This is an optimization exercise on Yosys and OpenROAD, whose aim is small area, not a production implementation.
Function was checked by simulation only, so behaviour that the tests miss may differ from the original.
Not every run is shown, and edits may drop behaviour that the tests do not exercise.

[flow/design.v]
`timescale 1ns / 1ps
module clk_div (clk, rst, clk_d, clk_en);
parameter div_value = 1;
input clk;
input rst;
output clk_d;
output clk_en;
reg clk_d; reg count;
assign clk_en = (count == div_value) & ~clk_d;
always @(posedge clk)
begin
if (rst)
count <= 0;
else if (count ==div_value)
count <= 0; 
else
count <= count + 1; 
end
always @(posedge clk)
begin
if (rst)
clk_d <= 0;
else if (count == div_value)
clk_d <= ~ clk_d; 
end endmodule
`timescale 1ns / 1ps
module h_counter(clk,rst,en,count,trig_v_signal);
input clk;
input rst;
input en;
output [9:0] count;
output trig_v_signal;
reg [9:0] count;
reg trig_v_signal;
always @(posedge clk)
begin
    if (rst)
    begin
        count <= 0;
        trig_v_signal <= 0;
    end
    else if (en)
    begin
    if (count < 799)
    begin
        count <= count + 1;
        trig_v_signal <= 0;
    end
    else
    begin
        count <= 0;
        trig_v_signal <= 1;
    end
    end
end 
endmodule
`timescale 1ns / 1ps
module v_counter(clk, rst, en, enable_v, v_count);
input clk;
input rst;
input en;
input enable_v;
output [9:0] v_count;
reg [9:0] v_count;
always @ (posedge clk)
begin
if (rst)
v_count <= 0;
else if (en && enable_v == 1)
begin
if (v_count < 524)
begin
v_count <= v_count + 1;
end
else
begin 
v_count <= 0;
end
end
end
endmodule
`timescale 1ns / 1ps
module vga_sync(
    input [9:0] h_count,
    input [9:0] v_count,
    output h_sync,
    output v_sync,
    output video_on,
    output [9:0]x_loc,
    output [9:0]y_loc
    );
    localparam HF = 16; 
    localparam HB = 48; 
    localparam HR = 96; 
    localparam HD = 640;  
    localparam VD = 480; 
    localparam VF = 10; 
    localparam VB = 33; 
    localparam VR = 2; 
    assign x_loc = h_count;
    assign y_loc = v_count;
    assign h_sync = ~((h_count >= HD + HF) & (h_count < HD + HF + HR));
    assign v_sync = ~((v_count >= VD + VF) & (v_count < VD + VF + VR));
    assign video_on = (v_count < VD & h_count < HD);
endmodule
`timescale 1ns / 1ps
module TopLevelModule(
input clk,
input rst,
output [9:0] h_count,
output [9:0] v_count
    );
    wire trig_v;
    wire clk_d;
    wire clk_en;
    clk_div c1(clk, rst, clk_d, clk_en);
    h_counter c2(clk, rst, clk_en, h_count, trig_v);
    v_counter c3(clk, rst, clk_en, trig_v, v_count);
endmodule
`timescale 1ns / 1ps
module TOPLEVEL(
input clk,
input rst,
output h_sync,
output v_sync,
output video_on,
output [9:0] x_loc,
output [9:0] y_loc 
    );
wire [9:0] h_count;
wire [9:0] v_count;
TopLevelModule t1(clk, rst, h_count, v_count);
vga_sync t2(h_count, v_count, h_sync, v_sync, video_on, x_loc, y_loc);
endmodule
module new_binary_clock #(
    parameter TICK_CYCLES = 5000    
) (
    input  clk_100MHz,
    input  reset,           
    input  enable,          
    output reg tick_1Hz,        
    output reg [3:0] sec_1s,
    output reg [3:0] sec_10s,
    output reg [3:0] min_1s,
    output reg [3:0] min_10s,
    output reg clock_stopped
);
    reg [12:0] cnt;
    always @(posedge clk_100MHz) begin
        if (reset) begin
            cnt <= 0;
            tick_1Hz <= 0;
        end else if (enable && !clock_stopped) begin
            if (cnt == TICK_CYCLES - 1) begin   
                cnt <= 0;
                tick_1Hz <= 1;
            end else begin
                cnt <= cnt + 1;
                tick_1Hz <= 0;
            end
        end else begin
            tick_1Hz <= 0;
        end
    end
    always @(posedge clk_100MHz) begin
        if (reset) begin
            sec_1s  <= 4'd9;
            sec_10s <= 4'd5;
            min_1s  <= 4'd1;
            min_10s <= 4'd0;
            clock_stopped <= 1'b0;
        end
        else if (enable && tick_1Hz && !clock_stopped) begin
            if (min_10s == 0 && min_1s == 0 && sec_10s == 0 && sec_1s == 0) begin
                clock_stopped <= 1'b1;   
            end
            else begin
                if (sec_1s == 0) begin
                    sec_1s <= 4'd9;
                    if (sec_10s == 0) begin
                        sec_10s <= 4'd5;
                        if (min_1s == 0) begin
                            min_1s <= 4'd9;
                            if (min_10s > 0) begin
                                min_10s <= min_10s - 1;
                            end
                        end else begin
                            min_1s <= min_1s - 1;
                        end
                    end else begin
                        sec_10s <= sec_10s - 1;
                    end
                end else begin
                    sec_1s <= sec_1s - 1;
                end
            end
        end
    end
endmodule
`timescale 1ns / 1ps
module clock_digit_rom(
    input clk,
    input en,
    input rst,
    input [10:0] addr,
    output reg [7:0] data
);
    always @(posedge clk) begin
        if (rst)
            data <= 8'b00000000;
        else if (en)
        case(addr[10:4])   
            7'h30: case(addr[3:0])
                4'h0: data <= 8'b00111100;
                4'h1: data <= 8'b01100110;
                4'h2: data <= 8'b01101110;
                4'h3: data <= 8'b01110110;
                4'h4: data <= 8'b01100110;
                4'h5: data <= 8'b01100110;
                4'h6: data <= 8'b00111100;
                4'h7: data <= 8'b00000000;
                4'h8: data <= 8'b00000000;
                4'h9: data <= 8'b00000000;
                4'ha: data <= 8'b00000000;
                4'hb: data <= 8'b00000000;
                4'hc: data <= 8'b00000000;
                4'hd: data <= 8'b00000000;
                4'he: data <= 8'b00000000;
                4'hf: data <= 8'b00000000;
            endcase
            7'h31: case(addr[3:0])
                4'h0: data <= 8'b00011000;
                4'h1: data <= 8'b00111000;
                4'h2: data <= 8'b00011000;
                4'h3: data <= 8'b00011000;
                4'h4: data <= 8'b00011000;
                4'h5: data <= 8'b00011000;
                4'h6: data <= 8'b01111110;
                4'h7: data <= 8'b00000000;
                4'h8: data <= 8'b00000000;
                4'h9: data <= 8'b00000000;
                4'ha: data <= 8'b00000000;
                4'hb: data <= 8'b00000000;
                4'hc: data <= 8'b00000000;
                4'hd: data <= 8'b00000000;
                4'he: data <= 8'b00000000;
                4'hf: data <= 8'b00000000;
            endcase
            7'h32: case(addr[3:0])
                4'h0: data <= 8'b00111100;
                4'h1: data <= 8'b01100110;
                4'h2: data <= 8'b00000110;
                4'h3: data <= 8'b00001100;
                4'h4: data <= 8'b00011000;
                4'h5: data <= 8'b00110000;
                4'h6: data <= 8'b01111110;
                4'h7: data <= 8'b00000000;
                4'h8: data <= 8'b00000000;
                4'h9: data <= 8'b00000000;
                4'ha: data <= 8'b00000000;
                4'hb: data <= 8'b00000000;
                4'hc: data <= 8'b00000000;
                4'hd: data <= 8'b00000000;
                4'he: data <= 8'b00000000;
                4'hf: data <= 8'b00000000;
            endcase
            7'h33: case(addr[3:0])
                4'h0: data <= 8'b00111100;
                4'h1: data <= 8'b01100110;
                4'h2: data <= 8'b00000110;
                4'h3: data <= 8'b00011100;
                4'h4: data <= 8'b00000110;
                4'h5: data <= 8'b01100110;
                4'h6: data <= 8'b00111100;
                4'h7: data <= 8'b00000000;
                4'h8: data <= 8'b00000000;
                4'h9: data <= 8'b00000000;
                4'ha: data <= 8'b00000000;
                4'hb: data <= 8'b00000000;
                4'hc: data <= 8'b00000000;
                4'hd: data <= 8'b00000000;
                4'he: data <= 8'b00000000;
                4'hf: data <= 8'b00000000;
            endcase
            7'h34: case(addr[3:0])
                4'h0: data <= 8'b00001100;
                4'h1: data <= 8'b00011100;
                4'h2: data <= 8'b00111100;
                4'h3: data <= 8'b01101100;
                4'h4: data <= 8'b01111110;
                4'h5: data <= 8'b00001100;
                4'h6: data <= 8'b00001100;
                4'h7: data <= 8'b00000000;
                4'h8: data <= 8'b00000000;
                4'h9: data <= 8'b00000000;
                4'ha: data <= 8'b00000000;
                4'hb: data <= 8'b00000000;
                4'hc: data <= 8'b00000000;
                4'hd: data <= 8'b00000000;
                4'he: data <= 8'b00000000;
                4'hf: data <= 8'b00000000;
            endcase
            7'h35: case(addr[3:0])
                4'h0: data <= 8'b01111110;
                4'h1: data <= 8'b01100000;
                4'h2: data <= 8'b01111100;
                4'h3: data <= 8'b00000110;
                4'h4: data <= 8'b00000110;
                4'h5: data <= 8'b01100110;
                4'h6: data <= 8'b00111100;
                4'h7: data <= 8'b00000000;
                4'h8: data <= 8'b00000000;
                4'h9: data <= 8'b00000000;
                4'ha: data <= 8'b00000000;
                4'hb: data <= 8'b00000000;
                4'hc: data <= 8'b00000000;
                4'hd: data <= 8'b00000000;
                4'he: data <= 8'b00000000;
                4'hf: data <= 8'b00000000;
            endcase
            7'h36: case(addr[3:0])
                4'h0: data <= 8'b00111100;
                4'h1: data <= 8'b01100000;
                4'h2: data <= 8'b01111100;
                4'h3: data <= 8'b01100110;
                4'h4: data <= 8'b01100110;
                4'h5: data <= 8'b01100110;
                4'h6: data <= 8'b00111100;
                4'h7: data <= 8'b00000000;
                4'h8: data <= 8'b00000000;
                4'h9: data <= 8'b00000000;
                4'ha: data <= 8'b00000000;
                4'hb: data <= 8'b00000000;
                4'hc: data <= 8'b00000000;
                4'hd: data <= 8'b00000000;
                4'he: data <= 8'b00000000;
                4'hf: data <= 8'b00000000;
            endcase
            7'h37: case(addr[3:0])
                4'h0: data <= 8'b01111110;
                4'h1: data <= 8'b00000110;
                4'h2: data <= 8'b00001100;
                4'h3: data <= 8'b00011000;
                4'h4: data <= 8'b00110000;
                4'h5: data <= 8'b00110000;
                4'h6: data <= 8'b00110000;
                4'h7: data <= 8'b00000000;
                4'h8: data <= 8'b00000000;
                4'h9: data <= 8'b00000000;
                4'ha: data <= 8'b00000000;
                4'hb: data <= 8'b00000000;
                4'hc: data <= 8'b00000000;
                4'hd: data <= 8'b00000000;
                4'he: data <= 8'b00000000;
                4'hf: data <= 8'b00000000;
            endcase
            7'h38: case(addr[3:0])
                4'h0: data <= 8'b00111100;
                4'h1: data <= 8'b01100110;
                4'h2: data <= 8'b01100110;
                4'h3: data <= 8'b00111100;
                4'h4: data <= 8'b01100110;
                4'h5: data <= 8'b01100110;
                4'h6: data <= 8'b00111100;
                4'h7: data <= 8'b00000000;
                4'h8: data <= 8'b00000000;
                4'h9: data <= 8'b00000000;
                4'ha: data <= 8'b00000000;
                4'hb: data <= 8'b00000000;
                4'hc: data <= 8'b00000000;
                4'hd: data <= 8'b00000000;
                4'he: data <= 8'b00000000;
                4'hf: data <= 8'b00000000;
            endcase
            7'h39: case(addr[3:0])
                4'h0: data <= 8'b00111100;
                4'h1: data <= 8'b01100110;
                4'h2: data <= 8'b01100110;
                4'h3: data <= 8'b00111110;
                4'h4: data <= 8'b00000110;
                4'h5: data <= 8'b00001100;
                4'h6: data <= 8'b00111100;
                4'h7: data <= 8'b00000000;
                4'h8: data <= 8'b00000000;
                4'h9: data <= 8'b00000000;
                4'ha: data <= 8'b00000000;
                4'hb: data <= 8'b00000000;
                4'hc: data <= 8'b00000000;
                4'hd: data <= 8'b00000000;
                4'he: data <= 8'b00000000;
                4'hf: data <= 8'b00000000;
            endcase
            7'h3a: case(addr[3:0])
                4'h0: data <= 8'b00000000;
                4'h1: data <= 8'b00000000;
                4'h2: data <= 8'b00011000;
                4'h3: data <= 8'b00011000;
                4'h4: data <= 8'b00000000;
                4'h5: data <= 8'b00011000;
                4'h6: data <= 8'b00011000;
                4'h7: data <= 8'b00000000;
                4'h8: data <= 8'b00000000;
                4'h9: data <= 8'b00000000;
                4'ha: data <= 8'b00000000;
                4'hb: data <= 8'b00000000;
                4'hc: data <= 8'b00000000;
                4'hd: data <= 8'b00000000;
                4'he: data <= 8'b00000000;
                4'hf: data <= 8'b00000000;
            endcase
            default: data <= 8'b00000000;
        endcase
    end
endmodule
`timescale 1ns / 1ps
module pixel_main #(
    parameter FLASH_DURATION = 5000  
) (
    input [2:0] ir_sensor_p1,    
    input [2:0] ir_sensor_p2,    
    input clk,
    input pix_en,                
    input reset,                 
    input video_on,
    input [9:0] x, y,
    input [3:0] sec_1s, sec_10s,
    input [3:0] min_1s, min_10s,
    input [5:0] score_p1,        
    input [5:0] score_p2,        
    output reg [3:0] red,
    output reg [3:0] green,
    output reg [3:0] blue
    );
    localparam M10_X_L = 256;
    localparam M10_X_R = 287;
    localparam M10_Y_T = 30;
    localparam M10_Y_B = 93;
    localparam M1_X_L = 288;
    localparam M1_X_R = 319;
    localparam M1_Y_T = 30;
    localparam M1_Y_B = 93;
    localparam COLON_X_L = 320;
    localparam COLON_X_R = 351;
    localparam COLON_Y_T = 30;
    localparam COLON_Y_B = 93;
    localparam S10_X_L = 352;
    localparam S10_X_R = 383;
    localparam S10_Y_T = 30;
    localparam S10_Y_B = 93;
    localparam S1_X_L = 384;
    localparam S1_X_R = 415;
    localparam S1_Y_T = 30;
    localparam S1_Y_B = 93;
    localparam SCORE1_10_X_L = 160;
    localparam SCORE1_10_X_R = 191;
    localparam SCORE1_10_Y_T = 192;
    localparam SCORE1_10_Y_B = 255;
    localparam SCORE1_1_X_L = 192;
    localparam SCORE1_1_X_R = 223;
    localparam SCORE1_1_Y_T = 192;
    localparam SCORE1_1_Y_B = 255;
    localparam SCORE2_10_X_L = 416;
    localparam SCORE2_10_X_R = 447;
    localparam SCORE2_10_Y_T = 192;
    localparam SCORE2_10_Y_B = 255;
    localparam SCORE2_1_X_L = 448;
    localparam SCORE2_1_X_R = 479;
    localparam SCORE2_1_Y_T = 192;
    localparam SCORE2_1_Y_B = 255;
    localparam CIRCLE_RADIUS = 30;
    localparam P1_CIRCLE1_X = 130;
    localparam P1_CIRCLE1_Y = 350;
    localparam P1_CIRCLE2_X = 190;
    localparam P1_CIRCLE2_Y = 350;
    localparam P1_CIRCLE3_X = 160;
    localparam P1_CIRCLE3_Y = 280;
    localparam P2_CIRCLE1_X = 450;
    localparam P2_CIRCLE1_Y = 350;
    localparam P2_CIRCLE2_X = 510;
    localparam P2_CIRCLE2_Y = 350;
    localparam P2_CIRCLE3_X = 480;
    localparam P2_CIRCLE3_Y = 280;
    reg p1_circle1_green;
    reg p1_circle2_green;
    reg p1_circle3_green;
    reg p2_circle1_green;
    reg p2_circle2_green;
    reg p2_circle3_green;
    reg [12:0] p1_circle1_timer;
    reg [12:0] p1_circle2_timer;
    reg [12:0] p1_circle3_timer;
    reg [12:0] p2_circle1_timer;
    reg [12:0] p2_circle2_timer;
    reg [12:0] p2_circle3_timer;
    reg [2:0] ir_sensor_p1_prev;
    reg [2:0] ir_sensor_p2_prev;
    always @(posedge clk) begin
        if (reset) begin
            p1_circle1_green <= 0;
            p1_circle2_green <= 0;
            p1_circle3_green <= 0;
            p2_circle1_green <= 0;
            p2_circle2_green <= 0;
            p2_circle3_green <= 0;
            p1_circle1_timer <= 0;
            p1_circle2_timer <= 0;
            p1_circle3_timer <= 0;
            p2_circle1_timer <= 0;
            p2_circle2_timer <= 0;
            p2_circle3_timer <= 0;
            ir_sensor_p1_prev <= 0;
            ir_sensor_p2_prev <= 0;
        end else if (pix_en) begin
            ir_sensor_p1_prev <= ir_sensor_p1;
            ir_sensor_p2_prev <= ir_sensor_p2;
            if (ir_sensor_p1[0] && !ir_sensor_p1_prev[0]) begin
                p1_circle1_green <= 1;
                p1_circle1_timer <= FLASH_DURATION;
            end else if (p1_circle1_timer > 0) begin
                p1_circle1_timer <= p1_circle1_timer - 1;
            end else begin
                p1_circle1_green <= 0;
            end
            if (ir_sensor_p1[1] && !ir_sensor_p1_prev[1]) begin
                p1_circle2_green <= 1;
                p1_circle2_timer <= FLASH_DURATION;
            end else if (p1_circle2_timer > 0) begin
                p1_circle2_timer <= p1_circle2_timer - 1;
            end else begin
                p1_circle2_green <= 0;
            end
            if (ir_sensor_p1[2] && !ir_sensor_p1_prev[2]) begin
                p1_circle3_green <= 1;
                p1_circle3_timer <= FLASH_DURATION;
            end else if (p1_circle3_timer > 0) begin
                p1_circle3_timer <= p1_circle3_timer - 1;
            end else begin
                p1_circle3_green <= 0;
            end
            if (ir_sensor_p2[0] && !ir_sensor_p2_prev[0]) begin
                p2_circle1_green <= 1;
                p2_circle1_timer <= FLASH_DURATION;
            end else if (p2_circle1_timer > 0) begin
                p2_circle1_timer <= p2_circle1_timer - 1;
            end else begin
                p2_circle1_green <= 0;
            end
            if (ir_sensor_p2[1] && !ir_sensor_p2_prev[1]) begin
                p2_circle2_green <= 1;
                p2_circle2_timer <= FLASH_DURATION;
            end else if (p2_circle2_timer > 0) begin
                p2_circle2_timer <= p2_circle2_timer - 1;
            end else begin
                p2_circle2_green <= 0;
            end
            if (ir_sensor_p2[2] && !ir_sensor_p2_prev[2]) begin
                p2_circle3_green <= 1;
                p2_circle3_timer <= FLASH_DURATION;
            end else if (p2_circle3_timer > 0) begin
                p2_circle3_timer <= p2_circle3_timer - 1;
            end else begin
                p2_circle3_green <= 0;
            end
        end
    end
    wire COLON_on, M10_on, M1_on, S10_on, S1_on;
    wire SCORE1_10_on, SCORE1_1_on, SCORE2_10_on, SCORE2_1_on;
    wire [10:0] rom_addr;
    reg [6:0] char_addr;
    wire [6:0] char_addr_m10, char_addr_m1, char_addr_s10, char_addr_s1;
    wire [6:0] char_addr_score1_10, char_addr_score1_1;
    wire [6:0] char_addr_score2_10, char_addr_score2_1;
    wire [6:0] char_addr_colon;
    reg [3:0] row_addr;
    wire [3:0] row_addr_m10, row_addr_m1, row_addr_s10, row_addr_s1;
    wire [3:0] row_addr_score1_10, row_addr_score1_1;
    wire [3:0] row_addr_score2_10, row_addr_score2_1;
    wire [3:0] row_addr_colon;
    reg [2:0] bit_addr;
    wire [2:0] bit_addr_m10, bit_addr_m1, bit_addr_s10, bit_addr_s1;
    wire [2:0] bit_addr_score1_10, bit_addr_score1_1;
    wire [2:0] bit_addr_score2_10, bit_addr_score2_1;
    wire [2:0] bit_addr_colon;
    wire [7:0] digit_word;
    wire digit_bit;
    wire [3:0] score1_ones = score_p1 % 10;
    wire [3:0] score1_tens = score_p1 / 10;
    wire [3:0] score2_ones = score_p2 % 10;
    wire [3:0] score2_tens = score_p2 / 10;
    assign char_addr_m10 = {3'b011, min_10s};
    assign row_addr_m10 = y[5:2];
    assign bit_addr_m10 = x[4:2];
    assign char_addr_m1 = {3'b011, min_1s};
    assign row_addr_m1 = y[5:2];
    assign bit_addr_m1 = x[4:2];
    assign char_addr_colon = 7'h3a;
    assign row_addr_colon = y[5:2];
    assign bit_addr_colon = x[4:2];
    assign char_addr_s10 = {3'b011, sec_10s};
    assign row_addr_s10 = y[5:2];
    assign bit_addr_s10 = x[4:2];
    assign char_addr_s1 = {3'b011, sec_1s};
    assign row_addr_s1 = y[5:2];
    assign bit_addr_s1 = x[4:2];
    assign char_addr_score1_10 = {3'b011, score1_tens};
    assign row_addr_score1_10 = y[5:2];
    assign bit_addr_score1_10 = x[4:2];
    assign char_addr_score1_1 = {3'b011, score1_ones};
    assign row_addr_score1_1 = y[5:2];
    assign bit_addr_score1_1 = x[4:2];
    assign char_addr_score2_10 = {3'b011, score2_tens};
    assign row_addr_score2_10 = y[5:2];
    assign bit_addr_score2_10 = x[4:2];
    assign char_addr_score2_1 = {3'b011, score2_ones};
    assign row_addr_score2_1 = y[5:2];
    assign bit_addr_score2_1 = x[4:2];
    clock_digit_rom cdr(.clk(clk), .en(pix_en), .rst(reset), .addr(rom_addr), .data(digit_word));
    assign COLON_on = (COLON_X_L <= x) && (x <= COLON_X_R) &&
                      (COLON_Y_T <= y) && (y <= COLON_Y_B);
    assign M10_on = (M10_X_L <= x) && (x <= M10_X_R) &&
                    (M10_Y_T <= y) && (y <= M10_Y_B);
    assign M1_on =  (M1_X_L <= x) && (x <= M1_X_R) &&
                    (M1_Y_T <= y) && (y <= M1_Y_B);
    assign S10_on = (S10_X_L <= x) && (x <= S10_X_R) &&
                    (S10_Y_T <= y) && (y <= S10_Y_B);
    assign S1_on =  (S1_X_L <= x) && (x <= S1_X_R) &&
                    (S1_Y_T <= y) && (y <= S1_Y_B);
    assign SCORE1_10_on = (SCORE1_10_X_L <= x) && (x <= SCORE1_10_X_R) &&
                          (SCORE1_10_Y_T <= y) && (y <= SCORE1_10_Y_B);
    assign SCORE1_1_on =  (SCORE1_1_X_L <= x) && (x <= SCORE1_1_X_R) &&
                          (SCORE1_1_Y_T <= y) && (y <= SCORE1_1_Y_B);
    assign SCORE2_10_on = (SCORE2_10_X_L <= x) && (x <= SCORE2_10_X_R) &&
                          (SCORE2_10_Y_T <= y) && (y <= SCORE2_10_Y_B);
    assign SCORE2_1_on =  (SCORE2_1_X_L <= x) && (x <= SCORE2_1_X_R) &&
                          (SCORE2_1_Y_T <= y) && (y <= SCORE2_1_Y_B);
    function in_circle_fixed;
        input signed [10:0] px, py, cx, cy;
        input [10:0] radius;
        reg signed [10:0] dx, dy;
        reg [21:0] dist_sq, radius_sq;
        begin
            dx = px - cx;
            dy = py - cy;
            dist_sq = (dx * dx) + (dy * dy);
            radius_sq = radius * radius;
            in_circle_fixed = (dist_sq <= radius_sq);
        end
    endfunction
    wire p1_circle1 = in_circle_fixed(x, y, P1_CIRCLE1_X, P1_CIRCLE1_Y, CIRCLE_RADIUS);
    wire p1_circle2 = in_circle_fixed(x, y, P1_CIRCLE2_X, P1_CIRCLE2_Y, CIRCLE_RADIUS);
    wire p1_circle3 = in_circle_fixed(x, y, P1_CIRCLE3_X, P1_CIRCLE3_Y, CIRCLE_RADIUS);
    wire p2_circle1 = in_circle_fixed(x, y, P2_CIRCLE1_X, P2_CIRCLE1_Y, CIRCLE_RADIUS);
    wire p2_circle2 = in_circle_fixed(x, y, P2_CIRCLE2_X, P2_CIRCLE2_Y, CIRCLE_RADIUS);
    wire p2_circle3 = in_circle_fixed(x, y, P2_CIRCLE3_X, P2_CIRCLE3_Y, CIRCLE_RADIUS);
    reg [11:0] rgb_reg;
    always @* begin
        rgb_reg = 12'h0FF;      
        char_addr = 7'h00;
        row_addr = 4'h0;
        bit_addr = 3'h0;
        if(M10_on) begin
            char_addr = char_addr_m10;
            row_addr = row_addr_m10;
            bit_addr = bit_addr_m10;
            if(digit_bit)
                rgb_reg = 12'hFA0;
        end
        else if(M1_on) begin
            char_addr = char_addr_m1;
            row_addr = row_addr_m1;
            bit_addr = bit_addr_m1;
            if(digit_bit)
                rgb_reg = 12'hFA0;
        end
        else if(COLON_on) begin
            char_addr = char_addr_colon;
            row_addr = row_addr_colon;
            bit_addr = bit_addr_colon;
            if(digit_bit)
                rgb_reg = 12'hFA0;
        end
        else if(S10_on) begin
            char_addr = char_addr_s10;
            row_addr = row_addr_s10;
            bit_addr = bit_addr_s10;
            if(digit_bit)
                rgb_reg = 12'hFA0;
        end
        else if(S1_on) begin
            char_addr = char_addr_s1;
            row_addr = row_addr_s1;
            bit_addr = bit_addr_s1;
            if(digit_bit)
                rgb_reg = 12'hFA0;
        end 
        else if(SCORE1_10_on) begin
            char_addr = char_addr_score1_10;
            row_addr = row_addr_score1_10;
            bit_addr = bit_addr_score1_10;
            if(digit_bit)
                rgb_reg = 12'hFA0;
        end
        else if(SCORE1_1_on) begin
            char_addr = char_addr_score1_1;
            row_addr = row_addr_score1_1;
            bit_addr = bit_addr_score1_1;
            if(digit_bit)
                rgb_reg = 12'hFA0;
        end
        else if(SCORE2_10_on) begin
            char_addr = char_addr_score2_10;
            row_addr = row_addr_score2_10;
            bit_addr = bit_addr_score2_10;
            if(digit_bit)
                rgb_reg = 12'hFA0;
        end
        else if(SCORE2_1_on) begin
            char_addr = char_addr_score2_1;
            row_addr = row_addr_score2_1;
            bit_addr = bit_addr_score2_1;
            if(digit_bit)
                rgb_reg = 12'hFA0;
        end
        else begin 
            rgb_reg = 12'h0FF;   
            if (
                (x >= 100 && x <= 120 && y >= 120 && y <= 130)||
                (x >= 100 && x <= 105 && y >= 130 && y <= 160)||
                (x >= 115 && x <= 120 && y >= 130 && y <= 145)||
                (x >= 100 && x <= 115 && y >= 145 && y <= 150)||
                (x >= 125 && x <= 140 && y >= 120 && y <= 160)
            ) begin
                rgb_reg = 12'hFA0;   
            end
            else if (
                (x >= 500 && x <= 520 && y >= 120 && y <= 130)||
                (x >= 500 && x <= 505 && y >= 130 && y <= 160)||
                (x >= 515 && x <= 520 && y >= 130 && y <= 145)||
                (x >= 500 && x <= 515 && y >= 145 && y <= 150)||
                (x >= 525 && x <= 545 && y >= 120 && y <= 130)||
                (x >= 540 && x <= 545 && y >= 130 && y <= 145)||
                (x >= 525 && x <= 545 && y >= 145 && y <= 150)||
                (x >= 525 && x <= 530 && y >= 150 && y <= 160)||
                (x >= 525 && x <= 545 && y >= 155 && y <= 160)
            ) begin
                rgb_reg = 12'hFA0;   
            end
            else if (p1_circle1) rgb_reg = p1_circle1_green ? 12'h0F0 : 12'hF00;
            else if (p1_circle2) rgb_reg = p1_circle2_green ? 12'h0F0 : 12'hF00;
            else if (p1_circle3) rgb_reg = p1_circle3_green ? 12'h0F0 : 12'hF00;
            else if (p2_circle1) rgb_reg = p2_circle1_green ? 12'h0F0 : 12'hF00;
            else if (p2_circle2) rgb_reg = p2_circle2_green ? 12'h0F0 : 12'hF00;
            else if (p2_circle3) rgb_reg = p2_circle3_green ? 12'h0F0 : 12'hF00;
        end
    end
    always @* begin
        if (video_on) begin
            red = rgb_reg[11:8];
            green = rgb_reg[7:4];
            blue = rgb_reg[3:0];
        end else begin
            red = 4'h0;
            green = 4'h0;
            blue = 4'h0;
        end
    end
    assign rom_addr = {char_addr, row_addr};
    assign digit_bit = digit_word[~bit_addr];    
endmodule
`timescale 1ns / 1ps
module buzzer #(
    parameter HALF_PERIOD = 10
) (
    input clk_100MHz,
    input rst,
    input enable,
    output reg buzzer_out
);
    reg [7:0] tone_cnt;
    always @(posedge clk_100MHz) begin
        if (rst || !enable) begin
            tone_cnt <= 0;
            buzzer_out <= 1'b0;
        end else if (tone_cnt == 0) begin
            tone_cnt <= HALF_PERIOD - 1;
            buzzer_out <= ~buzzer_out;
        end else begin
            tone_cnt <= tone_cnt - 1;
        end
    end
endmodule
module game_screen #(
    parameter TICK_CYCLES = 5000,
    parameter FLASH_DURATION = 5000,
    parameter BUZZER_HALF_PERIOD = 10
) (
    input clk,
    input clk_25MHz,               
    input reset,               
    input enable,              
    input [2:0] ir_sensor_p1,  
    input [2:0] ir_sensor_p2,  
    input [5:0] score_p1,      
    input [5:0] score_p2,      
    input video_on,
    input [9:0] x_loc,
    input [9:0] y_loc,
    output [3:0] red,
    output [3:0] green,
    output [3:0] blue,
    output clock_stopped,      
    output buzzer_out          
);
    wire [3:0] sec_1s;
    wire [3:0] sec_10s;
    wire [3:0] min_1s;
    wire [3:0] min_10s;
    wire tick_1Hz;
    reg timer_enable;
    always @(posedge clk) begin
        if (reset) begin
            timer_enable <= 1'b0;
        end else begin
            if (!clock_stopped) begin
                timer_enable <= 1'b1;   
            end else begin
                timer_enable <= 1'b0;   
            end
        end
    end
    new_binary_clock #(.TICK_CYCLES(TICK_CYCLES)) timer(
        .clk_100MHz(clk),
        .reset(reset),
        .enable(timer_enable),   
        .tick_1Hz(tick_1Hz),
        .sec_1s(sec_1s),
        .sec_10s(sec_10s),
        .min_1s(min_1s),
        .min_10s(min_10s),
        .clock_stopped(clock_stopped)
    );
    pixel_main #(.FLASH_DURATION(FLASH_DURATION)) pixel_gen(
        .ir_sensor_p1(ir_sensor_p1),
        .ir_sensor_p2(ir_sensor_p2),
        .clk(clk),
        .pix_en(clk_25MHz),
        .reset(reset),
        .video_on(video_on),
        .x(x_loc),
        .y(y_loc),
        .sec_1s(sec_1s),
        .sec_10s(sec_10s),
        .min_1s(min_1s),
        .min_10s(min_10s),
        .score_p1(score_p1),
        .score_p2(score_p2),
        .red(red),
        .green(green),
        .blue(blue)
    );
    buzzer #(.HALF_PERIOD(BUZZER_HALF_PERIOD)) game_buzzer(
        .clk_100MHz(clk),
        .rst(reset),
        .enable(clock_stopped),
        .buzzer_out(buzzer_out)
    );
endmodule
`timescale 1ns / 1ps
module ir_score_counter_multi #(
    parameter LOCKOUT_DURATION = 25000,   
    parameter DEBOUNCE_DELAY = 50         
) (
    input clk_100MHz,
    input sys_rst,              
    input reset,
    input [2:0] ir_sensors,     
    output [6:0] seg,
    output [3:0] an,
    output [5:0] score_out
    );
    wire [2:0] ir_stable;
    wire [2:0] ir_edge;
    reg [14:0] lockout_counter;      
    reg is_locked;                   
    genvar i;
    generate
        for (i = 0; i < 3; i = i + 1) begin : sensor_processing
            debounce #(.DELAY(DEBOUNCE_DELAY)) db(
                .clk(clk_100MHz),
                .rst(sys_rst),
                .btn_in(ir_sensors[i]),
                .btn_out(ir_stable[i])
            );
            edge_detector ed(
                .clk(clk_100MHz),
                .rst(sys_rst),
                .signal_in(ir_stable[i]),
                .edge_out(ir_edge[i])
            );
        end
    endgenerate
    reg [5:0] score;
    wire valid_trigger = (|ir_edge) && !is_locked;
    always @(posedge clk_100MHz) begin
        if (reset) begin
            score <= 6'd0;
            lockout_counter <= 0;
            is_locked <= 0;
        end else begin
            if (is_locked) begin
                if (lockout_counter < LOCKOUT_DURATION) begin
                    lockout_counter <= lockout_counter + 1;
                end else begin
                    is_locked <= 0;
                    lockout_counter <= 0;
                end
            end else if (valid_trigger && score < 6'd50) begin
                score <= score + 1;
                is_locked <= 1;
                lockout_counter <= 0;
            end
        end
    end
    assign score_out = score;
    wire [3:0] ones, tens;
    assign ones = score % 10;
    assign tens = score / 10;
    seven_seg_controller ssc(
        .clk(clk_100MHz),
        .digit0(ones),
        .digit1(tens),
        .digit2(4'd0),
        .digit3(4'd0),
        .seg(seg),
        .an(an)
    );
endmodule
module debounce(
    input clk,
    input rst,
    input btn_in,
    output reg btn_out
    );
    parameter DELAY = 50;  
    reg [5:0] counter;
    reg btn_sync_0, btn_sync_1;
    always @(posedge clk) begin
        if (rst) begin
            btn_sync_0 <= 1'b0;
            btn_sync_1 <= 1'b0;
            btn_out <= 1'b0;
            counter <= 0;
        end else begin
        btn_sync_0 <= btn_in;
        btn_sync_1 <= btn_sync_0;
        if (btn_sync_1 == btn_out) begin
            counter <= 0;
        end else begin
            counter <= counter + 1;
            if (counter >= DELAY) begin
                btn_out <= btn_sync_1;
                counter <= 0;
            end
        end
        end
    end
endmodule
module edge_detector(
    input clk,
    input rst,
    input signal_in,
    output edge_out
    );
    reg signal_d;
    always @(posedge clk) begin
        if (rst)
            signal_d <= 1'b0;
        else
            signal_d <= signal_in;
    end
    assign edge_out = signal_in & ~signal_d;
endmodule
module seven_seg_controller(
    input clk,
    input [3:0] digit0,
    input [3:0] digit1,
    input [3:0] digit2,
    input [3:0] digit3,
    output reg [6:0] seg,
    output reg [3:0] an
    );
    reg [1:0] digit_select;
    reg [16:0] refresh_counter;
    reg [3:0] current_digit;
    always @(posedge clk) begin
        refresh_counter <= refresh_counter + 1;
        if (refresh_counter == 0) begin
            digit_select <= digit_select + 1;
        end
    end
    always @* begin
        case (digit_select)
            2'd0: begin an = 4'b1110; current_digit = digit0; end
            2'd1: begin an = 4'b1101; current_digit = digit1; end
            2'd2: begin an = 4'b1011; current_digit = digit2; end
            2'd3: begin an = 4'b0111; current_digit = digit3; end
            default: begin an = 4'b1111; current_digit = 4'd0; end
        endcase
    end
    always @* begin
        case (current_digit)
            4'd0: seg = 7'b1000000;
            4'd1: seg = 7'b1111001;
            4'd2: seg = 7'b0100100;
            4'd3: seg = 7'b0110000;
            4'd4: seg = 7'b0011001;
            4'd5: seg = 7'b0010010;
            4'd6: seg = 7'b0000010;
            4'd7: seg = 7'b1111000;
            4'd8: seg = 7'b0000000;
            4'd9: seg = 7'b0010000;
            default: seg = 7'b1111111;
        endcase
    end
endmodule
`timescale 1ns / 1ps
module start_screen(
    input clk,
    input rst,
    input en,     
    input [9:0] pixel_x,
    input [9:0] pixel_y,
    input video_on,
    output reg [3:0] red,
    output reg [3:0] green,
    output reg [3:0] blue
);
function in_cup;
    input [9:0] px, py;
    input [9:0] top_left, top_right, bottom_left, bottom_right, top_y, bottom_y;
    reg [9:0] left_edge, right_edge;
    begin
        if (py >= top_y && py <= bottom_y) begin
            left_edge = top_left + ((bottom_left - top_left) * (py - top_y)) / (bottom_y - top_y);
            right_edge = top_right + ((bottom_right - top_right) * (py - top_y)) / (bottom_y - top_y);
            in_cup = (px >= left_edge && px <= right_edge);
        end else begin
            in_cup = 0;
        end
    end
endfunction
always @(posedge clk) begin
    if (rst) begin
        red <= 4'h0;
        green <= 4'h0;
        blue <= 4'h0;
    end
    else if (!en) begin
    end
    else if (video_on) begin
        red <= 4'h0;
        green <= 4'hF;
        blue <= 4'hF;
        if (in_cup(pixel_x, pixel_y, 40, 90, 50, 80, 50, 150)) begin
            red <= 4'hF; 
            green <= 4'h0; 
            blue <= 4'h0;
        end
        else if (in_cup(pixel_x, pixel_y, 550, 600, 560, 590, 250, 350)) begin
            red <= 4'h0; 
            green <= 4'h5; 
            blue <= 4'hF;
        end
        else if (
            ((pixel_x - 575) * (pixel_x - 575) + (pixel_y - 220) * (pixel_y - 220) <= 225)
        ) begin
            red <= 4'hF; 
            green <= 4'hF; 
            blue <= 4'hF;
        end
        else if(
            (pixel_x >= 120 && pixel_x <= 140 && pixel_y >= 20 && pixel_y <= 190) || 
            (pixel_x >= 190 && pixel_x <= 210 && pixel_y >= 20 && pixel_y <= 95) || 
            (pixel_x >= 140 && pixel_x <= 190 && pixel_y >= 20 && pixel_y <= 40) || 
            (pixel_x >= 140 && pixel_x <= 190 && pixel_y >= 85 && pixel_y <= 95) || 
            (pixel_x >= 230 && pixel_x <= 250 && pixel_y >= 20 && pixel_y <= 190) || 
            (pixel_x >= 290 && pixel_x <= 310 && pixel_y >= 20 && pixel_y <= 190) || 
            (pixel_x >= 250 && pixel_x <= 290 && pixel_y >= 20 && pixel_y <= 40) || 
            (pixel_x >= 250 && pixel_x <= 290 && pixel_y >= 170 && pixel_y <= 190) || 
            (pixel_x >= 320 && pixel_x <= 340 && pixel_y >= 20 && pixel_y <= 190) || 
            (pixel_x >= 390 && pixel_x <= 410 && pixel_y >= 20 && pixel_y <= 190) || 
            (pixel_x >= 340 && pixel_x <= 390 && pixel_y >= 20 && pixel_y <= 40) || 
            (pixel_x >= 420 && pixel_x <= 440 && pixel_y >= 20 && pixel_y <= 190) || 
            (pixel_x >= 490 && pixel_x <= 510 && pixel_y >= 85 && pixel_y <= 190) || 
            (pixel_x >= 440 && pixel_x <= 490 && pixel_y >= 20 && pixel_y <= 40) || 
            (pixel_x >= 440 && pixel_x <= 490 && pixel_y >= 85 && pixel_y <= 95) || 
            (pixel_x >= 440 && pixel_x <= 490 && pixel_y >= 170 && pixel_y <= 190) || 
            (pixel_x >= 130 && pixel_x <= 190 && pixel_y >= 200 && pixel_y <= 220) || 
            (pixel_x >= 150 && pixel_x <= 170 && pixel_y >= 220 && pixel_y <= 390) || 
            (pixel_x >= 210 && pixel_x <= 230 && pixel_y >= 200 && pixel_y <= 390) || 
            (pixel_x >= 270 && pixel_x <= 290 && pixel_y >= 200 && pixel_y <= 390) || 
            (pixel_x >= 230 && pixel_x <= 270 && pixel_y >= 200 && pixel_y <= 220) || 
            (pixel_x >= 230 && pixel_x <= 270 && pixel_y >= 370 && pixel_y <= 390) || 
            (pixel_x >= 310 && pixel_x <= 370 && pixel_y >= 200 && pixel_y <= 220) || 
            (pixel_x >= 310 && pixel_x <= 330 && pixel_y >= 220 && pixel_y <= 300) || 
            (pixel_x >= 310 && pixel_x <= 370 && pixel_y >= 300 && pixel_y <= 320) || 
            (pixel_x >= 350 && pixel_x <= 370 && pixel_y >= 320 && pixel_y <= 390) || 
            (pixel_x >= 310 && pixel_x <= 370 && pixel_y >= 370 && pixel_y <= 390) || 
            (pixel_x >= 390 && pixel_x <= 450 && pixel_y >= 200 && pixel_y <= 220) || 
            (pixel_x >= 390 && pixel_x <= 410 && pixel_y >= 220 && pixel_y <= 300) || 
            (pixel_x >= 390 && pixel_x <= 450 && pixel_y >= 300 && pixel_y <= 320) || 
            (pixel_x >= 430 && pixel_x <= 450 && pixel_y >= 320 && pixel_y <= 390) || 
            (pixel_x >= 390 && pixel_x <= 450 && pixel_y >= 370 && pixel_y <= 390) ||
            (pixel_x >= 20 && pixel_x <= 80 && pixel_y >= 400 && pixel_y <= 410) ||
            (pixel_x >= 20 && pixel_x <= 30 && pixel_y >= 410 && pixel_y <= 425) ||
            (pixel_x >= 20 && pixel_x <= 80 && pixel_y >= 425 && pixel_y <= 435) ||
            (pixel_x >= 70 && pixel_x <= 80 && pixel_y >= 435 && pixel_y <= 450) ||
            (pixel_x >= 20 && pixel_x <= 80 && pixel_y >= 450 && pixel_y <= 460) ||
            (pixel_x >= 90 && pixel_x <= 130 && pixel_y >= 400 && pixel_y <= 410) ||
            (pixel_x >= 105 && pixel_x <= 115 && pixel_y >= 410 && pixel_y <= 460) ||
            (pixel_x >= 140 && pixel_x <= 150 && pixel_y >= 400 && pixel_y <= 460) ||
            (pixel_x >= 150 && pixel_x <= 180 && pixel_y >= 400 && pixel_y <= 410) ||
            (pixel_x >= 150 && pixel_x <= 180 && pixel_y >= 425 && pixel_y <= 435) ||
            (pixel_x >= 180 && pixel_x <= 190 && pixel_y >= 400 && pixel_y <= 460) ||
            (pixel_x >= 200 && pixel_x <= 210 && pixel_y >= 400 && pixel_y <= 460) ||
            (pixel_x >= 210 && pixel_x <= 250 && pixel_y >= 400 && pixel_y <= 410) ||
            (pixel_x >= 210 && pixel_x <= 250 && pixel_y >= 425 && pixel_y <= 435) ||
            (pixel_x >= 250 && pixel_x <= 260 && pixel_y >= 410 && pixel_y <= 425) ||
            (pixel_x >= 250 && pixel_x <= 260 && pixel_y >= 435 && pixel_y <= 460) ||
            (pixel_x >= 270 && pixel_x <= 310 && pixel_y >= 400 && pixel_y <= 410) ||
            (pixel_x >= 285 && pixel_x <= 295 && pixel_y >= 410 && pixel_y <= 460) ||
            (pixel_x >= 380 && pixel_x <= 430 && pixel_y >= 400 && pixel_y <= 410) ||
            (pixel_x >= 380 && pixel_x <= 430 && pixel_y >= 450 && pixel_y <= 460) ||
            (pixel_x >= 380 && pixel_x <= 390 && pixel_y >= 410 && pixel_y <= 450) ||
            (pixel_x >= 420 && pixel_x <= 430 && pixel_y >= 435 && pixel_y <= 450) ||
            (pixel_x >= 400 && pixel_x <= 430 && pixel_y >= 425 && pixel_y <= 435) ||
            (pixel_x >= 450 && pixel_x <= 460 && pixel_y >= 400 && pixel_y <= 460) ||
            (pixel_x >= 460 && pixel_x <= 480 && pixel_y >= 400 && pixel_y <= 410) ||
            (pixel_x >= 460 && pixel_x <= 480 && pixel_y >= 425 && pixel_y <= 435) ||
            (pixel_x >= 480 && pixel_x <= 490 && pixel_y >= 400 && pixel_y <= 460) ||
            (pixel_x >= 500 && pixel_x <= 560 && pixel_y >= 400 && pixel_y <= 410) ||
            (pixel_x >= 500 && pixel_x <= 510 && pixel_y >= 410 && pixel_y <= 460) ||
            (pixel_x >= 525 && pixel_x <= 535 && pixel_y >= 410 && pixel_y <= 460) ||
            (pixel_x >= 550 && pixel_x <= 560 && pixel_y >= 410 && pixel_y <= 460) ||
            (pixel_x >= 570 && pixel_x <= 580 && pixel_y >= 400 && pixel_y <= 460) ||
            (pixel_x >= 580 && pixel_x <= 620 && pixel_y >= 400 && pixel_y <= 410) ||
            (pixel_x >= 580 && pixel_x <= 620 && pixel_y >= 425 && pixel_y <= 435) ||
            (pixel_x >= 580 && pixel_x <= 620 && pixel_y >= 450 && pixel_y <= 460)
        ) begin
            red <= 4'hF; 
            green <= 4'hA; 
            blue <= 4'h0;
        end
    end
    else begin
        red <= 4'h0;
        green <= 4'h0;
        blue <= 4'h0;
    end
end
endmodule
`timescale 1ns / 1ps
module end_screen(
    input clk,
    input rst,
    input en,                  
    input [9:0] pixel_x,
    input [9:0] pixel_y,
    input video_on,
    input player1_win,         
    input player2_win,         
    input draw,                
    output reg [3:0] red,
    output reg [3:0] green,
    output reg [3:0] blue
);
    always @(posedge clk) begin
        if (rst) begin
            red <= 4'h0;
            green <= 4'h0;
            blue <= 4'h0;
        end
        else if (!en) begin
        end
        else if (video_on) begin
            red <= 4'h0;
            green <= 4'hF;
            blue <= 4'hF;
            if (player1_win) begin
                if (
                    (pixel_x >= 80 && pixel_x <= 100 && pixel_y >= 80 && pixel_y <= 210) ||
                    (pixel_x >= 100 && pixel_x <= 140 && pixel_y >= 80 && pixel_y <= 100) ||
                    (pixel_x >= 100 && pixel_x <= 140 && pixel_y >= 135 && pixel_y <= 145) ||
                    (pixel_x >= 140 && pixel_x <= 160 && pixel_y >= 100 && pixel_y <= 135) ||
                    (pixel_x >= 170 && pixel_x <= 190 && pixel_y >= 80 && pixel_y <= 210) ||
                    (pixel_x >= 170 && pixel_x <= 230 && pixel_y >= 190 && pixel_y <= 210) ||
                    (pixel_x >= 240 && pixel_x <= 260 && pixel_y >= 80 && pixel_y <= 210) ||
                    (pixel_x >= 300 && pixel_x <= 320 && pixel_y >= 80 && pixel_y <= 210) ||
                    (pixel_x >= 260 && pixel_x <= 300 && pixel_y >= 80 && pixel_y <= 100) ||
                    (pixel_x >= 260 && pixel_x <= 300 && pixel_y >= 135 && pixel_y <= 145) ||
                    (pixel_x >= 330 && pixel_x <= 350 && pixel_y >= 80 && pixel_y <= 135) ||
                    (pixel_x >= 390 && pixel_x <= 410 && pixel_y >= 80 && pixel_y <= 135) ||
                    (pixel_x >= 330 && pixel_x <= 410 && pixel_y >= 135 && pixel_y <= 145) ||
                    (pixel_x >= 360 && pixel_x <= 380 && pixel_y >= 145 && pixel_y <= 210) ||
                    (pixel_x >= 420 && pixel_x <= 440 && pixel_y >= 80 && pixel_y <= 210) ||
                    (pixel_x >= 420 && pixel_x <= 480 && pixel_y >= 80 && pixel_y <= 100) ||
                    (pixel_x >= 420 && pixel_x <= 480 && pixel_y >= 135 && pixel_y <= 145) ||
                    (pixel_x >= 420 && pixel_x <= 480 && pixel_y >= 190 && pixel_y <= 210) ||
                    (pixel_x >= 490 && pixel_x <= 510 && pixel_y >= 80 && pixel_y <= 210) ||
                    (pixel_x >= 490 && pixel_x <= 550 && pixel_y >= 80 && pixel_y <= 100) ||
                    (pixel_x >= 490 && pixel_x <= 550 && pixel_y >= 135 && pixel_y <= 145) ||
                    (pixel_x >= 530 && pixel_x <= 550 && pixel_y >= 100 && pixel_y <= 135) ||
                    (pixel_x >= 510 && pixel_x <= 550 && pixel_y >= 145 && pixel_y <= 210) ||
                    (pixel_x >= 580 && pixel_x <= 600 && pixel_y >= 80 && pixel_y <= 210) ||
                    (pixel_x >= 600 && pixel_x <= 620 && pixel_y >= 190 && pixel_y <= 210)
                ) begin
                    red <= 4'hF;
                    green <= 4'hA;
                    blue <= 4'h0;
                end
                else if (
                    (pixel_x >= 120 && pixel_x <= 140 && pixel_y >= 300 && pixel_y <= 400) ||
                    (pixel_x >= 160 && pixel_x <= 180 && pixel_y >= 300 && pixel_y <= 370) ||
                    (pixel_x >= 200 && pixel_x <= 220 && pixel_y >= 300 && pixel_y <= 400) ||
                    (pixel_x >= 120 && pixel_x <= 220 && pixel_y >= 380 && pixel_y <= 400) ||
                    (pixel_x >= 240 && pixel_x <= 300 && pixel_y >= 300 && pixel_y <= 310) ||
                    (pixel_x >= 270 && pixel_x <= 280 && pixel_y >= 310 && pixel_y <= 390) ||
                    (pixel_x >= 240 && pixel_x <= 300 && pixel_y >= 390 && pixel_y <= 400) ||
                    (pixel_x >= 320 && pixel_x <= 340 && pixel_y >= 300 && pixel_y <= 400) ||
                    (pixel_x >= 400 && pixel_x <= 420 && pixel_y >= 300 && pixel_y <= 400) ||
                    (pixel_x >= 340 && pixel_x <= 400 && pixel_y >= 300 && pixel_y <= 320) ||
                    (pixel_x >= 440 && pixel_x <= 500 && pixel_y >= 300 && pixel_y <= 310) ||
                    (pixel_x >= 440 && pixel_x <= 460 && pixel_y >= 300 && pixel_y <= 340) ||
                    (pixel_x >= 440 && pixel_x <= 500 && pixel_y >= 330 && pixel_y <= 340) ||
                    (pixel_x >= 480 && pixel_x <= 500 && pixel_y >= 340 && pixel_y <= 390) ||
                    (pixel_x >= 440 && pixel_x <= 500 && pixel_y >= 390 && pixel_y <= 400) ||
                    (pixel_x >= 520 && pixel_x <= 530 && pixel_y >= 300 && pixel_y <= 380) ||
                    (pixel_x >= 520 && pixel_x <= 530 && pixel_y >= 390 && pixel_y <= 400)
                ) begin
                    red <= 4'hF;
                    green <= 4'hA;
                    blue <= 4'h0;
                end
            end else if (player2_win) begin
                if (
                    (pixel_x >= 80 && pixel_x <= 100 && pixel_y >= 80 && pixel_y <= 210) ||
                    (pixel_x >= 100 && pixel_x <= 140 && pixel_y >= 80 && pixel_y <= 100) ||
                    (pixel_x >= 100 && pixel_x <= 140 && pixel_y >= 135 && pixel_y <= 145) ||
                    (pixel_x >= 140 && pixel_x <= 160 && pixel_y >= 100 && pixel_y <= 135) ||
                    (pixel_x >= 170 && pixel_x <= 190 && pixel_y >= 80 && pixel_y <= 210) ||
                    (pixel_x >= 170 && pixel_x <= 230 && pixel_y >= 190 && pixel_y <= 210) ||
                    (pixel_x >= 240 && pixel_x <= 260 && pixel_y >= 80 && pixel_y <= 210) ||
                    (pixel_x >= 300 && pixel_x <= 320 && pixel_y >= 80 && pixel_y <= 210) ||
                    (pixel_x >= 260 && pixel_x <= 300 && pixel_y >= 80 && pixel_y <= 100) ||
                    (pixel_x >= 260 && pixel_x <= 300 && pixel_y >= 135 && pixel_y <= 145) ||
                    (pixel_x >= 330 && pixel_x <= 350 && pixel_y >= 80 && pixel_y <= 135) ||
                    (pixel_x >= 390 && pixel_x <= 410 && pixel_y >= 80 && pixel_y <= 135) ||
                    (pixel_x >= 330 && pixel_x <= 410 && pixel_y >= 135 && pixel_y <= 145) ||
                    (pixel_x >= 360 && pixel_x <= 380 && pixel_y >= 145 && pixel_y <= 210) ||
                    (pixel_x >= 420 && pixel_x <= 440 && pixel_y >= 80 && pixel_y <= 210) ||
                    (pixel_x >= 420 && pixel_x <= 480 && pixel_y >= 80 && pixel_y <= 100) ||
                    (pixel_x >= 420 && pixel_x <= 480 && pixel_y >= 135 && pixel_y <= 145) ||
                    (pixel_x >= 420 && pixel_x <= 480 && pixel_y >= 190 && pixel_y <= 210) ||
                    (pixel_x >= 490 && pixel_x <= 510 && pixel_y >= 80 && pixel_y <= 210) ||
                    (pixel_x >= 490 && pixel_x <= 550 && pixel_y >= 80 && pixel_y <= 100) ||
                    (pixel_x >= 490 && pixel_x <= 550 && pixel_y >= 135 && pixel_y <= 145) ||
                    (pixel_x >= 530 && pixel_x <= 550 && pixel_y >= 100 && pixel_y <= 135) ||
                    (pixel_x >= 510 && pixel_x <= 550 && pixel_y >= 145 && pixel_y <= 210) ||
                    (pixel_x >= 580 && pixel_x <= 620 && pixel_y >= 80 && pixel_y <= 100) ||
                    (pixel_x >= 600 && pixel_x <= 620 && pixel_y >= 100 && pixel_y <= 145) ||
                    (pixel_x >= 580 && pixel_x <= 620 && pixel_y >= 135 && pixel_y <= 145) ||
                    (pixel_x >= 580 && pixel_x <= 600 && pixel_y >= 145 && pixel_y <= 190) ||
                    (pixel_x >= 580 && pixel_x <= 620 && pixel_y >= 190 && pixel_y <= 210)
                ) begin
                    red <= 4'hF;
                    green <= 4'hA;
                    blue <= 4'h0;
                end
                else if (
                    (pixel_x >= 120 && pixel_x <= 140 && pixel_y >= 300 && pixel_y <= 400) ||
                    (pixel_x >= 160 && pixel_x <= 180 && pixel_y >= 300 && pixel_y <= 370) ||
                    (pixel_x >= 200 && pixel_x <= 220 && pixel_y >= 300 && pixel_y <= 400) ||
                    (pixel_x >= 120 && pixel_x <= 220 && pixel_y >= 380 && pixel_y <= 400) ||
                    (pixel_x >= 240 && pixel_x <= 300 && pixel_y >= 300 && pixel_y <= 310) ||
                    (pixel_x >= 270 && pixel_x <= 280 && pixel_y >= 310 && pixel_y <= 390) ||
                    (pixel_x >= 240 && pixel_x <= 300 && pixel_y >= 390 && pixel_y <= 400) ||
                    (pixel_x >= 320 && pixel_x <= 340 && pixel_y >= 300 && pixel_y <= 400) ||
                    (pixel_x >= 400 && pixel_x <= 420 && pixel_y >= 300 && pixel_y <= 400) ||
                    (pixel_x >= 340 && pixel_x <= 400 && pixel_y >= 300 && pixel_y <= 320) ||
                    (pixel_x >= 440 && pixel_x <= 500 && pixel_y >= 300 && pixel_y <= 310) ||
                    (pixel_x >= 440 && pixel_x <= 460 && pixel_y >= 300 && pixel_y <= 340) ||
                    (pixel_x >= 440 && pixel_x <= 500 && pixel_y >= 330 && pixel_y <= 340) ||
                    (pixel_x >= 480 && pixel_x <= 500 && pixel_y >= 340 && pixel_y <= 390) ||
                    (pixel_x >= 440 && pixel_x <= 500 && pixel_y >= 390 && pixel_y <= 400) ||
                    (pixel_x >= 520 && pixel_x <= 530 && pixel_y >= 300 && pixel_y <= 380) ||
                    (pixel_x >= 520 && pixel_x <= 530 && pixel_y >= 390 && pixel_y <= 400)
                ) begin
                    red <= 4'hF;
                    green <= 4'hA;
                    blue <= 4'h0;
                end
            end else if (draw) begin
                if (
                    (pixel_x >= 80 && pixel_x <= 100 && pixel_y >= 180 && pixel_y <= 300) ||
                    (pixel_x >= 80 && pixel_x <= 160 && pixel_y >= 180 && pixel_y <= 200) ||
                    (pixel_x >= 80 && pixel_x <= 160 && pixel_y >= 280 && pixel_y <= 300) ||
                    (pixel_x >= 140 && pixel_x <= 160 && pixel_y >= 200 && pixel_y <= 280) ||
                    (pixel_x >= 180 && pixel_x <= 200 && pixel_y >= 180 && pixel_y <= 300) ||
                    (pixel_x >= 180 && pixel_x <= 260 && pixel_y >= 180 && pixel_y <= 200) ||
                    (pixel_x >= 180 && pixel_x <= 260 && pixel_y >= 230 && pixel_y <= 250) ||
                    (pixel_x >= 240 && pixel_x <= 260 && pixel_y >= 200 && pixel_y <= 230) ||
                    (pixel_x >= 240 && pixel_x <= 260 && pixel_y >= 250 && pixel_y <= 270) ||
                    (pixel_x >= 220 && pixel_x <= 240 && pixel_y >= 270 && pixel_y <= 290) ||
                    (pixel_x >= 200 && pixel_x <= 220 && pixel_y >= 290 && pixel_y <= 300) ||
                    (pixel_x >= 280 && pixel_x <= 300 && pixel_y >= 180 && pixel_y <= 300) ||
                    (pixel_x >= 360 && pixel_x <= 380 && pixel_y >= 180 && pixel_y <= 300) ||
                    (pixel_x >= 300 && pixel_x <= 360 && pixel_y >= 180 && pixel_y <= 200) ||
                    (pixel_x >= 300 && pixel_x <= 360 && pixel_y >= 230 && pixel_y <= 250) ||
                    (pixel_x >= 400 && pixel_x <= 420 && pixel_y >= 180 && pixel_y <= 300) ||
                    (pixel_x >= 440 && pixel_x <= 460 && pixel_y >= 180 && pixel_y <= 270) ||
                    (pixel_x >= 480 && pixel_x <= 500 && pixel_y >= 180 && pixel_y <= 300) ||
                    (pixel_x >= 400 && pixel_x <= 500 && pixel_y >= 280 && pixel_y <= 300) ||
                    (pixel_x >= 520 && pixel_x <= 540 && pixel_y >= 180 && pixel_y <= 260) ||
                    (pixel_x >= 520 && pixel_x <= 540 && pixel_y >= 280 && pixel_y <= 300)
                ) begin
                    red <= 4'hF;
                    green <= 4'hA;
                    blue <= 4'h0;
                end
            end
        end
        else begin
            red <= 4'h0;
            green <= 4'h0;
            blue <= 4'h0;
        end
    end
endmodule
`timescale 1ns / 1ps
module VGATopModule #(
    parameter TICK_CYCLES = 5000,          
    parameter LOCKOUT_DURATION = 25000,    
    parameter DEBOUNCE_DELAY = 50,         
    parameter FLASH_DURATION = 5000,       
    parameter BUZZER_DURATION = 15000,     
    parameter BUZZER_HALF_PERIOD = 10      
) (
    input clk,
    input sys_rst,             
    input reset,               
    input start_button,        
    input enable,              
    input [2:0] ir_sensor_p1,  
    input [2:0] ir_sensor_p2,  
    output h_sync,
    output v_sync,
    output [3:0] red,
    output [3:0] green,
    output [3:0] blue,
    output buzzer_out          
);
    wire video_on;
    wire [9:0] x_loc;
    wire [9:0] y_loc;
    wire c_div;
    wire pix_en;
    reg [1:0] game_state;
    localparam STATE_START = 2'b00;
    localparam STATE_GAME  = 2'b01;
    localparam STATE_END   = 2'b10;
    reg game_reset;        
    wire game_rst = game_reset | sys_rst;
    wire clock_stopped;
    wire [5:0] score_p1;
    wire [5:0] score_p2;
    reg player1_win;
    reg player2_win;
    reg draw;
    wire game_over;
    reg buzzer_enable;
    reg [13:0] buzzer_timer;
    assign game_over = clock_stopped;
    wire start_button_stable;
    wire start_button_edge;
    wire reset_stable;
    wire reset_edge;
    TOPLEVEL t1(
        .clk(clk),
        .rst(sys_rst),
        .h_sync(h_sync),
        .v_sync(v_sync),
        .video_on(video_on),
        .x_loc(x_loc),
        .y_loc(y_loc)
    );
    clk_div t2(clk, sys_rst, c_div, pix_en);
    debounce #(.DELAY(DEBOUNCE_DELAY)) start_db(
        .clk(clk),
        .rst(sys_rst),
        .btn_in(start_button),
        .btn_out(start_button_stable)
    );
    edge_detector start_ed(
        .clk(clk),
        .rst(sys_rst),
        .signal_in(start_button_stable),
        .edge_out(start_button_edge)
    );
    debounce #(.DELAY(DEBOUNCE_DELAY)) reset_db(
        .clk(clk),
        .rst(sys_rst),
        .btn_in(reset),
        .btn_out(reset_stable)
    );
    edge_detector reset_ed(
        .clk(clk),
        .rst(sys_rst),
        .signal_in(reset_stable),
        .edge_out(reset_edge)
    );
    always @(posedge clk) begin
        if (sys_rst || reset_edge || game_state == STATE_START || game_state == STATE_GAME) begin
            buzzer_timer <= 0;
            buzzer_enable <= 0;
        end else if (game_state == STATE_END) begin
            if (buzzer_timer < BUZZER_DURATION) begin
                buzzer_timer <= buzzer_timer + 1;
                buzzer_enable <= 1;
            end else begin
                buzzer_enable <= 0;
            end
        end
    end
    always @(posedge clk) begin
        if (sys_rst || reset_edge) begin
            game_state <= STATE_START;
            game_reset <= 1;   
            player1_win <= 0;
            player2_win <= 0;
            draw <= 0;
        end else begin
            case (game_state)
                STATE_START: begin
                    game_reset <= 1;   
                    if (start_button_edge) begin
                        game_state <= STATE_GAME;
                        game_reset <= 0;   
                    end
                end
                STATE_GAME: begin
                    game_reset <= 0;   
                    if (game_over) begin
                        game_state <= STATE_END;
                        if (score_p1 > score_p2) begin
                            player1_win <= 1;
                            player2_win <= 0;
                            draw <= 0;
                        end else if (score_p2 > score_p1) begin
                            player1_win <= 0;
                            player2_win <= 1;
                            draw <= 0;
                        end else begin
                            player1_win <= 0;
                            player2_win <= 0;
                            draw <= 1;
                        end
                    end
                end
                STATE_END: begin
                    game_reset <= 1;   
                end
                default: begin
                    game_state <= STATE_START;
                    game_reset <= 1;
                end
            endcase
        end
    end
    wire [3:0] start_red, start_green, start_blue;
    wire [3:0] game_red, game_green, game_blue;
    wire [3:0] end_red, end_green, end_blue;
    start_screen start_scr(
        .clk(clk),
        .rst(sys_rst),
        .en(pix_en),
        .pixel_x(x_loc),
        .pixel_y(y_loc),
        .video_on(video_on),
        .red(start_red),
        .green(start_green),
        .blue(start_blue)
    );
    game_screen #(
        .TICK_CYCLES(TICK_CYCLES),
        .FLASH_DURATION(FLASH_DURATION),
        .BUZZER_HALF_PERIOD(BUZZER_HALF_PERIOD)
    ) game_scr(
        .clk(clk),
        .clk_25MHz(pix_en),
        .reset(game_rst),
        .enable(1'b1),                  
        .ir_sensor_p1(ir_sensor_p1),
        .ir_sensor_p2(ir_sensor_p2),
        .score_p1(score_p1),            
        .score_p2(score_p2),            
        .video_on(video_on),
        .x_loc(x_loc),
        .y_loc(y_loc),
        .red(game_red),
        .green(game_green),
        .blue(game_blue),
        .clock_stopped(clock_stopped),
        .buzzer_out()                   
    );
    ir_score_counter_multi #(
        .LOCKOUT_DURATION(LOCKOUT_DURATION),
        .DEBOUNCE_DELAY(DEBOUNCE_DELAY)
    ) score_counter_p1(
        .clk_100MHz(clk),
        .sys_rst(sys_rst),
        .reset(game_rst),
        .ir_sensors(ir_sensor_p1),
        .seg(),
        .an(),
        .score_out(score_p1)
    );
    ir_score_counter_multi #(
        .LOCKOUT_DURATION(LOCKOUT_DURATION),
        .DEBOUNCE_DELAY(DEBOUNCE_DELAY)
    ) score_counter_p2(
        .clk_100MHz(clk),
        .sys_rst(sys_rst),
        .reset(game_rst),
        .ir_sensors(ir_sensor_p2),
        .seg(),
        .an(),
        .score_out(score_p2)
    );
    end_screen end_scr(
        .clk(clk),
        .rst(sys_rst),
        .en(pix_en),
        .pixel_x(x_loc),
        .pixel_y(y_loc),
        .video_on(video_on),
        .player1_win(player1_win),
        .player2_win(player2_win),
        .draw(draw),
        .red(end_red),
        .green(end_green),
        .blue(end_blue)
    );
    buzzer #(.HALF_PERIOD(BUZZER_HALF_PERIOD)) end_buzzer(
        .clk_100MHz(clk),
        .rst(sys_rst),
        .enable(buzzer_enable),
        .buzzer_out(buzzer_out)
    );
    assign red   = (game_state == STATE_START) ? start_red   :
                   (game_state == STATE_GAME)  ? game_red    :
                   (game_state == STATE_END)   ? end_red     : 4'h0;
    assign green = (game_state == STATE_START) ? start_green :
                   (game_state == STATE_GAME)  ? game_green  :
                   (game_state == STATE_END)   ? end_green   : 4'h0;
    assign blue  = (game_state == STATE_START) ? start_blue  :
                   (game_state == STATE_GAME)  ? game_blue   :
                   (game_state == STATE_END)   ? end_blue    : 4'h0;
endmodule
[flow/run.sh]
#!/bin/bash
# synth_recipe.tcl (not shown) runs the flow's synth.tcl, then flattens the netlist and writes it again
# the make line also repeats each setting of config.mk as NAME=value (left out here)
make -C /OpenROAD-flow-scripts/flow DESIGN_CONFIG=/design/flow/config.mk WORK_HOME=/design/flow/orfs CLKGATE_MAP_FILE= SYNTH_SCRIPT=/design/flow/synth_recipe.tcl finish
[flow/config.mk]
export PLATFORM = sky130hd
export DESIGN_NAME = VGATopModule
export DESIGN_NICKNAME = VGATopModule
export VERILOG_FILES = /design/flow/design.v
export SDC_FILE = /design/flow/constraint.sdc
export NUM_CORES = 4
export LEC_CHECK = 0
export CAP_MARGIN = 20
export CORE_MARGIN = 2
export CORE_UTILIZATION = 40
export PLACE_DENSITY = 0.6
export SLEW_MARGIN = 20
[flow/constraint.sdc]
create_clock -name core_clock -period 20.0 [get_ports {clk}]
set_input_delay 4.0000 -clock core_clock [delete_from_list [all_inputs] [get_ports {clk}]]
set_output_delay 4.0000 -clock core_clock [all_outputs]
set_load 0.01 [all_outputs]
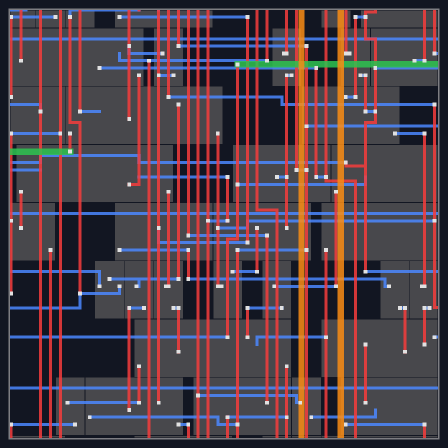
Run 1: zoomed window
Region (215, 125) to (235, 145) um. Cells in gray, sequential cells in the stronger gray; small squares are vias.
[orange] M4
[blue] M1
[red] M2
[green] M3
cells with their middle in the window: 28
sequential cells in the window: 0
most frequent: inv_1 (11), fa_1 (8), ha_1 (8)

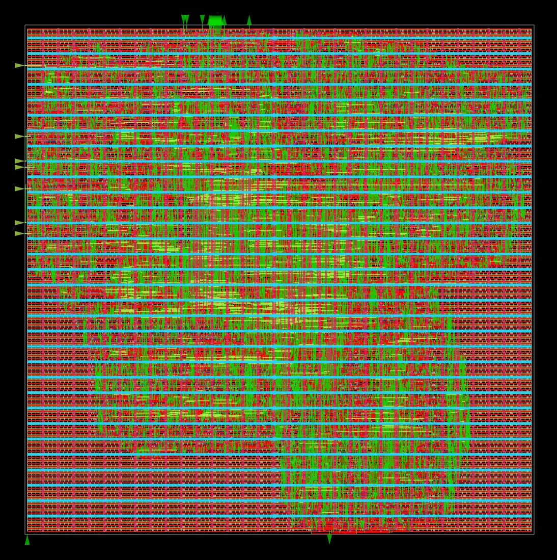
Run 1: finished layout with every layer on
die area: 202000 um^2
fin cells: 11.8k
fin area: 84100 um^2
die width: 450 um

==> run summary, run 1 <==
* Run status: complete, no violations
* Routing usage on met1 at 0.317
* Filler cell count at 19.7k
* Simple-Gate Fraction of Synth Area at 0.134
* # rows at 163
* Synth top area share at 0.368
* Synth Area in XOR/XNOR at 0.0574
* Slowest cell on the critical path: dfxtp_1
* Cell mode on critical path: fa_1
* Hold WC Path Type: flop to flop
* First-pass GRT wire length at 371000 um
* Largest net degree at the start of global routing at 82
* Post-synthesis sequential area ratio at 0.0789
* Hold Path Depth at 1
* Leading post-synthesis cells by cell area: fa_1 (37%), ha_1 (13%), inv_1 (10%)
* Initial core utilization at 0.403
* Vias at 62.2k
* Arrival @ worst endpoint at 15.08 ns
* Commonest non-fill, non-tap cell in the layout: inv_1
* Final setup viols at 0
* Crit end category: output pin
* Reg2Reg Depth at 35
* Initial antenna violation count at 2
* Crit Path Category: flop to output pin
* Proportion of synthesized area in mux cells at 0.00786
* Detailed placement HPWL at 195000 um
* Relative slew slack at 0.196
* Dominant synthesized flop cell: dfxtp_1
* Worst R2R End: start_scr.red[2]
* Top-count cell post-synth: inv_1
* Max Cap Viol at 0
* Vias/cell at 5.25
* DR WL met3 at 12400 um
* Total CTS buffers at 37
* Met2 WL at 110000 um
* Worst-path fanout max at 14
* DRC at 0
* Fin crit share at 0.954
* Final min period at 19.08 ns
* WP depth at 44
* First drt pass iteration count at 6
* Netlist cell types at 116
* Total gr overflow at 0
* Fin util at 0.426
* Worst endpoint required time at 16.00 ns
* Post-Synth Adder-Cell Area at 0.494
* NumNets Final at 11.4k
* Final worst slack at 0.922 ns
* FF+latch count, synth at 313
* Max Freq at 0.0524 GHz
* Ports at 26
* Setup_tns at 0 ns
* Post-Syn Area per Cell at 8.57 um^2
* Mapped Area at 79400 um^2
* CORE AREA at 197000 um^2
* Routing usage on met2 at 0.389
* Root Driver: clkbuf_16
* Mapped Nets at 11.5k
* Placed Cells at 11.8k
* Hold_ws at 0.442 ns
* Most frequent cells in the layout: inv_1 (2166), fa_1 (1459), ha_1 (794)
* Post-route ant nets at 0
* CTS tree: yes
* YS warnings at 15
* Gr busiest metal: met2
* Number of global-route vias before repair at 65.1k
* Clock sinks at 313
* Clock transition at path regs at 0.06 ns
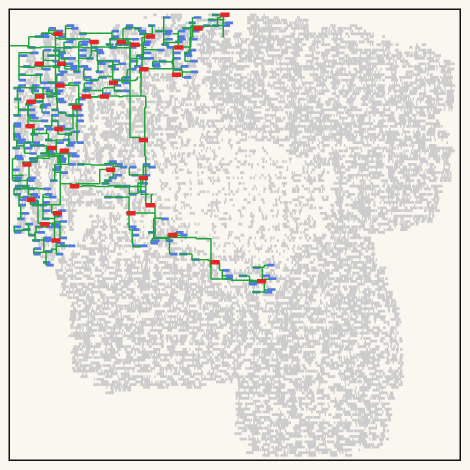
Run 1: clock wires, drivers and flops
(1 px per um)
[green] clock wires | length: 4540 um
[blue] flip-flops | count: 313
[red] clock-net drivers | count: 37
routed clock nets: 38

-- run 1: sequential cells by signal, indices dropped and copies added, names as in the netlist, 10 cells and up --
signal / count
game_scr.pixel_gen.p1_circle2_timer: 13
game_scr.pixel_gen.p1_circle1_timer: 13
score_counter_p1.sensor_processing.db.counter: 18
score_counter_p2.lockout_counter: 15
buzzer_timer: 14
t1.t1.c3.v_count: 10
game_scr.pixel_gen.p2_circle1_timer: 13
game_scr.pixel_gen.p2_circle3_timer: 13
t1.t1.c2.count: 10
game_scr.timer.cnt: 13
game_scr.pixel_gen.p1_circle3_timer: 13
game_scr.pixel_gen.p2_circle2_timer: 13
score_counter_p2.sensor_processing.db.counter: 18
score_counter_p1.lockout_counter: 15
-- run 1: what timing repair did --
item | in CTS | in global routing
resized for setup | 0 | 1
hold buffers | 0 | 0
endpoints found under the setup margin | 0 | 4
-- run 1: area by class of cell --
type,count,area [um^2],area share
clock buffers,49,1050,0.0125
clock inverters,18,250,0.00298
inverters,2194,8240,0.0979
diodes,3,7.51,0.0000893
flip-flops and latches,313,6280,0.0747
multi-input cells,6488,63900,0.759
well taps,2640,3300,0.0393
repair buffers,139,1120,0.0133
==> run 2: too many edits to list; what changed since run 1 <==
flow/design.v: 1568 -> 959 lines; modules unchanged: 0
  pong_start_text: new, 69 lines
  pong_end_shapes: new, 110 lines
  pong_game_text: new, 16 lines
  pong_circles: new, 43 lines
  pong_cups_ball: new, 43 lines
  pong_glyph: new, 86 lines
  VGATopModule: edited, 229 -> 289 lines
  pong_db: new, 102 lines
  pong_score: new, 107 lines
  pong_flash: new, 93 lines
  removed: clk_div, h_counter, v_counter, vga_sync, TopLevelModule, TOPLEVEL, new_binary_clock, clock_digit_rom, pixel_main, buzzer, game_screen, ir_score_counter_multi, debounce, edge_detector, seven_seg_controller, start_screen, end_screen
==> module pong_score as of run 2 <==
module pong_score #(parameter LOCKOUT = 25000, parameter DELAY = 50) (
    input clk,
    input sys_rst,
    input grst,
    input [2:0] ir,
    output reg [2:0] tens,
    output reg [3:0] ones
);
    function [31:0] lf_taps(input integer w);
        case (w)
            2: lf_taps = 32'h3;     3: lf_taps = 32'h5;     4: lf_taps = 32'h9;
            5: lf_taps = 32'h12;    6: lf_taps = 32'h21;    7: lf_taps = 32'h41;
            8: lf_taps = 32'hc3;    9: lf_taps = 32'h108;   10: lf_taps = 32'h204;
            11: lf_taps = 32'h402;  12: lf_taps = 32'h883;  13: lf_taps = 32'h1013;
            14: lf_taps = 32'h2803; 15: lf_taps = 32'h4001; 16: lf_taps = 32'h8805;
            17: lf_taps = 32'h10004; 18: lf_taps = 32'h20040; 19: lf_taps = 32'h40023;
            20: lf_taps = 32'h80004; default: lf_taps = 32'h0;
        endcase
    endfunction
    function [31:0] lf_next(input [31:0] s, input integer w);
        lf_next = ((s << 1) | {31'd0, ~^(s & lf_taps(w))}) & ((32'd1 << w) - 32'd1);
    endfunction
    function [31:0] lf_adv(input integer n, input integer w);
        integer i, j;
        reg [31:0] sv;
        begin
            if (n == 50 && w == 6) lf_adv = 32'h27;
            if (n == 25001 && w == 15) lf_adv = 32'h195;
            if (n == 5001 && w == 13) lf_adv = 32'hee7;
            if (n == 1500 && w == 11) lf_adv = 32'h5bd;
            if (n == 9 && w == 4) lf_adv = 32'hd;
            if (n == 1 && w == 4) lf_adv = 32'h1;
            if (n == 2 && w == 13) lf_adv = 32'h2;
            sv = 32'd0;
            if (!((n == 50 && w == 6) || (n == 25001 && w == 15) || (n == 5001 && w == 13) ||
                  (n == 1500 && w == 11) || (n == 9 && w == 4) || (n == 1 && w == 4) || (n == 2 && w == 13))) begin
                for (j = 0; j < n; j = j + 4096)
                    for (i = j; i < n && i < j + 4096; i = i + 1)
                        sv = lf_next(sv, w);
                lf_adv = sv;
            end
        end
    endfunction
    function integer lf_clog2(input integer v);
        integer k;
        begin
            lf_clog2 = 0;
            for (k = 1; k < 31; k = k + 1)
                if ((32'd1 << k) < v) lf_clog2 = k;
            lf_clog2 = lf_clog2 + 1;
        end
    endfunction
    function [31:0] lf_prev(input [31:0] s, input integer w);
        reg [31:0] low;
        reg b;
        begin
            low = s >> 1;
            b = ~s[0] ^ (^(low & lf_taps(w) & ~(32'd1 << (w - 1))));
            lf_prev = low | ({31'd0, b} << (w - 1));
        end
    endfunction
    function [31:0] lf_load(input integer n, input integer w);
        integer i, j;
        reg [31:0] sv;
        begin
            if (n == 20003 && w == 15) lf_load = 32'h2ab8;
            else if (n == 25000 && w == 15) lf_load = 32'h6b39;
            else begin
                sv = (32'd1 << (w - 1)) - 32'd1;
                for (j = 0; j < n; j = j + 4096)
                    for (i = j; i < n && i < j + 4096; i = i + 1)
                        sv = lf_prev(sv, w);
                lf_load = sv;
            end
        end
    endfunction
    localparam W = lf_clog2(LOCKOUT + 3);
    localparam [W-1:0] LOAD = lf_load(LOCKOUT, W);
    localparam [W-1:0] LAST = {1'b0, {(W-1){1'b1}}};
    wire [2:0] e;
    genvar i;
    generate
        for (i = 0; i < 3; i = i + 1) begin : s
            pong_db #(.DELAY(DELAY)) db(.clk(clk), .rst(sys_rst), .in(ir[i]), .out(), .rise(e[i]));
        end
    endgenerate
    reg [W-1:0] lk;
    wire idle = &lk;
    wire [W-1:0] lk_nx = lf_next(lk, W) | {{(W-1){1'b0}}, lk == LAST};
    wire hit = idle & (|e) & (tens != 3'd5);
    always @(posedge clk) begin
        if (grst) begin
            lk <= {W{1'b1}};
            tens <= 3'd0;
            ones <= 4'd0;
        end else begin
            lk <= hit ? LOAD : lk_nx;
            if (hit) begin
                if (ones == 4'd9) begin
                    ones <= 4'd0;
                    tens <= tens + 3'd1;
                end else
                    ones <= ones + 4'd1;
            end
        end
    end
endmodule
==> module pong_game_text as of run 2 <==
module pong_game_text(input [9:0] x, input [9:0] y, output text);
  assign text = ((x >= 10'd100) & (x <= 10'd120) & (y >= 10'd120) & (y <= 10'd130)) |
    ((x >= 10'd100) & (x <= 10'd105) & (y >= 10'd130) & (y <= 10'd160)) |
    ((x >= 10'd115) & (x <= 10'd120) & (y >= 10'd130) & (y <= 10'd145)) |
    ((x >= 10'd100) & (x <= 10'd115) & (y >= 10'd145) & (y <= 10'd150)) |
    ((x >= 10'd125) & (x <= 10'd140) & (y >= 10'd120) & (y <= 10'd160)) |
    ((x >= 10'd500) & (x <= 10'd520) & (y >= 10'd120) & (y <= 10'd130)) |
    ((x >= 10'd500) & (x <= 10'd505) & (y >= 10'd130) & (y <= 10'd160)) |
    ((x >= 10'd515) & (x <= 10'd520) & (y >= 10'd130) & (y <= 10'd145)) |
    ((x >= 10'd500) & (x <= 10'd515) & (y >= 10'd145) & (y <= 10'd150)) |
    ((x >= 10'd525) & (x <= 10'd545) & (y >= 10'd120) & (y <= 10'd130)) |
    ((x >= 10'd540) & (x <= 10'd545) & (y >= 10'd130) & (y <= 10'd145)) |
    ((x >= 10'd525) & (x <= 10'd545) & (y >= 10'd145) & (y <= 10'd150)) |
    ((x >= 10'd525) & (x <= 10'd530) & (y >= 10'd150) & (y <= 10'd160)) |
    ((x >= 10'd525) & (x <= 10'd545) & (y >= 10'd155) & (y <= 10'd160));
endmodule
==> module pong_db as of run 2 <==
module pong_db #(parameter DELAY = 50) (
    input clk,
    input rst,
    input in,
    output reg out,
    output rise
);
    function [31:0] lf_taps(input integer w);
        case (w)
            2: lf_taps = 32'h3;     3: lf_taps = 32'h5;     4: lf_taps = 32'h9;
            5: lf_taps = 32'h12;    6: lf_taps = 32'h21;    7: lf_taps = 32'h41;
            8: lf_taps = 32'hc3;    9: lf_taps = 32'h108;   10: lf_taps = 32'h204;
            11: lf_taps = 32'h402;  12: lf_taps = 32'h883;  13: lf_taps = 32'h1013;
            14: lf_taps = 32'h2803; 15: lf_taps = 32'h4001; 16: lf_taps = 32'h8805;
            17: lf_taps = 32'h10004; 18: lf_taps = 32'h20040; 19: lf_taps = 32'h40023;
            20: lf_taps = 32'h80004; default: lf_taps = 32'h0;
        endcase
    endfunction
    function [31:0] lf_next(input [31:0] s, input integer w);
        lf_next = ((s << 1) | {31'd0, ~^(s & lf_taps(w))}) & ((32'd1 << w) - 32'd1);
    endfunction
    function [31:0] lf_adv(input integer n, input integer w);
        integer i, j;
        reg [31:0] sv;
        begin
            if (n == 50 && w == 6) lf_adv = 32'h27;
            if (n == 25001 && w == 15) lf_adv = 32'h195;
            if (n == 5001 && w == 13) lf_adv = 32'hee7;
            if (n == 1500 && w == 11) lf_adv = 32'h5bd;
            if (n == 9 && w == 4) lf_adv = 32'hd;
            if (n == 1 && w == 4) lf_adv = 32'h1;
            if (n == 2 && w == 13) lf_adv = 32'h2;
            sv = 32'd0;
            if (!((n == 50 && w == 6) || (n == 25001 && w == 15) || (n == 5001 && w == 13) ||
                  (n == 1500 && w == 11) || (n == 9 && w == 4) || (n == 1 && w == 4) || (n == 2 && w == 13))) begin
                for (j = 0; j < n; j = j + 4096)
                    for (i = j; i < n && i < j + 4096; i = i + 1)
                        sv = lf_next(sv, w);
                lf_adv = sv;
            end
        end
    endfunction
    function integer lf_clog2(input integer v);
        integer k;
        begin
            lf_clog2 = 0;
            for (k = 1; k < 31; k = k + 1)
                if ((32'd1 << k) < v) lf_clog2 = k;
            lf_clog2 = lf_clog2 + 1;
        end
    endfunction
    function [31:0] lf_prev(input [31:0] s, input integer w);
        reg [31:0] low;
        reg b;
        begin
            low = s >> 1;
            b = ~s[0] ^ (^(low & lf_taps(w) & ~(32'd1 << (w - 1))));
            lf_prev = low | ({31'd0, b} << (w - 1));
        end
    endfunction
    function [31:0] lf_load(input integer n, input integer w);
        integer i, j;
        reg [31:0] sv;
        begin
            if (n == 20003 && w == 15) lf_load = 32'h2ab8;
            else if (n == 25000 && w == 15) lf_load = 32'h6b39;
            else begin
                sv = (32'd1 << (w - 1)) - 32'd1;
                for (j = 0; j < n; j = j + 4096)
                    for (i = j; i < n && i < j + 4096; i = i + 1)
                        sv = lf_prev(sv, w);
                lf_load = sv;
            end
        end
    endfunction
    localparam W = lf_clog2(DELAY + 3);
    localparam [W-1:0] C_END = lf_adv(DELAY, W);
    localparam [W-1:0] J = {1'b1, {(W-1){1'b0}}};    
    reg s0, s1;
    reg [W-1:0] c;
    wire is_j = (c == J);
    wire [W-1:0] nx = lf_next(c, W) | {{(W-1){1'b0}}, is_j};
    always @(posedge clk) begin
        if (rst) begin
            s0 <= 1'b0;
            s1 <= 1'b0;
            out <= 1'b0;
            c <= {W{1'b0}};
        end else begin
            s0 <= in;
            s1 <= s0;
            if (s1 == out)
                c <= {W{1'b0}};
            else if (c == C_END) begin
                c <= J;
                out <= s1;
            end else
                c <= nx;
        end
    end
    assign rise = out & is_j;
endmodule
==> module pong_cups_ball as of run 2 <==
module pong_cups_ball(input [9:0] x, input [9:0] y, output cup_l, output cup_r, output ball);
    wire yl = (y >= 10'd50) & (y <= 10'd150);
    wire yr = (y >= 10'd250) & (y <= 10'd350);
    wire [6:0] d = y[6:0] - (yr ? 7'd122 : 7'd50);    
    reg [3:0] q1, q2;
    always @* begin
        q1 = 4'd10; q2 = 4'd10;
        if (d < 7'd10) q1 = 4'd0; else if (d < 7'd20) q1 = 4'd1; else if (d < 7'd30) q1 = 4'd2;
        else if (d < 7'd40) q1 = 4'd3; else if (d < 7'd50) q1 = 4'd4; else if (d < 7'd60) q1 = 4'd5;
        else if (d < 7'd70) q1 = 4'd6; else if (d < 7'd80) q1 = 4'd7; else if (d < 7'd90) q1 = 4'd8;
        else if (d < 7'd100) q1 = 4'd9;
        if (d == 7'd0) q2 = 4'd10; else if (d < 7'd3) q2 = 4'd0; else if (d < 7'd13) q2 = 4'd1;
        else if (d < 7'd23) q2 = 4'd2; else if (d < 7'd33) q2 = 4'd3; else if (d < 7'd43) q2 = 4'd4;
        else if (d < 7'd53) q2 = 4'd5; else if (d < 7'd63) q2 = 4'd6; else if (d < 7'd73) q2 = 4'd7;
        else if (d < 7'd83) q2 = 4'd8; else if (d < 7'd93) q2 = 4'd9;
    end
    wire [5:0] lo_t = (yr ? 6'd39 : 6'd41) + {2'b00, q1};
    wire [5:0] hi_t = (yr ? 6'd35 : 6'd37) - {2'b00, q2};
    wire x_lo = (x[5:0] >= lo_t);
    wire x_hi = (x[5:0] <= hi_t);
    assign cup_l = yl & (((x[9:6] == 4'd0) & x_lo) | ((x[9:6] == 4'd1) & x_hi));
    assign cup_r = yr & (((x[9:6] == 4'd8) & x_lo) | ((x[9:6] == 4'd9) & x_hi));
    wire [5:0] dy6 = y[5:0] - 6'd28;                  
    wire [4:0] dy = dy6[5] ? (5'd0 - dy6[4:0]) : dy6[4:0];
    wire yb = (y >= 10'd205) & (y <= 10'd235);
    reg [3:0] w;
    always @* begin
        case (dy)
            5'd0: w = 4'd15;
            5'd1, 5'd2, 5'd3, 5'd4, 5'd5: w = 4'd14;
            5'd6, 5'd7: w = 4'd13;
            5'd8, 5'd9: w = 4'd12;
            5'd10: w = 4'd11;
            5'd11: w = 4'd10;
            5'd12: w = 4'd9;
            5'd13: w = 4'd7;
            5'd14: w = 4'd5;
            default: w = 4'd0;
        endcase
    end
    wire [6:0] dx = x[6] ? {1'b0, x[5:0]} : (7'd64 - {1'b0, x[5:0]});
    assign ball = yb & (x[9:7] == 3'b100) & (dx <= {3'b000, w});
endmodule
==> module pong_circles as of run 2 <==
module pong_circles(input [9:0] x, input [9:0] y, output [5:0] circ);
    wire up = (y >= 10'd250) & (y <= 10'd310);      
    wire lo = (y >= 10'd320) & (y <= 10'd380);      
    wire [5:0] d6 = y[5:0] - (up ? 6'd24 : 6'd30);  
    wire [4:0] dy = d6[5] ? (5'd0 - d6[4:0]) : d6[4:0];
    reg [4:0] w;
    always @* begin
        case (dy)
            5'd0: w = 5'd30;
            5'd1, 5'd2, 5'd3, 5'd4, 5'd5, 5'd6, 5'd7: w = 5'd29;
            5'd8, 5'd9, 5'd10: w = 5'd28;
            5'd11, 5'd12, 5'd13: w = 5'd27;
            5'd14: w = 5'd26;
            5'd15, 5'd16: w = 5'd25;
            5'd17, 5'd18: w = 5'd24;
            5'd19: w = 5'd23;
            5'd20: w = 5'd22;
            5'd21: w = 5'd21;
            5'd22: w = 5'd20;
            5'd23: w = 5'd19;
            5'd24: w = 5'd18;
            5'd25: w = 5'd16;
            5'd26: w = 5'd14;
            5'd27: w = 5'd13;
            5'd28: w = 5'd10;
            5'd29: w = 5'd7;
            default: w = 5'd0;
        endcase
    end
    wire r = (x >= 10'd320);
    wire [9:0] t = {x[9:5] - (r ? 5'd15 : 5'd5), x[4:0]};
    wire near = (t[9:6] == 4'b0000) | (t[9:6] == 4'b1111);
    wire [6:0] a = t[9] ? (7'd0 - t[6:0]) : t[6:0];
    wire le0 = t[9] | (t == 10'd0);
    wire hit_up = near & up & (a <= {2'b00, w});
    wire hit_lo = near & lo & (a + {2'b00, w} >= 7'd30) & (a <= 7'd30 + {2'b00, w});
    assign circ[0] = ~r & hit_lo & le0;
    assign circ[1] = ~r & hit_lo & ~le0;
    assign circ[2] = ~r & hit_up;
    assign circ[3] = r & hit_lo & le0;
    assign circ[4] = r & hit_lo & ~le0;
    assign circ[5] = r & hit_up;
endmodule
==> flow/flow/run.sh (new file) <==
#!/bin/bash
# Layout flow: the standard flow (standard.sh), with an area-oriented ABC
# script (deep AIG resynthesis, then area-oriented mapping) in place of
# ORFS's mapping script. Everything else, including the synthesis script,
# is ORFS's own.
set -euo pipefail
HERE=$(pwd)
rm -rf "$HERE/orfs_scripts"
cp -r "$FLOW_HOME/scripts" "$HERE/orfs_scripts"
cp "$HERE/flow/abc_deep.script" "$HERE/orfs_scripts/abc_speed.script"
cp "$HERE/flow/abc_deep.script" "$HERE/orfs_scripts/abc_area.script"
bash standard.sh SCRIPTS_DIR="$HERE/orfs_scripts" finish > "$HERE/flow_make.log" 2>&1
==> flow/flow/abc_deep.script (new file) <==
strash
&get -n
&deepsyn -T 120
&put
&get -n
&dch -f
&nf -R 1000
&put
topo
stime -c
==> flow/standard.sh (new file) <==
#!/bin/bash
# synth_recipe.tcl (not shown) runs the flow's synth.tcl, then flattens the netlist and writes it again
# the make line also repeats each setting of config.mk as NAME=value (left out here)
make -C /OpenROAD-flow-scripts/flow DESIGN_CONFIG=/design/flow/config.mk WORK_HOME=/design/flow/orfs CLKGATE_MAP_FILE= SYNTH_SCRIPT=/design/flow/synth_recipe.tcl "${@:-finish}"
--- a/flow/config.mk
+++ b/flow/config.mk
@@ -10,3 +10,3 @@
 export CORE_UTILIZATION = 40
 export PLACE_DENSITY = 0.6
-export SLEW_MARGIN = 20
+export SLEW_MARGIN = 40
removed: flow/run.sh
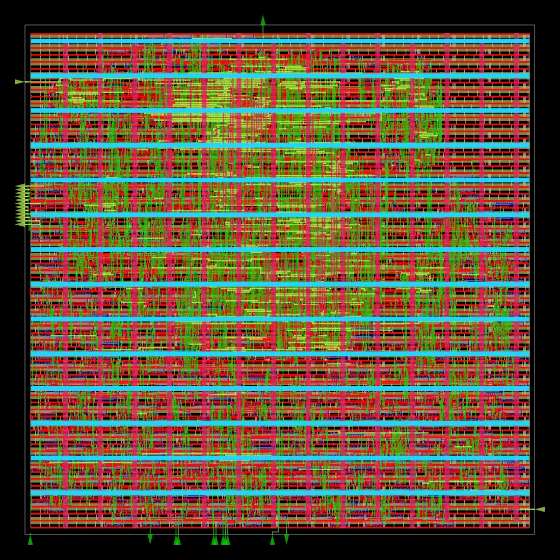
Run 2: finished layout with every layer on
die area: 39800 um^2
Ports: 26
fin cells: 2568
height of the die: 199 um
WL final: 51100 um

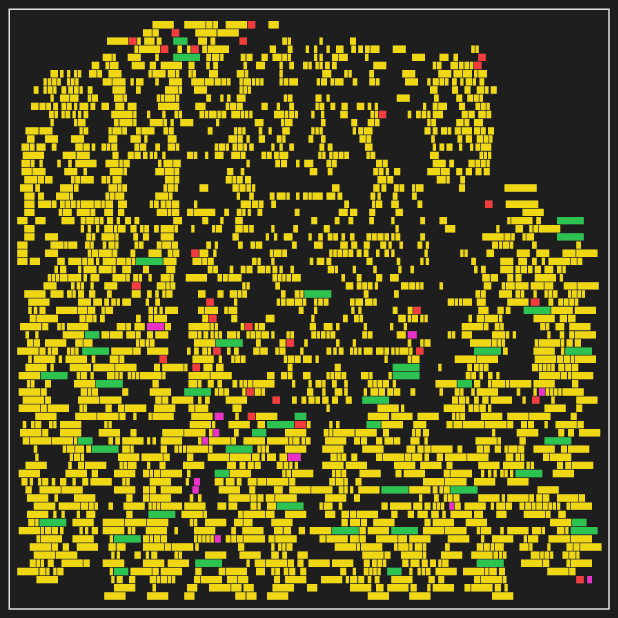
Run 2: cell sizes after repair
(3 px per um)
[red] x3 and x4 | cells: 28 | most used: buf_4
[yellow] x1 and smaller | cells: 1974 | most used: nor2_1
[green] x6 and larger | cells: 43 | most used: clkbuf_16
[magenta] x2 | cells: 12 | most used: nor2_2
fin area: 17300 um^2
P&R area growth vs syn: 13.3%
final worst slack: 6.73 ns

==> run 2 against run 1 <==
  * Clock-buffer cell count shrank 1
  * Utilization grew 3.3 points
  * Via count shrank 75%
  * Critical endpoint is now red[2]
==> run summary, run 2 <==
* Fin util at 0.460 (+0.0331)
* Footprint of the multi-input gates at 9420 um^2 (-85%)
* YS warnings at 7 (-8)
* Leading post-synthesis cells by cell area: dfxtp_1 (36%), nor2_1 (8.5%), ha_1 (6.7%)
* First drt pass iteration count at 8 (+2)
* Largest net degree at the start of global routing at 108 (+32%)
* Worst endpoint required time at 16.00 ns (about the same)
* Placed Cells at 2517 (-79%)
* Top-count cell post-synth: nor2_1
* Mapped Area at 15300 um^2 (-81%)
* Hold_ws at 0.436 ns (-0.00577 ns)
* Initial core utilization at 0.405 (+0.00291)
* Clock sinks at 279 (-11%)
* CTS tree: yes
* Commonest non-fill, non-tap cell in the layout: nor2_1
* Setup_tns at 0 ns (unchanged)
* Post-Syn Area per Cell at 7.78 um^2 (-9.3%)
* Mapped Nets at 2062 (-82%)
* CTS resizes at 0 (unchanged)
* Hold Path Depth at 1 (unchanged)
* WP depth at 33 (-25%)
* Initial antenna violation count at 0 (-2)
* Fin crit share at 0.664 (-0.290)
* Largest register FFs at 90
* Total CTS buffers at 30 (-19%)
* Clock transition at path regs at 0.06 ns (about the same)
* DRC at 0 (unchanged)
* Slowest cell on the critical path: dfxtp_1
* Filler cell count at 3834 (-80%)
* CORE AREA at 37700 um^2 (-81%)
* Vias/cell at 5.94 (+13%)
* Relative slew slack at 0.398 (+0.203)
* Post-route ant nets at 0 (unchanged)
* Cell mode on critical path: a21oi_1
* Run status: complete, no violations
* Register area at 5610 um^2 (-11%)
* Root Driver: clkbuf_16
* Cts hold-fix bufs at 0 (unchanged)
* Final setup viols at 0 (unchanged)
* NumNets Final at 2136 (-81%)
* Largest regs: flash.f.t x90, sc1.s.db.c x18, sc2.s.db.c x18
* Dominant synthesized flop cell: dfxtp_1
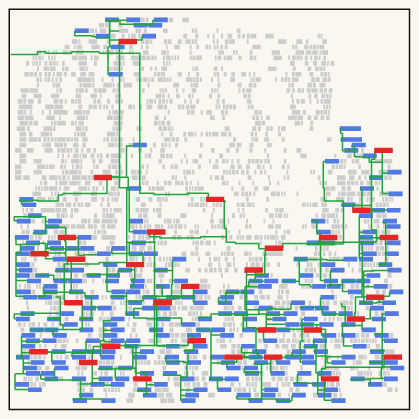
Run 2: clock wires, drivers and flops
(2 px per um)
[red] clock-net drivers | count: 30
[green] clock wires | length: 3400 um
[blue] flip-flops | count: 279
routed clock nets: 31

==> run 2: cell count changes in the layout (fill, tap and decap cells not counted), moves of 183 or more <==
cell and change:
inv_1 -2166, a21oi_1 -253, nor2_1 -432, o21ai_0 -183, ha_1 -712, nand2_1 -470, xnor2_1 -340, fa_1 -1454
==> run 2: cell type report <==
cell class	count	share of cell area
Inverter	60	0.0130
Timing Repair Buffer	50	0.0251
Sequential cell	279	0.324
Multi-Input combinational cell	1617	0.544
Clock inverter	3	0.00130
Tap cell	511	0.0369
Clock buffer	48	0.0555
==> run 2: per-layer routing <==
layer  vias to the layer above  wire length [um]  global-route usage
li1                       7293                 -                   -
met4                         0              1800              0.0840
met3                       126              3620              0.0368
met2                       646             22900               0.414
met5                         -                 0                   0
met1                      7183             22800               0.350
==> run 2: cells by family after synthesis <==
| group | after synthesis | share of synthesized area |
|---|---|---|
| muxes | 12 | 0.00787 |
| buffers and inverters | 68 | 0.0187 |
| adders and majority gates | 87 | 0.0737 |
| and+or+nand+nor | 1003 | 0.311 |
| DFF | 279 | 0.367 |
| AOI/OAI and AO/OA | 467 | 0.194 |
| xor gates and xnor gates | 48 | 0.0275 |
==> inputs of run 3 (changes only) <==
--- a/flow/design.v
+++ b/flow/design.v
@@ -70,3 +70,3 @@
 module pong_end_shapes(input [9:0] x, input [9:0] y, output t1, output t2, output td);
-  assign t1 = ((x >= 10'd81) & (x <= 10'd101) & (y >= 10'd80) & (y <= 10'd210)) |
+  wire common = ((x >= 10'd81) & (x <= 10'd101) & (y >= 10'd80) & (y <= 10'd210)) |
     ((x >= 10'd101) & (x <= 10'd141) & (y >= 10'd80) & (y <= 10'd100)) |
@@ -93,4 +93,2 @@
     ((x >= 10'd511) & (x <= 10'd551) & (y >= 10'd145) & (y <= 10'd210)) |
-    ((x >= 10'd581) & (x <= 10'd601) & (y >= 10'd80) & (y <= 10'd210)) |
-    ((x >= 10'd601) & (x <= 10'd621) & (y >= 10'd190) & (y <= 10'd210)) |
     ((x >= 10'd121) & (x <= 10'd141) & (y >= 10'd300) & (y <= 10'd400)) |
@@ -112,26 +110,5 @@
     ((x >= 10'd521) & (x <= 10'd531) & (y >= 10'd390) & (y <= 10'd400));
-  assign t2 = ((x >= 10'd81) & (x <= 10'd101) & (y >= 10'd80) & (y <= 10'd210)) |
-    ((x >= 10'd101) & (x <= 10'd141) & (y >= 10'd80) & (y <= 10'd100)) |
-    ((x >= 10'd101) & (x <= 10'd141) & (y >= 10'd135) & (y <= 10'd145)) |
-    ((x >= 10'd141) & (x <= 10'd161) & (y >= 10'd100) & (y <= 10'd135)) |
-    ((x >= 10'd171) & (x <= 10'd191) & (y >= 10'd80) & (y <= 10'd210)) |
-    ((x >= 10'd171) & (x <= 10'd231) & (y >= 10'd190) & (y <= 10'd210)) |
-    ((x >= 10'd241) & (x <= 10'd261) & (y >= 10'd80) & (y <= 10'd210)) |
-    ((x >= 10'd301) & (x <= 10'd321) & (y >= 10'd80) & (y <= 10'd210)) |
-    ((x >= 10'd261) & (x <= 10'd301) & (y >= 10'd80) & (y <= 10'd100)) |
-    ((x >= 10'd261) & (x <= 10'd301) & (y >= 10'd135) & (y <= 10'd145)) |
-    ((x >= 10'd331) & (x <= 10'd351) & (y >= 10'd80) & (y <= 10'd135)) |
-    ((x >= 10'd391) & (x <= 10'd411) & (y >= 10'd80) & (y <= 10'd135)) |
-    ((x >= 10'd331) & (x <= 10'd411) & (y >= 10'd135) & (y <= 10'd145)) |
-    ((x >= 10'd361) & (x <= 10'd381) & (y >= 10'd145) & (y <= 10'd210)) |
-    ((x >= 10'd421) & (x <= 10'd441) & (y >= 10'd80) & (y <= 10'd210)) |
-    ((x >= 10'd421) & (x <= 10'd481) & (y >= 10'd80) & (y <= 10'd100)) |
-    ((x >= 10'd421) & (x <= 10'd481) & (y >= 10'd135) & (y <= 10'd145)) |
-    ((x >= 10'd421) & (x <= 10'd481) & (y >= 10'd190) & (y <= 10'd210)) |
-    ((x >= 10'd491) & (x <= 10'd511) & (y >= 10'd80) & (y <= 10'd210)) |
-    ((x >= 10'd491) & (x <= 10'd551) & (y >= 10'd80) & (y <= 10'd100)) |
-    ((x >= 10'd491) & (x <= 10'd551) & (y >= 10'd135) & (y <= 10'd145)) |
-    ((x >= 10'd531) & (x <= 10'd551) & (y >= 10'd100) & (y <= 10'd135)) |
-    ((x >= 10'd511) & (x <= 10'd551) & (y >= 10'd145) & (y <= 10'd210)) |
-    ((x >= 10'd581) & (x <= 10'd621) & (y >= 10'd80) & (y <= 10'd100)) |
+  assign t1 = common | ((x >= 10'd581) & (x <= 10'd601) & (y >= 10'd80) & (y <= 10'd210)) |
+    ((x >= 10'd601) & (x <= 10'd621) & (y >= 10'd190) & (y <= 10'd210));
+  assign t2 = common | ((x >= 10'd581) & (x <= 10'd621) & (y >= 10'd80) & (y <= 10'd100)) |
     ((x >= 10'd601) & (x <= 10'd621) & (y >= 10'd100) & (y <= 10'd145)) |
@@ -139,20 +116,3 @@
     ((x >= 10'd581) & (x <= 10'd601) & (y >= 10'd145) & (y <= 10'd190)) |
-    ((x >= 10'd581) & (x <= 10'd621) & (y >= 10'd190) & (y <= 10'd210)) |
-    ((x >= 10'd121) & (x <= 10'd141) & (y >= 10'd300) & (y <= 10'd400)) |
-    ((x >= 10'd161) & (x <= 10'd181) & (y >= 10'd300) & (y <= 10'd370)) |
-    ((x >= 10'd201) & (x <= 10'd221) & (y >= 10'd300) & (y <= 10'd400)) |
-    ((x >= 10'd121) & (x <= 10'd221) & (y >= 10'd380) & (y <= 10'd400)) |
-    ((x >= 10'd241) & (x <= 10'd301) & (y >= 10'd300) & (y <= 10'd310)) |
-    ((x >= 10'd271) & (x <= 10'd281) & (y >= 10'd310) & (y <= 10'd390)) |
-    ((x >= 10'd241) & (x <= 10'd301) & (y >= 10'd390) & (y <= 10'd400)) |
-    ((x >= 10'd321) & (x <= 10'd341) & (y >= 10'd300) & (y <= 10'd400)) |
-    ((x >= 10'd401) & (x <= 10'd421) & (y >= 10'd300) & (y <= 10'd400)) |
-    ((x >= 10'd341) & (x <= 10'd401) & (y >= 10'd300) & (y <= 10'd320)) |
-    ((x >= 10'd441) & (x <= 10'd501) & (y >= 10'd300) & (y <= 10'd310)) |
-    ((x >= 10'd441) & (x <= 10'd461) & (y >= 10'd300) & (y <= 10'd340)) |
-    ((x >= 10'd441) & (x <= 10'd501) & (y >= 10'd330) & (y <= 10'd340)) |
-    ((x >= 10'd481) & (x <= 10'd501) & (y >= 10'd340) & (y <= 10'd390)) |
-    ((x >= 10'd441) & (x <= 10'd501) & (y >= 10'd390) & (y <= 10'd400)) |
-    ((x >= 10'd521) & (x <= 10'd531) & (y >= 10'd300) & (y <= 10'd380)) |
-    ((x >= 10'd521) & (x <= 10'd531) & (y >= 10'd390) & (y <= 10'd400));
+    ((x >= 10'd581) & (x <= 10'd621) & (y >= 10'd190) & (y <= 10'd210));
   assign td = ((x >= 10'd81) & (x <= 10'd101) & (y >= 10'd180) & (y <= 10'd300)) |
@@ -449,2 +409,3 @@
             else if (n == 25000 && w == 15) lf_load = 32'h6b39;
+            else if (n == 15000 && w == 15) lf_load = 32'h4670;
             else begin
@@ -499,2 +460,3 @@
     end
+    wire in_start = (st == ST_START);
     wire in_game = (st == ST_GAME);
@@ -502,14 +464,16 @@
     wire grst = sys_rst | ~in_game;
+    wire clr = sys_rst | in_start;
     wire [2:0] s1t, s2t;
     wire [3:0] s1o, s2o;
-    pong_score #(.LOCKOUT(LOCKOUT_DURATION), .DELAY(DEBOUNCE_DELAY)) sc1(
-        .clk(clk), .sys_rst(sys_rst), .grst(grst), .ir(ir_sensor_p1), .tens(s1t), .ones(s1o));
-    pong_score #(.LOCKOUT(LOCKOUT_DURATION), .DELAY(DEBOUNCE_DELAY)) sc2(
-        .clk(clk), .sys_rst(sys_rst), .grst(grst), .ir(ir_sensor_p2), .tens(s2t), .ones(s2o));
-    reg [1:0] res;    
+    wire lk_last, lk_idle;
+    pong_score #(.LOCKOUT(LOCKOUT_DURATION), .DELAY(DEBOUNCE_DELAY), .BUZZ(BUZZER_DURATION)) sc1(
+        .clk(clk), .sys_rst(sys_rst), .clr(clr), .run(in_game & ~stopped), .bload(in_game & stopped),
+        .ir(ir_sensor_p1), .tens(s1t), .ones(s1o), .last(lk_last), .idle(lk_idle));
+    pong_score #(.LOCKOUT(LOCKOUT_DURATION), .DELAY(DEBOUNCE_DELAY), .BUZZ(BUZZER_DURATION)) sc2(
+        .clk(clk), .sys_rst(sys_rst), .clr(clr), .run(in_game & ~stopped), .bload(1'b0),
+        .ir(ir_sensor_p2), .tens(s2t), .ones(s2o), .last(), .idle());
+    wire [1:0] res = {{s1t, s1o} > {s2t, s2o}, {s2t, s2o} > {s1t, s1o}};
     reg ev;
-    always @(posedge clk) begin
-        if (in_game) res <= {{s1t, s1o} > {s2t, s2o}, {s2t, s2o} > {s1t, s1o}};
+    always @(posedge clk)
         ev <= ~sys_rst & in_end & (ev | pix_en);
-    end
     localparam TW = lf_clog2(TICK_CYCLES + 3);
@@ -521,5 +485,4 @@
     reg [2:0] s10;
-    reg [3:0] s1;
-    reg stop_r;
-    assign stopped = stop_r;
+    reg [3:0] s1;        
+    assign stopped = s1[3] & s1[2];
     always @(posedge clk) begin
@@ -530,8 +493,7 @@
             s1 <= 4'd9;
-            stop_r <= 1'b0;
         end else begin
             tc <= tick ? T_C1 : lf_next(tc, TW);
-            if (tick & ~stop_r) begin
+            if (tick & ~stopped) begin
                 if (!m1 && s10 == 3'd0 && s1 == 4'd0)
-                    stop_r <= 1'b1;
+                    s1 <= 4'd15;
                 else if (s1 == 4'd0) begin
@@ -627,29 +589,17 @@
     assign blue = {4{c[0]}};
-    localparam BQ = (BUZZER_DURATION + 1) / BUZZER_HALF_PERIOD;
-    localparam BR = (BUZZER_DURATION + 1) % BUZZER_HALF_PERIOD;
-    localparam QW = lf_clog2(BQ + 2);
     localparam RW = lf_clog2(BUZZER_HALF_PERIOD + 2);
-    localparam [QW-1:0] Q_DONE = lf_adv(BQ, QW);
-    localparam [RW-1:0] R_DONE = lf_adv(BR, RW);
-    localparam [RW-1:0] R_ONE = lf_adv(1, RW);
-    localparam [RW-1:0] R_LAST = lf_adv(BUZZER_HALF_PERIOD - 1, RW);
-    reg [QW-1:0] bq;
+    localparam [RW-1:0] R_ZERO = lf_adv(BUZZER_HALF_PERIOD - 1, RW);
+    reg ben;
     reg [RW-1:0] br;
     reg bz;
-    wire b_done = (bq == Q_DONE) & (br == R_DONE);
-    wire b_zero = (bq == {QW{1'b0}}) & (br == {RW{1'b0}});
-    wire b_en = in_end & ~b_zero & ~b_done;
     always @(posedge clk) begin
-        if (!in_end) begin
-            bq <= {QW{1'b0}};
+        ben <= ~sys_rst & ~reset_edge & in_end & ~lk_last & ~lk_idle;
+        if (sys_rst || !ben) begin
+            br <= R_ZERO;
+            bz <= 1'b0;
+        end else if (br == R_ZERO) begin
             br <= {RW{1'b0}};
-        end else if (!b_done) begin
-            if (br == R_LAST) begin
-                br <= {RW{1'b0}};
-                bq <= lf_next(bq, QW);
-            end else
-                br <= lf_next(br, RW);
-        end
-        if (sys_rst || !b_en) bz <= 1'b0;
-        else if (br == R_ONE) bz <= ~bz;
+            bz <= ~bz;
+        end else
+            br <= lf_next(br, RW);
     end
@@ -723,2 +673,3 @@
             else if (n == 25000 && w == 15) lf_load = 32'h6b39;
+            else if (n == 15000 && w == 15) lf_load = 32'h4670;
             else begin
@@ -759,9 +710,13 @@
 endmodule
-module pong_score #(parameter LOCKOUT = 25000, parameter DELAY = 50) (
+module pong_score #(parameter LOCKOUT = 25000, parameter DELAY = 50, parameter BUZZ = 15000) (
     input clk,
     input sys_rst,
-    input grst,
+    input clr,
+    input run,
+    input bload,
     input [2:0] ir,
     output reg [2:0] tens,
-    output reg [3:0] ones
+    output reg [3:0] ones,
+    output last,
+    output idle
 );
@@ -826,2 +781,3 @@
             else if (n == 25000 && w == 15) lf_load = 32'h6b39;
+            else if (n == 15000 && w == 15) lf_load = 32'h4670;
             else begin
@@ -837,2 +793,3 @@
     localparam [W-1:0] LOAD = lf_load(LOCKOUT, W);
+    localparam [W-1:0] BLOAD = lf_load(BUZZ, W);
     localparam [W-1:0] LAST = {1'b0, {(W-1){1'b1}}};
@@ -846,7 +803,8 @@
     reg [W-1:0] lk;
-    wire idle = &lk;
-    wire [W-1:0] lk_nx = lf_next(lk, W) | {{(W-1){1'b0}}, lk == LAST};
-    wire hit = idle & (|e) & (tens != 3'd5);
+    assign idle = &lk;
+    assign last = (lk == LAST);
+    wire [W-1:0] lk_nx = lf_next(lk, W) | {{(W-1){1'b0}}, last};
+    wire hit = run & idle & (|e) & (tens != 3'd5);
     always @(posedge clk) begin
-        if (grst) begin
+        if (clr) begin
             lk <= {W{1'b1}};
@@ -855,3 +813,3 @@
         end else begin
-            lk <= hit ? LOAD : lk_nx;
+            lk <= bload ? BLOAD : hit ? LOAD : lk_nx;
             if (hit) begin
@@ -932,2 +890,3 @@
             else if (n == 25000 && w == 15) lf_load = 32'h6b39;
+            else if (n == 15000 && w == 15) lf_load = 32'h4670;
             else begin
--- a/flow/flow/run.sh
+++ b/flow/flow/run.sh
@@ -3,3 +3,4 @@
 # script (deep AIG resynthesis, then area-oriented mapping) in place of
-# ORFS's mapping script. Everything else, including the synthesis script,
+# ORFS's mapping script, and with adders left to ABC instead of mapped to
+# full and half adder cells. Everything else, including the synthesis script,
 # is ORFS's own.
@@ -11,2 +12,2 @@
 cp "$HERE/flow/abc_deep.script" "$HERE/orfs_scripts/abc_area.script"
-bash standard.sh SCRIPTS_DIR="$HERE/orfs_scripts" finish > "$HERE/flow_make.log" 2>&1
+bash standard.sh SCRIPTS_DIR="$HERE/orfs_scripts" ADDER_MAP_FILE= finish > "$HERE/flow_make.log" 2>&1
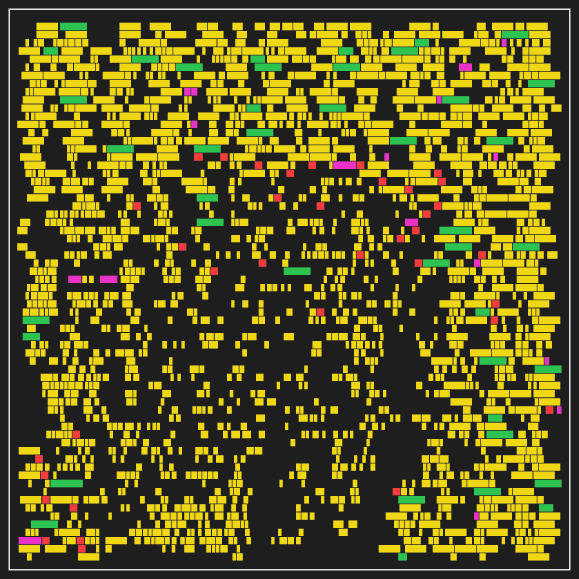
Run 3: cell sizes after repair
(3 px per um)
[red] x3 and x4 | cells: 36 | most used: buf_4
[green] x6 and larger | cells: 42 | most used: clkbuf_16
[yellow] x1 and smaller | cells: 1750 | most used: nand2_1
[magenta] x2 | cells: 17 | most used: clkinv_2
Non-CTS buffers: 59
P&R area growth vs syn: 15.3%
final worst slack: 5.42 ns
fin area: 15300 um^2

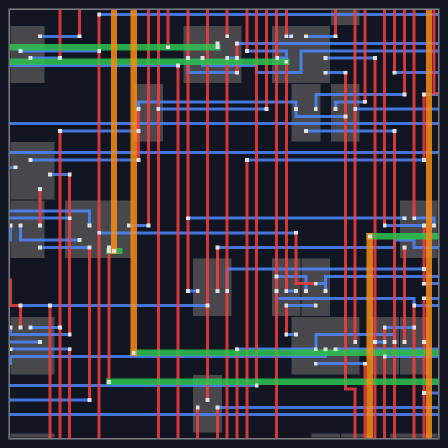
Run 3: zoomed window
Region (83, 46) to (103, 66) um. Cells in gray, sequential cells in the stronger gray; small squares are vias.
[orange] M4
[red] M2
[green] M3
[blue] M1
cells with their middle in the window: 18
sequential cells in the window: 0
most frequent: nor2_1 (5), nand2_1 (3), o31ai_1 (3)

==> run 3 against run 2 <==
  * Area after synthesis fell by 13%
  * Design area fell by 11%
  * Largest cell class unchanged
  * Via count fell by 8.9%
  * Maximum frequency fell by 9.0%
  * Worst hold slack got worse by 0.0018 ns
  * Worst setup slack got worse by 1.3 ns
==> run summary, run 3 <==
* Largest register FFs at 90 (unchanged)
* FFs w/ async S/R, synth at 0
* Cts hold-fix bufs at 0 (unchanged)
* Worst r2r src: x[8]
* Clock transition at path regs at 0.06 ns (about the same)
* Synth Area in XOR/XNOR at 0.0250 (-0.00251)
* Crit Path Category: flop to output pin
* Fin util at 0.470 (+0.0105)
* Worst endpoint required time at 16.00 ns (about the same)
* NumNets Final at 1833 (-14%)
* Slowest cell on the critical path: xnor2_1
* All-Layer GR Usage at 0.291
* Root Driver: clkbuf_16
* Post-Synth Adder-Cell Area at 0.00301 (-0.0707)
* Post-synthesis compound-gate area fraction at 0.205 (+0.0111)
* Hold_ws at 0.434 ns (-0.00183 ns)
* CORE AREA at 32600 um^2 (-13%)
* Post-Syn Area per Cell at 7.65 um^2 (-1.7%)
* CTS Buffer Depth at 3
* DRC at 0 (unchanged)
* Worst R2R End: nb
* Relative slew slack at 0.372 (-0.0264)
* Cell taking the most area after synthesis: dfxtp_1
* Crit path max-delay family: compound AO/OA/AOI/OAI gates
* Hold Crit Endpoint: sc1.s[1].db.s1
* Run status: complete, no violations
* Hold Path Depth at 1 (unchanged)
* Largest net degree at the start of global routing at 56 (-48%)
* Vias at 13.9k
* Detailed placement HPWL at 38700 um
* Fin crit share at 0.729 (+0.0656)
* Placed Cells at 2233 (-11%)
* Clock sinks at 266 (-4.7%)
* First drt pass iteration count at 9 (+1)
* Gate Count Post-Synth at 1740
* Height of the die at 186 um (-6.5%)
* WL final at 52000 um (+1.7%)
* Setup_tns at 0 ns (unchanged)
* Mapped Area at 13300 um^2 (-13%)
* Clock skew at 0.0148 ns
* Post-synthesis sequential area ratio at 0.400
* Post-CTS Repair Setup Buffers at 0
* Max stage delay on crit path at 0.67 ns
* Max Freq at 0.0686 GHz
* Top-count cell post-synth: dfxtp_1
* Filler cell count at 3313 (-14%)
* Slew Limit Fails at 0
* Vias/cell at 6.07 (+2.3%)
* DR iter-0 viols at 1219
* Cell mode on critical path: a21oi_1
* Hold path startpoint: sc1.s[1].db.s0
* Die area at 34700 um^2 (-13%)
* Max Cap Viol at 0
* Register area at 5330 um^2 (-5.0%)
* Total CTS buffers at 29 (-3.3%)
* First-pass GRT wire length at 79300 um
* # rows at 66
* Routability cong. at 0.984
* Simple-Gate Fraction of Synth Area at 0.342 (+0.0313)
* CTS resizes at 0 (unchanged)
* Mapped Nets at 1751 (-15%)
* Final setup viols at 0 (unchanged)
* Die width at 186 um
* Footprint of the multi-input gates at 7800 um^2 (-17%)
* Initial core utilization at 0.408 (+0.00240)
* Proportion of synthesized area in mux cells at 0.00837 (+0.000505)
* YS warnings at 7 (unchanged)
* Buf/Inv on CP at 4
* Netlist cell types at 61
* Post-route ant nets at 0 (unchanged)
* Leading post-synthesis cells by cell area: dfxtp_1 (40%), nand2_1 (7.5%), nor2_1 (6.8%)
* Largest family of logic cells by synthesized area: simple AND/OR/NAND/NOR gates
* CTS tree: yes
* Startpoint types: flop
* Dominant synthesized flop cell: dfxtp_1
* Largest regs: flash.f.t x90, sc1.s.db.c x18, sc2.s.db.c x18
* Worst slew pin tran at 0.930 ns
* Initial antenna violation count at 1 (+1)
* Most flop-heavy register: flash.f.t
* Ports at 26 (unchanged)
* Placed Area at 14300 um^2
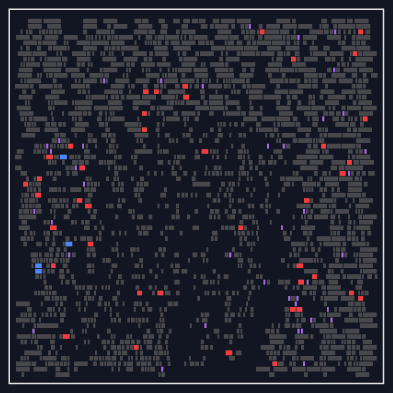
Run 3: selected gate families
(2 px per um)
[blue] fa/ha/maj cells | cells: 4
[red] non-inverting ao/oa cells | cells: 41
[purple] inv cells | cells: 40 | where: widely spread
fraction of standard cell area in multi-input logic: 0.509
commonest non-fill, non-tap cell in the layout: nand2_1
fin cells: 2288

[run 3: changes by cell type after synthesis, sizes merged, moves of 20 or more]
cell    previous run  this run
clkinv            60        40
ha                82         0
nand2            229       265
nand3             65        42
nor2             344       241
nor3              58        79
or2               10        36
or3               66        40
[run 3: metal layers]
metal | share of wire | global-route usage | wire (um)
met5 | 0 | 0 | 0
met3 | 0.072 | 0.0470 | 3750
met1 | 0.44 | 0.394 | 22800
met4 | 0.042 | 0.105 | 2210
met2 | 0.45 | 0.469 | 23300
[run 3: worst max path at each step]
stage,from,endpoint,slack (ns),depth (start not counted)
finish,y[2],red[0],5.42,34
global route,y[2],red[0],4.51,34
CTS,y[3],red[0],4.95,32
detailed placement,y[3],red[0],5.61,32
floorplan,y[5],green[2],8.63,30
global placement,y[3],red[0],5.76,32
[run 3: area by class of cell]
class                   count  share of cell area
diodes                      1            0.000163
clock buffers              42              0.0557
clock inverters            12             0.00938
inverters                  40             0.00979
multi-input cells        1426               0.509
flip-flops and latches    266               0.347
well taps                 442              0.0361
repair buffers             59              0.0325
==> inputs of run 4 (changes only) <==
==> flow/flow/run.sh (replaced) <==
#!/bin/bash
# Layout flow: the standard flow (standard.sh) with these changes, all
# aimed at cell area (the clock period is met with several ns to spare):
#  - synthesis: an area-oriented ABC script (deep AIG resynthesis, then
#    area-oriented mapping) in place of ORFS's mapping script, and adders
#    left to ABC instead of being mapped to full and half adder cells.
#    Registers are untouched: ABC only sees the logic between them.
#  - port buffers: the smallest buffer cell.
#  - clock tree: clkbuf_8 buffers, sinks clustered by 20, no dummy loads.
# Everything else is ORFS's own.
set -euo pipefail
HERE=$(pwd)
rm -rf "$HERE/orfs_scripts"
cp -r "$FLOW_HOME/scripts" "$HERE/orfs_scripts"
cp "$HERE/flow/abc_deep.script" "$HERE/orfs_scripts/abc_speed.script"
cp "$HERE/flow/abc_deep.script" "$HERE/orfs_scripts/abc_area.script"
bash standard.sh SCRIPTS_DIR="$HERE/orfs_scripts" ADDER_MAP_FILE= \
  GPL_TIMING_DRIVEN=0 \
  BUFFER_PORTS_ARGS="-buffer_cell sky130_fd_sc_hd__buf_1" \
  CTS_ARGS="-sink_clustering_enable -repair_clock_nets -dont_use_dummy_load -buf_list sky130_fd_sc_hd__clkbuf_8 -root_buf sky130_fd_sc_hd__clkbuf_8 -sink_clustering_size 20 -sink_clustering_max_diameter 120" \
  finish > "$HERE/flow_make.log" 2>&1
==> flow/flow/abc_deep.script (replaced) <==
strash
&get -n
&deepsyn -T 300
&put
&get -n
&dch -f
&nf -R 1000
&put
topo
stime -c
--- a/flow/config.mk
+++ b/flow/config.mk
@@ -10,2 +10,3 @@
 export CORE_UTILIZATION = 40
+export GPL_TIMING_DRIVEN = 0
 export PLACE_DENSITY = 0.6
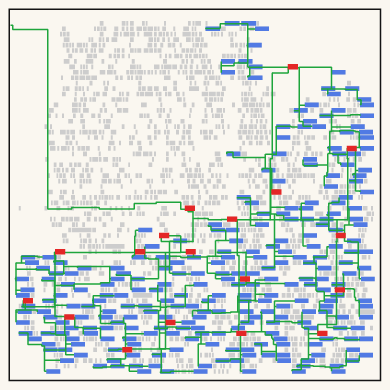
Run 4: clock wires, drivers and flops
(2 px per um)
[green] clock wires | length: 2960 um
[red] clock-net drivers | count: 18
[blue] flip-flops | count: 266
flops lie: widely spread
routed clock nets: 19

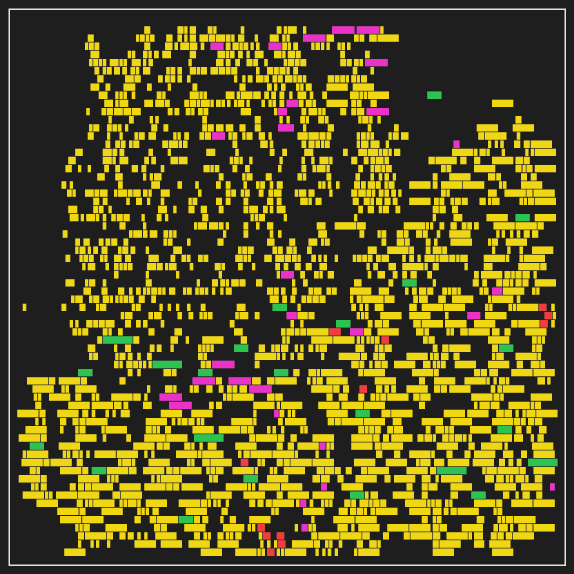
Run 4: cell sizes after repair
(3 px per um)
[green] x6 and larger | cells: 23 | most used: clkbuf_8
[magenta] x2 | cells: 29 | most used: dfxtp_2
[red] x3 and x4 | cells: 12 | most used: buf_4
[yellow] x1 and smaller | cells: 1697 | most used: dfxtp_1

==> run 4 against run 3 <==
  * Worst hold slack got worse by 0.050 ns
  * Flip-flop and latch count did not move
  * Final cell count fell by 3.7%
  * Non-clock buffer count fell by 17
  * First-iteration DRC count rose by 31%
  * Utilization fell by 3.1 points
  * Area after synthesis fell by 1.7%
  * Die area fell by 1.7%
==> run summary, run 4 <==
* Post-CTS Repair Setup Buffers at 0 (unchanged)
* Synth Area in XOR/XNOR at 0.0174 (-0.00760)
* Vias/cell at 6.03 (-0.63%)
* Initial antenna violation count at 0 (-1)
* Dominant synthesized flop cell: dfxtp_1
* Detailed placement HPWL at 33500 um (-13%)
* Relative slew slack at 0.344 (-0.0274)
* CTS Buffer Depth at 3 (unchanged)
* Leading post-synthesis cells by cell area: dfxtp_1 (41%), nor2_1 (7.3%), nand2_1 (7.0%)
* Proportion of synthesized area in mux cells at 0.00775 (-0.000620)
* First-pass GRT wire length at 69600 um (-12%)
* Seq/total area at 0.375 (+0.0278)
* Metal1 wirelength at 19800 um (-13%)
* Post-Synth Adder-Cell Area at 0 (-0.00301)
* Initial core utilization at 0.404 (-0.00387)
* Post-route ant nets at 0 (unchanged)
* Fin crit share at 0.637 (-0.0922)
* Largest regs: flash.f.t x90, sc1.s.db.c x18, sc2.s.db.c x18
* Largest register FFs at 90 (unchanged)
* Post-synthesis sequential area ratio at 0.407 (+0.00693)
* Setup_tns at 0 ns (unchanged)
* CTS tree: yes
* Num sequential at 266 (unchanged)
* Top-count cell post-synth: dfxtp_1
* Routing usage on met1 at 0.357 (-0.0365)
* Post-synthesis compound-gate area fraction at 0.196 (-0.00965)
* Commonest non-fill, non-tap cell in the layout: dfxtp_1
* Total CTS buffers at 18 (-38%)
* NumNets Final at 1774 (-3.2%)
* Height of the die at 185 um (-0.84%)
* Footprint of the multi-input gates at 7620 um^2 (-2.3%)
* Mapped Nets at 1720 (-1.8%)
* P&R area growth vs syn at 8.79%
* Multi-input gates at 1399 (-1.9%)
* Cell mode on critical path: o21ai_0
* Routing usage on met2 at 0.406 (-0.0630)
* Mapped Area at 13100 um^2 (-1.7%)
* Cts hold-fix bufs at 0 (unchanged)
* Buf/Inv on CP at 3 (-1)
* Top Layer Used: met4
* Filler cell count at 3316 (+0.091%)
* Slew Limit Fails at 0 (unchanged)
* Non-Clock Buffer Area Fraction at 0.0230 (-0.00944)
* Tap Count at 442 (unchanged)
* Fraction of standard cell area in multi-input logic at 0.536 (+0.0270)
* Startpoint types: flop
* Dominant kind of cell: multi-input combinational cells
* Run status: complete, no violations
* Clock transition at path regs at 0.12 ns (+0.06 ns)
* Gate Count Post-Synth at 1709 (-1.8%)
* DRC at 0 (unchanged)
* Clock skew at 0.112 ns (+0.0974 ns)
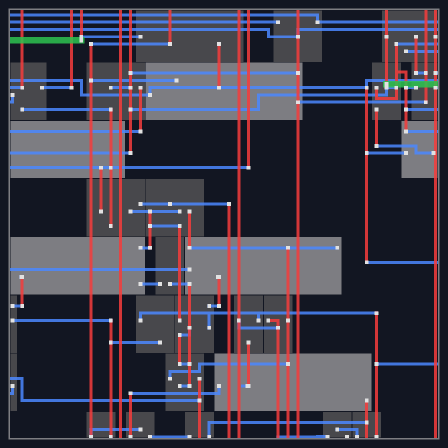
Run 4: zoomed window
Region (82, 45) to (102, 65) um. Cells in gray, sequential cells in the stronger gray; small squares are vias.
[blue] M1
[green] M3
[red] M2
most frequent: dfxtp_1 (4)
cells with their middle in the window: 20
sequential cells in the window: 5
netlist names of flops here include: flash.f.t (3)

-- run 4: cell types whose count changed in the layout (fill, tap and decap cells not counted), moves of 10 or more --
cell and delta:
nand2b_1 +10, nor2_1 +12, or2_0 -10, clkdlybuf4s50_1 -23, clkbuf_8 +10, and3_1 +22, buf_1 +23, xnor2_1 -14
buf_4 -24, nor3_1 -20, clkbuf_16 -29, nand2_1 -21
-- run 4: final timing paths --
check,end,slack (ns),startpoint,depth (start not counted)
max reg2reg,nb,15.79,x[9],14
max,red[1],7.26,y[3],32
min,flash[4].f.t[12],0.38,flash[4].f.t[11],2
min reg2reg,flash[4].f.t[12],0.38,flash[4].f.t[11],2
-- run 4: stage by stage --
stage | util | hold WS, ns | instance area (um^2) | std cells
final | 0.440 | 0.385 | 14200 | 2203
after global routing | 0.440 | 0.420 | 14200 | 2203
after CTS | 0.439 | 0.391 | 14200 | 2203
after detailed placement | 0.431 | 0.425 | 14000 | 2185
after global placement | 0.424 | 0.419 | 13700 | 2175
after floorplan | - | 0.407 | 13100 | 1709

afterwards: timing with drivers on the ports:
The results above use ideal ports. As a check the final layouts listed here were re-extracted and re-timed, cells and wires unchanged.
Step 1: set_driving_cell puts a clkbuf_16 on clk and a buf_2 on each other input, an assumption about the parent block.
Step 2 moves the port delays by t, midway between the first and last clock arrival at a register: inputs arrive t later, outputs are due t later. That takes back most of the time a late clock gives input paths.
Slacks: ideal / step 1 / step 2; pairs: ideal / step 1.
| run | shift t [ns] | setup slack, ns | worst setup path after step 2 |
|---|---|---|---|
| run 1 | 0.615 | 0.922 / 0.862 / 1.477 | register to output |
| run 2 | 0.605 | 6.729 / 6.673 / 7.278 | register to output |
| run 3 | 0.614 | 5.416 / 5.365 / 5.979 | register to output |
| run 4 | 0.546 | 7.260 / 7.208 / 7.754 | register to output |
After both steps setup and hold are still met in every run listed.
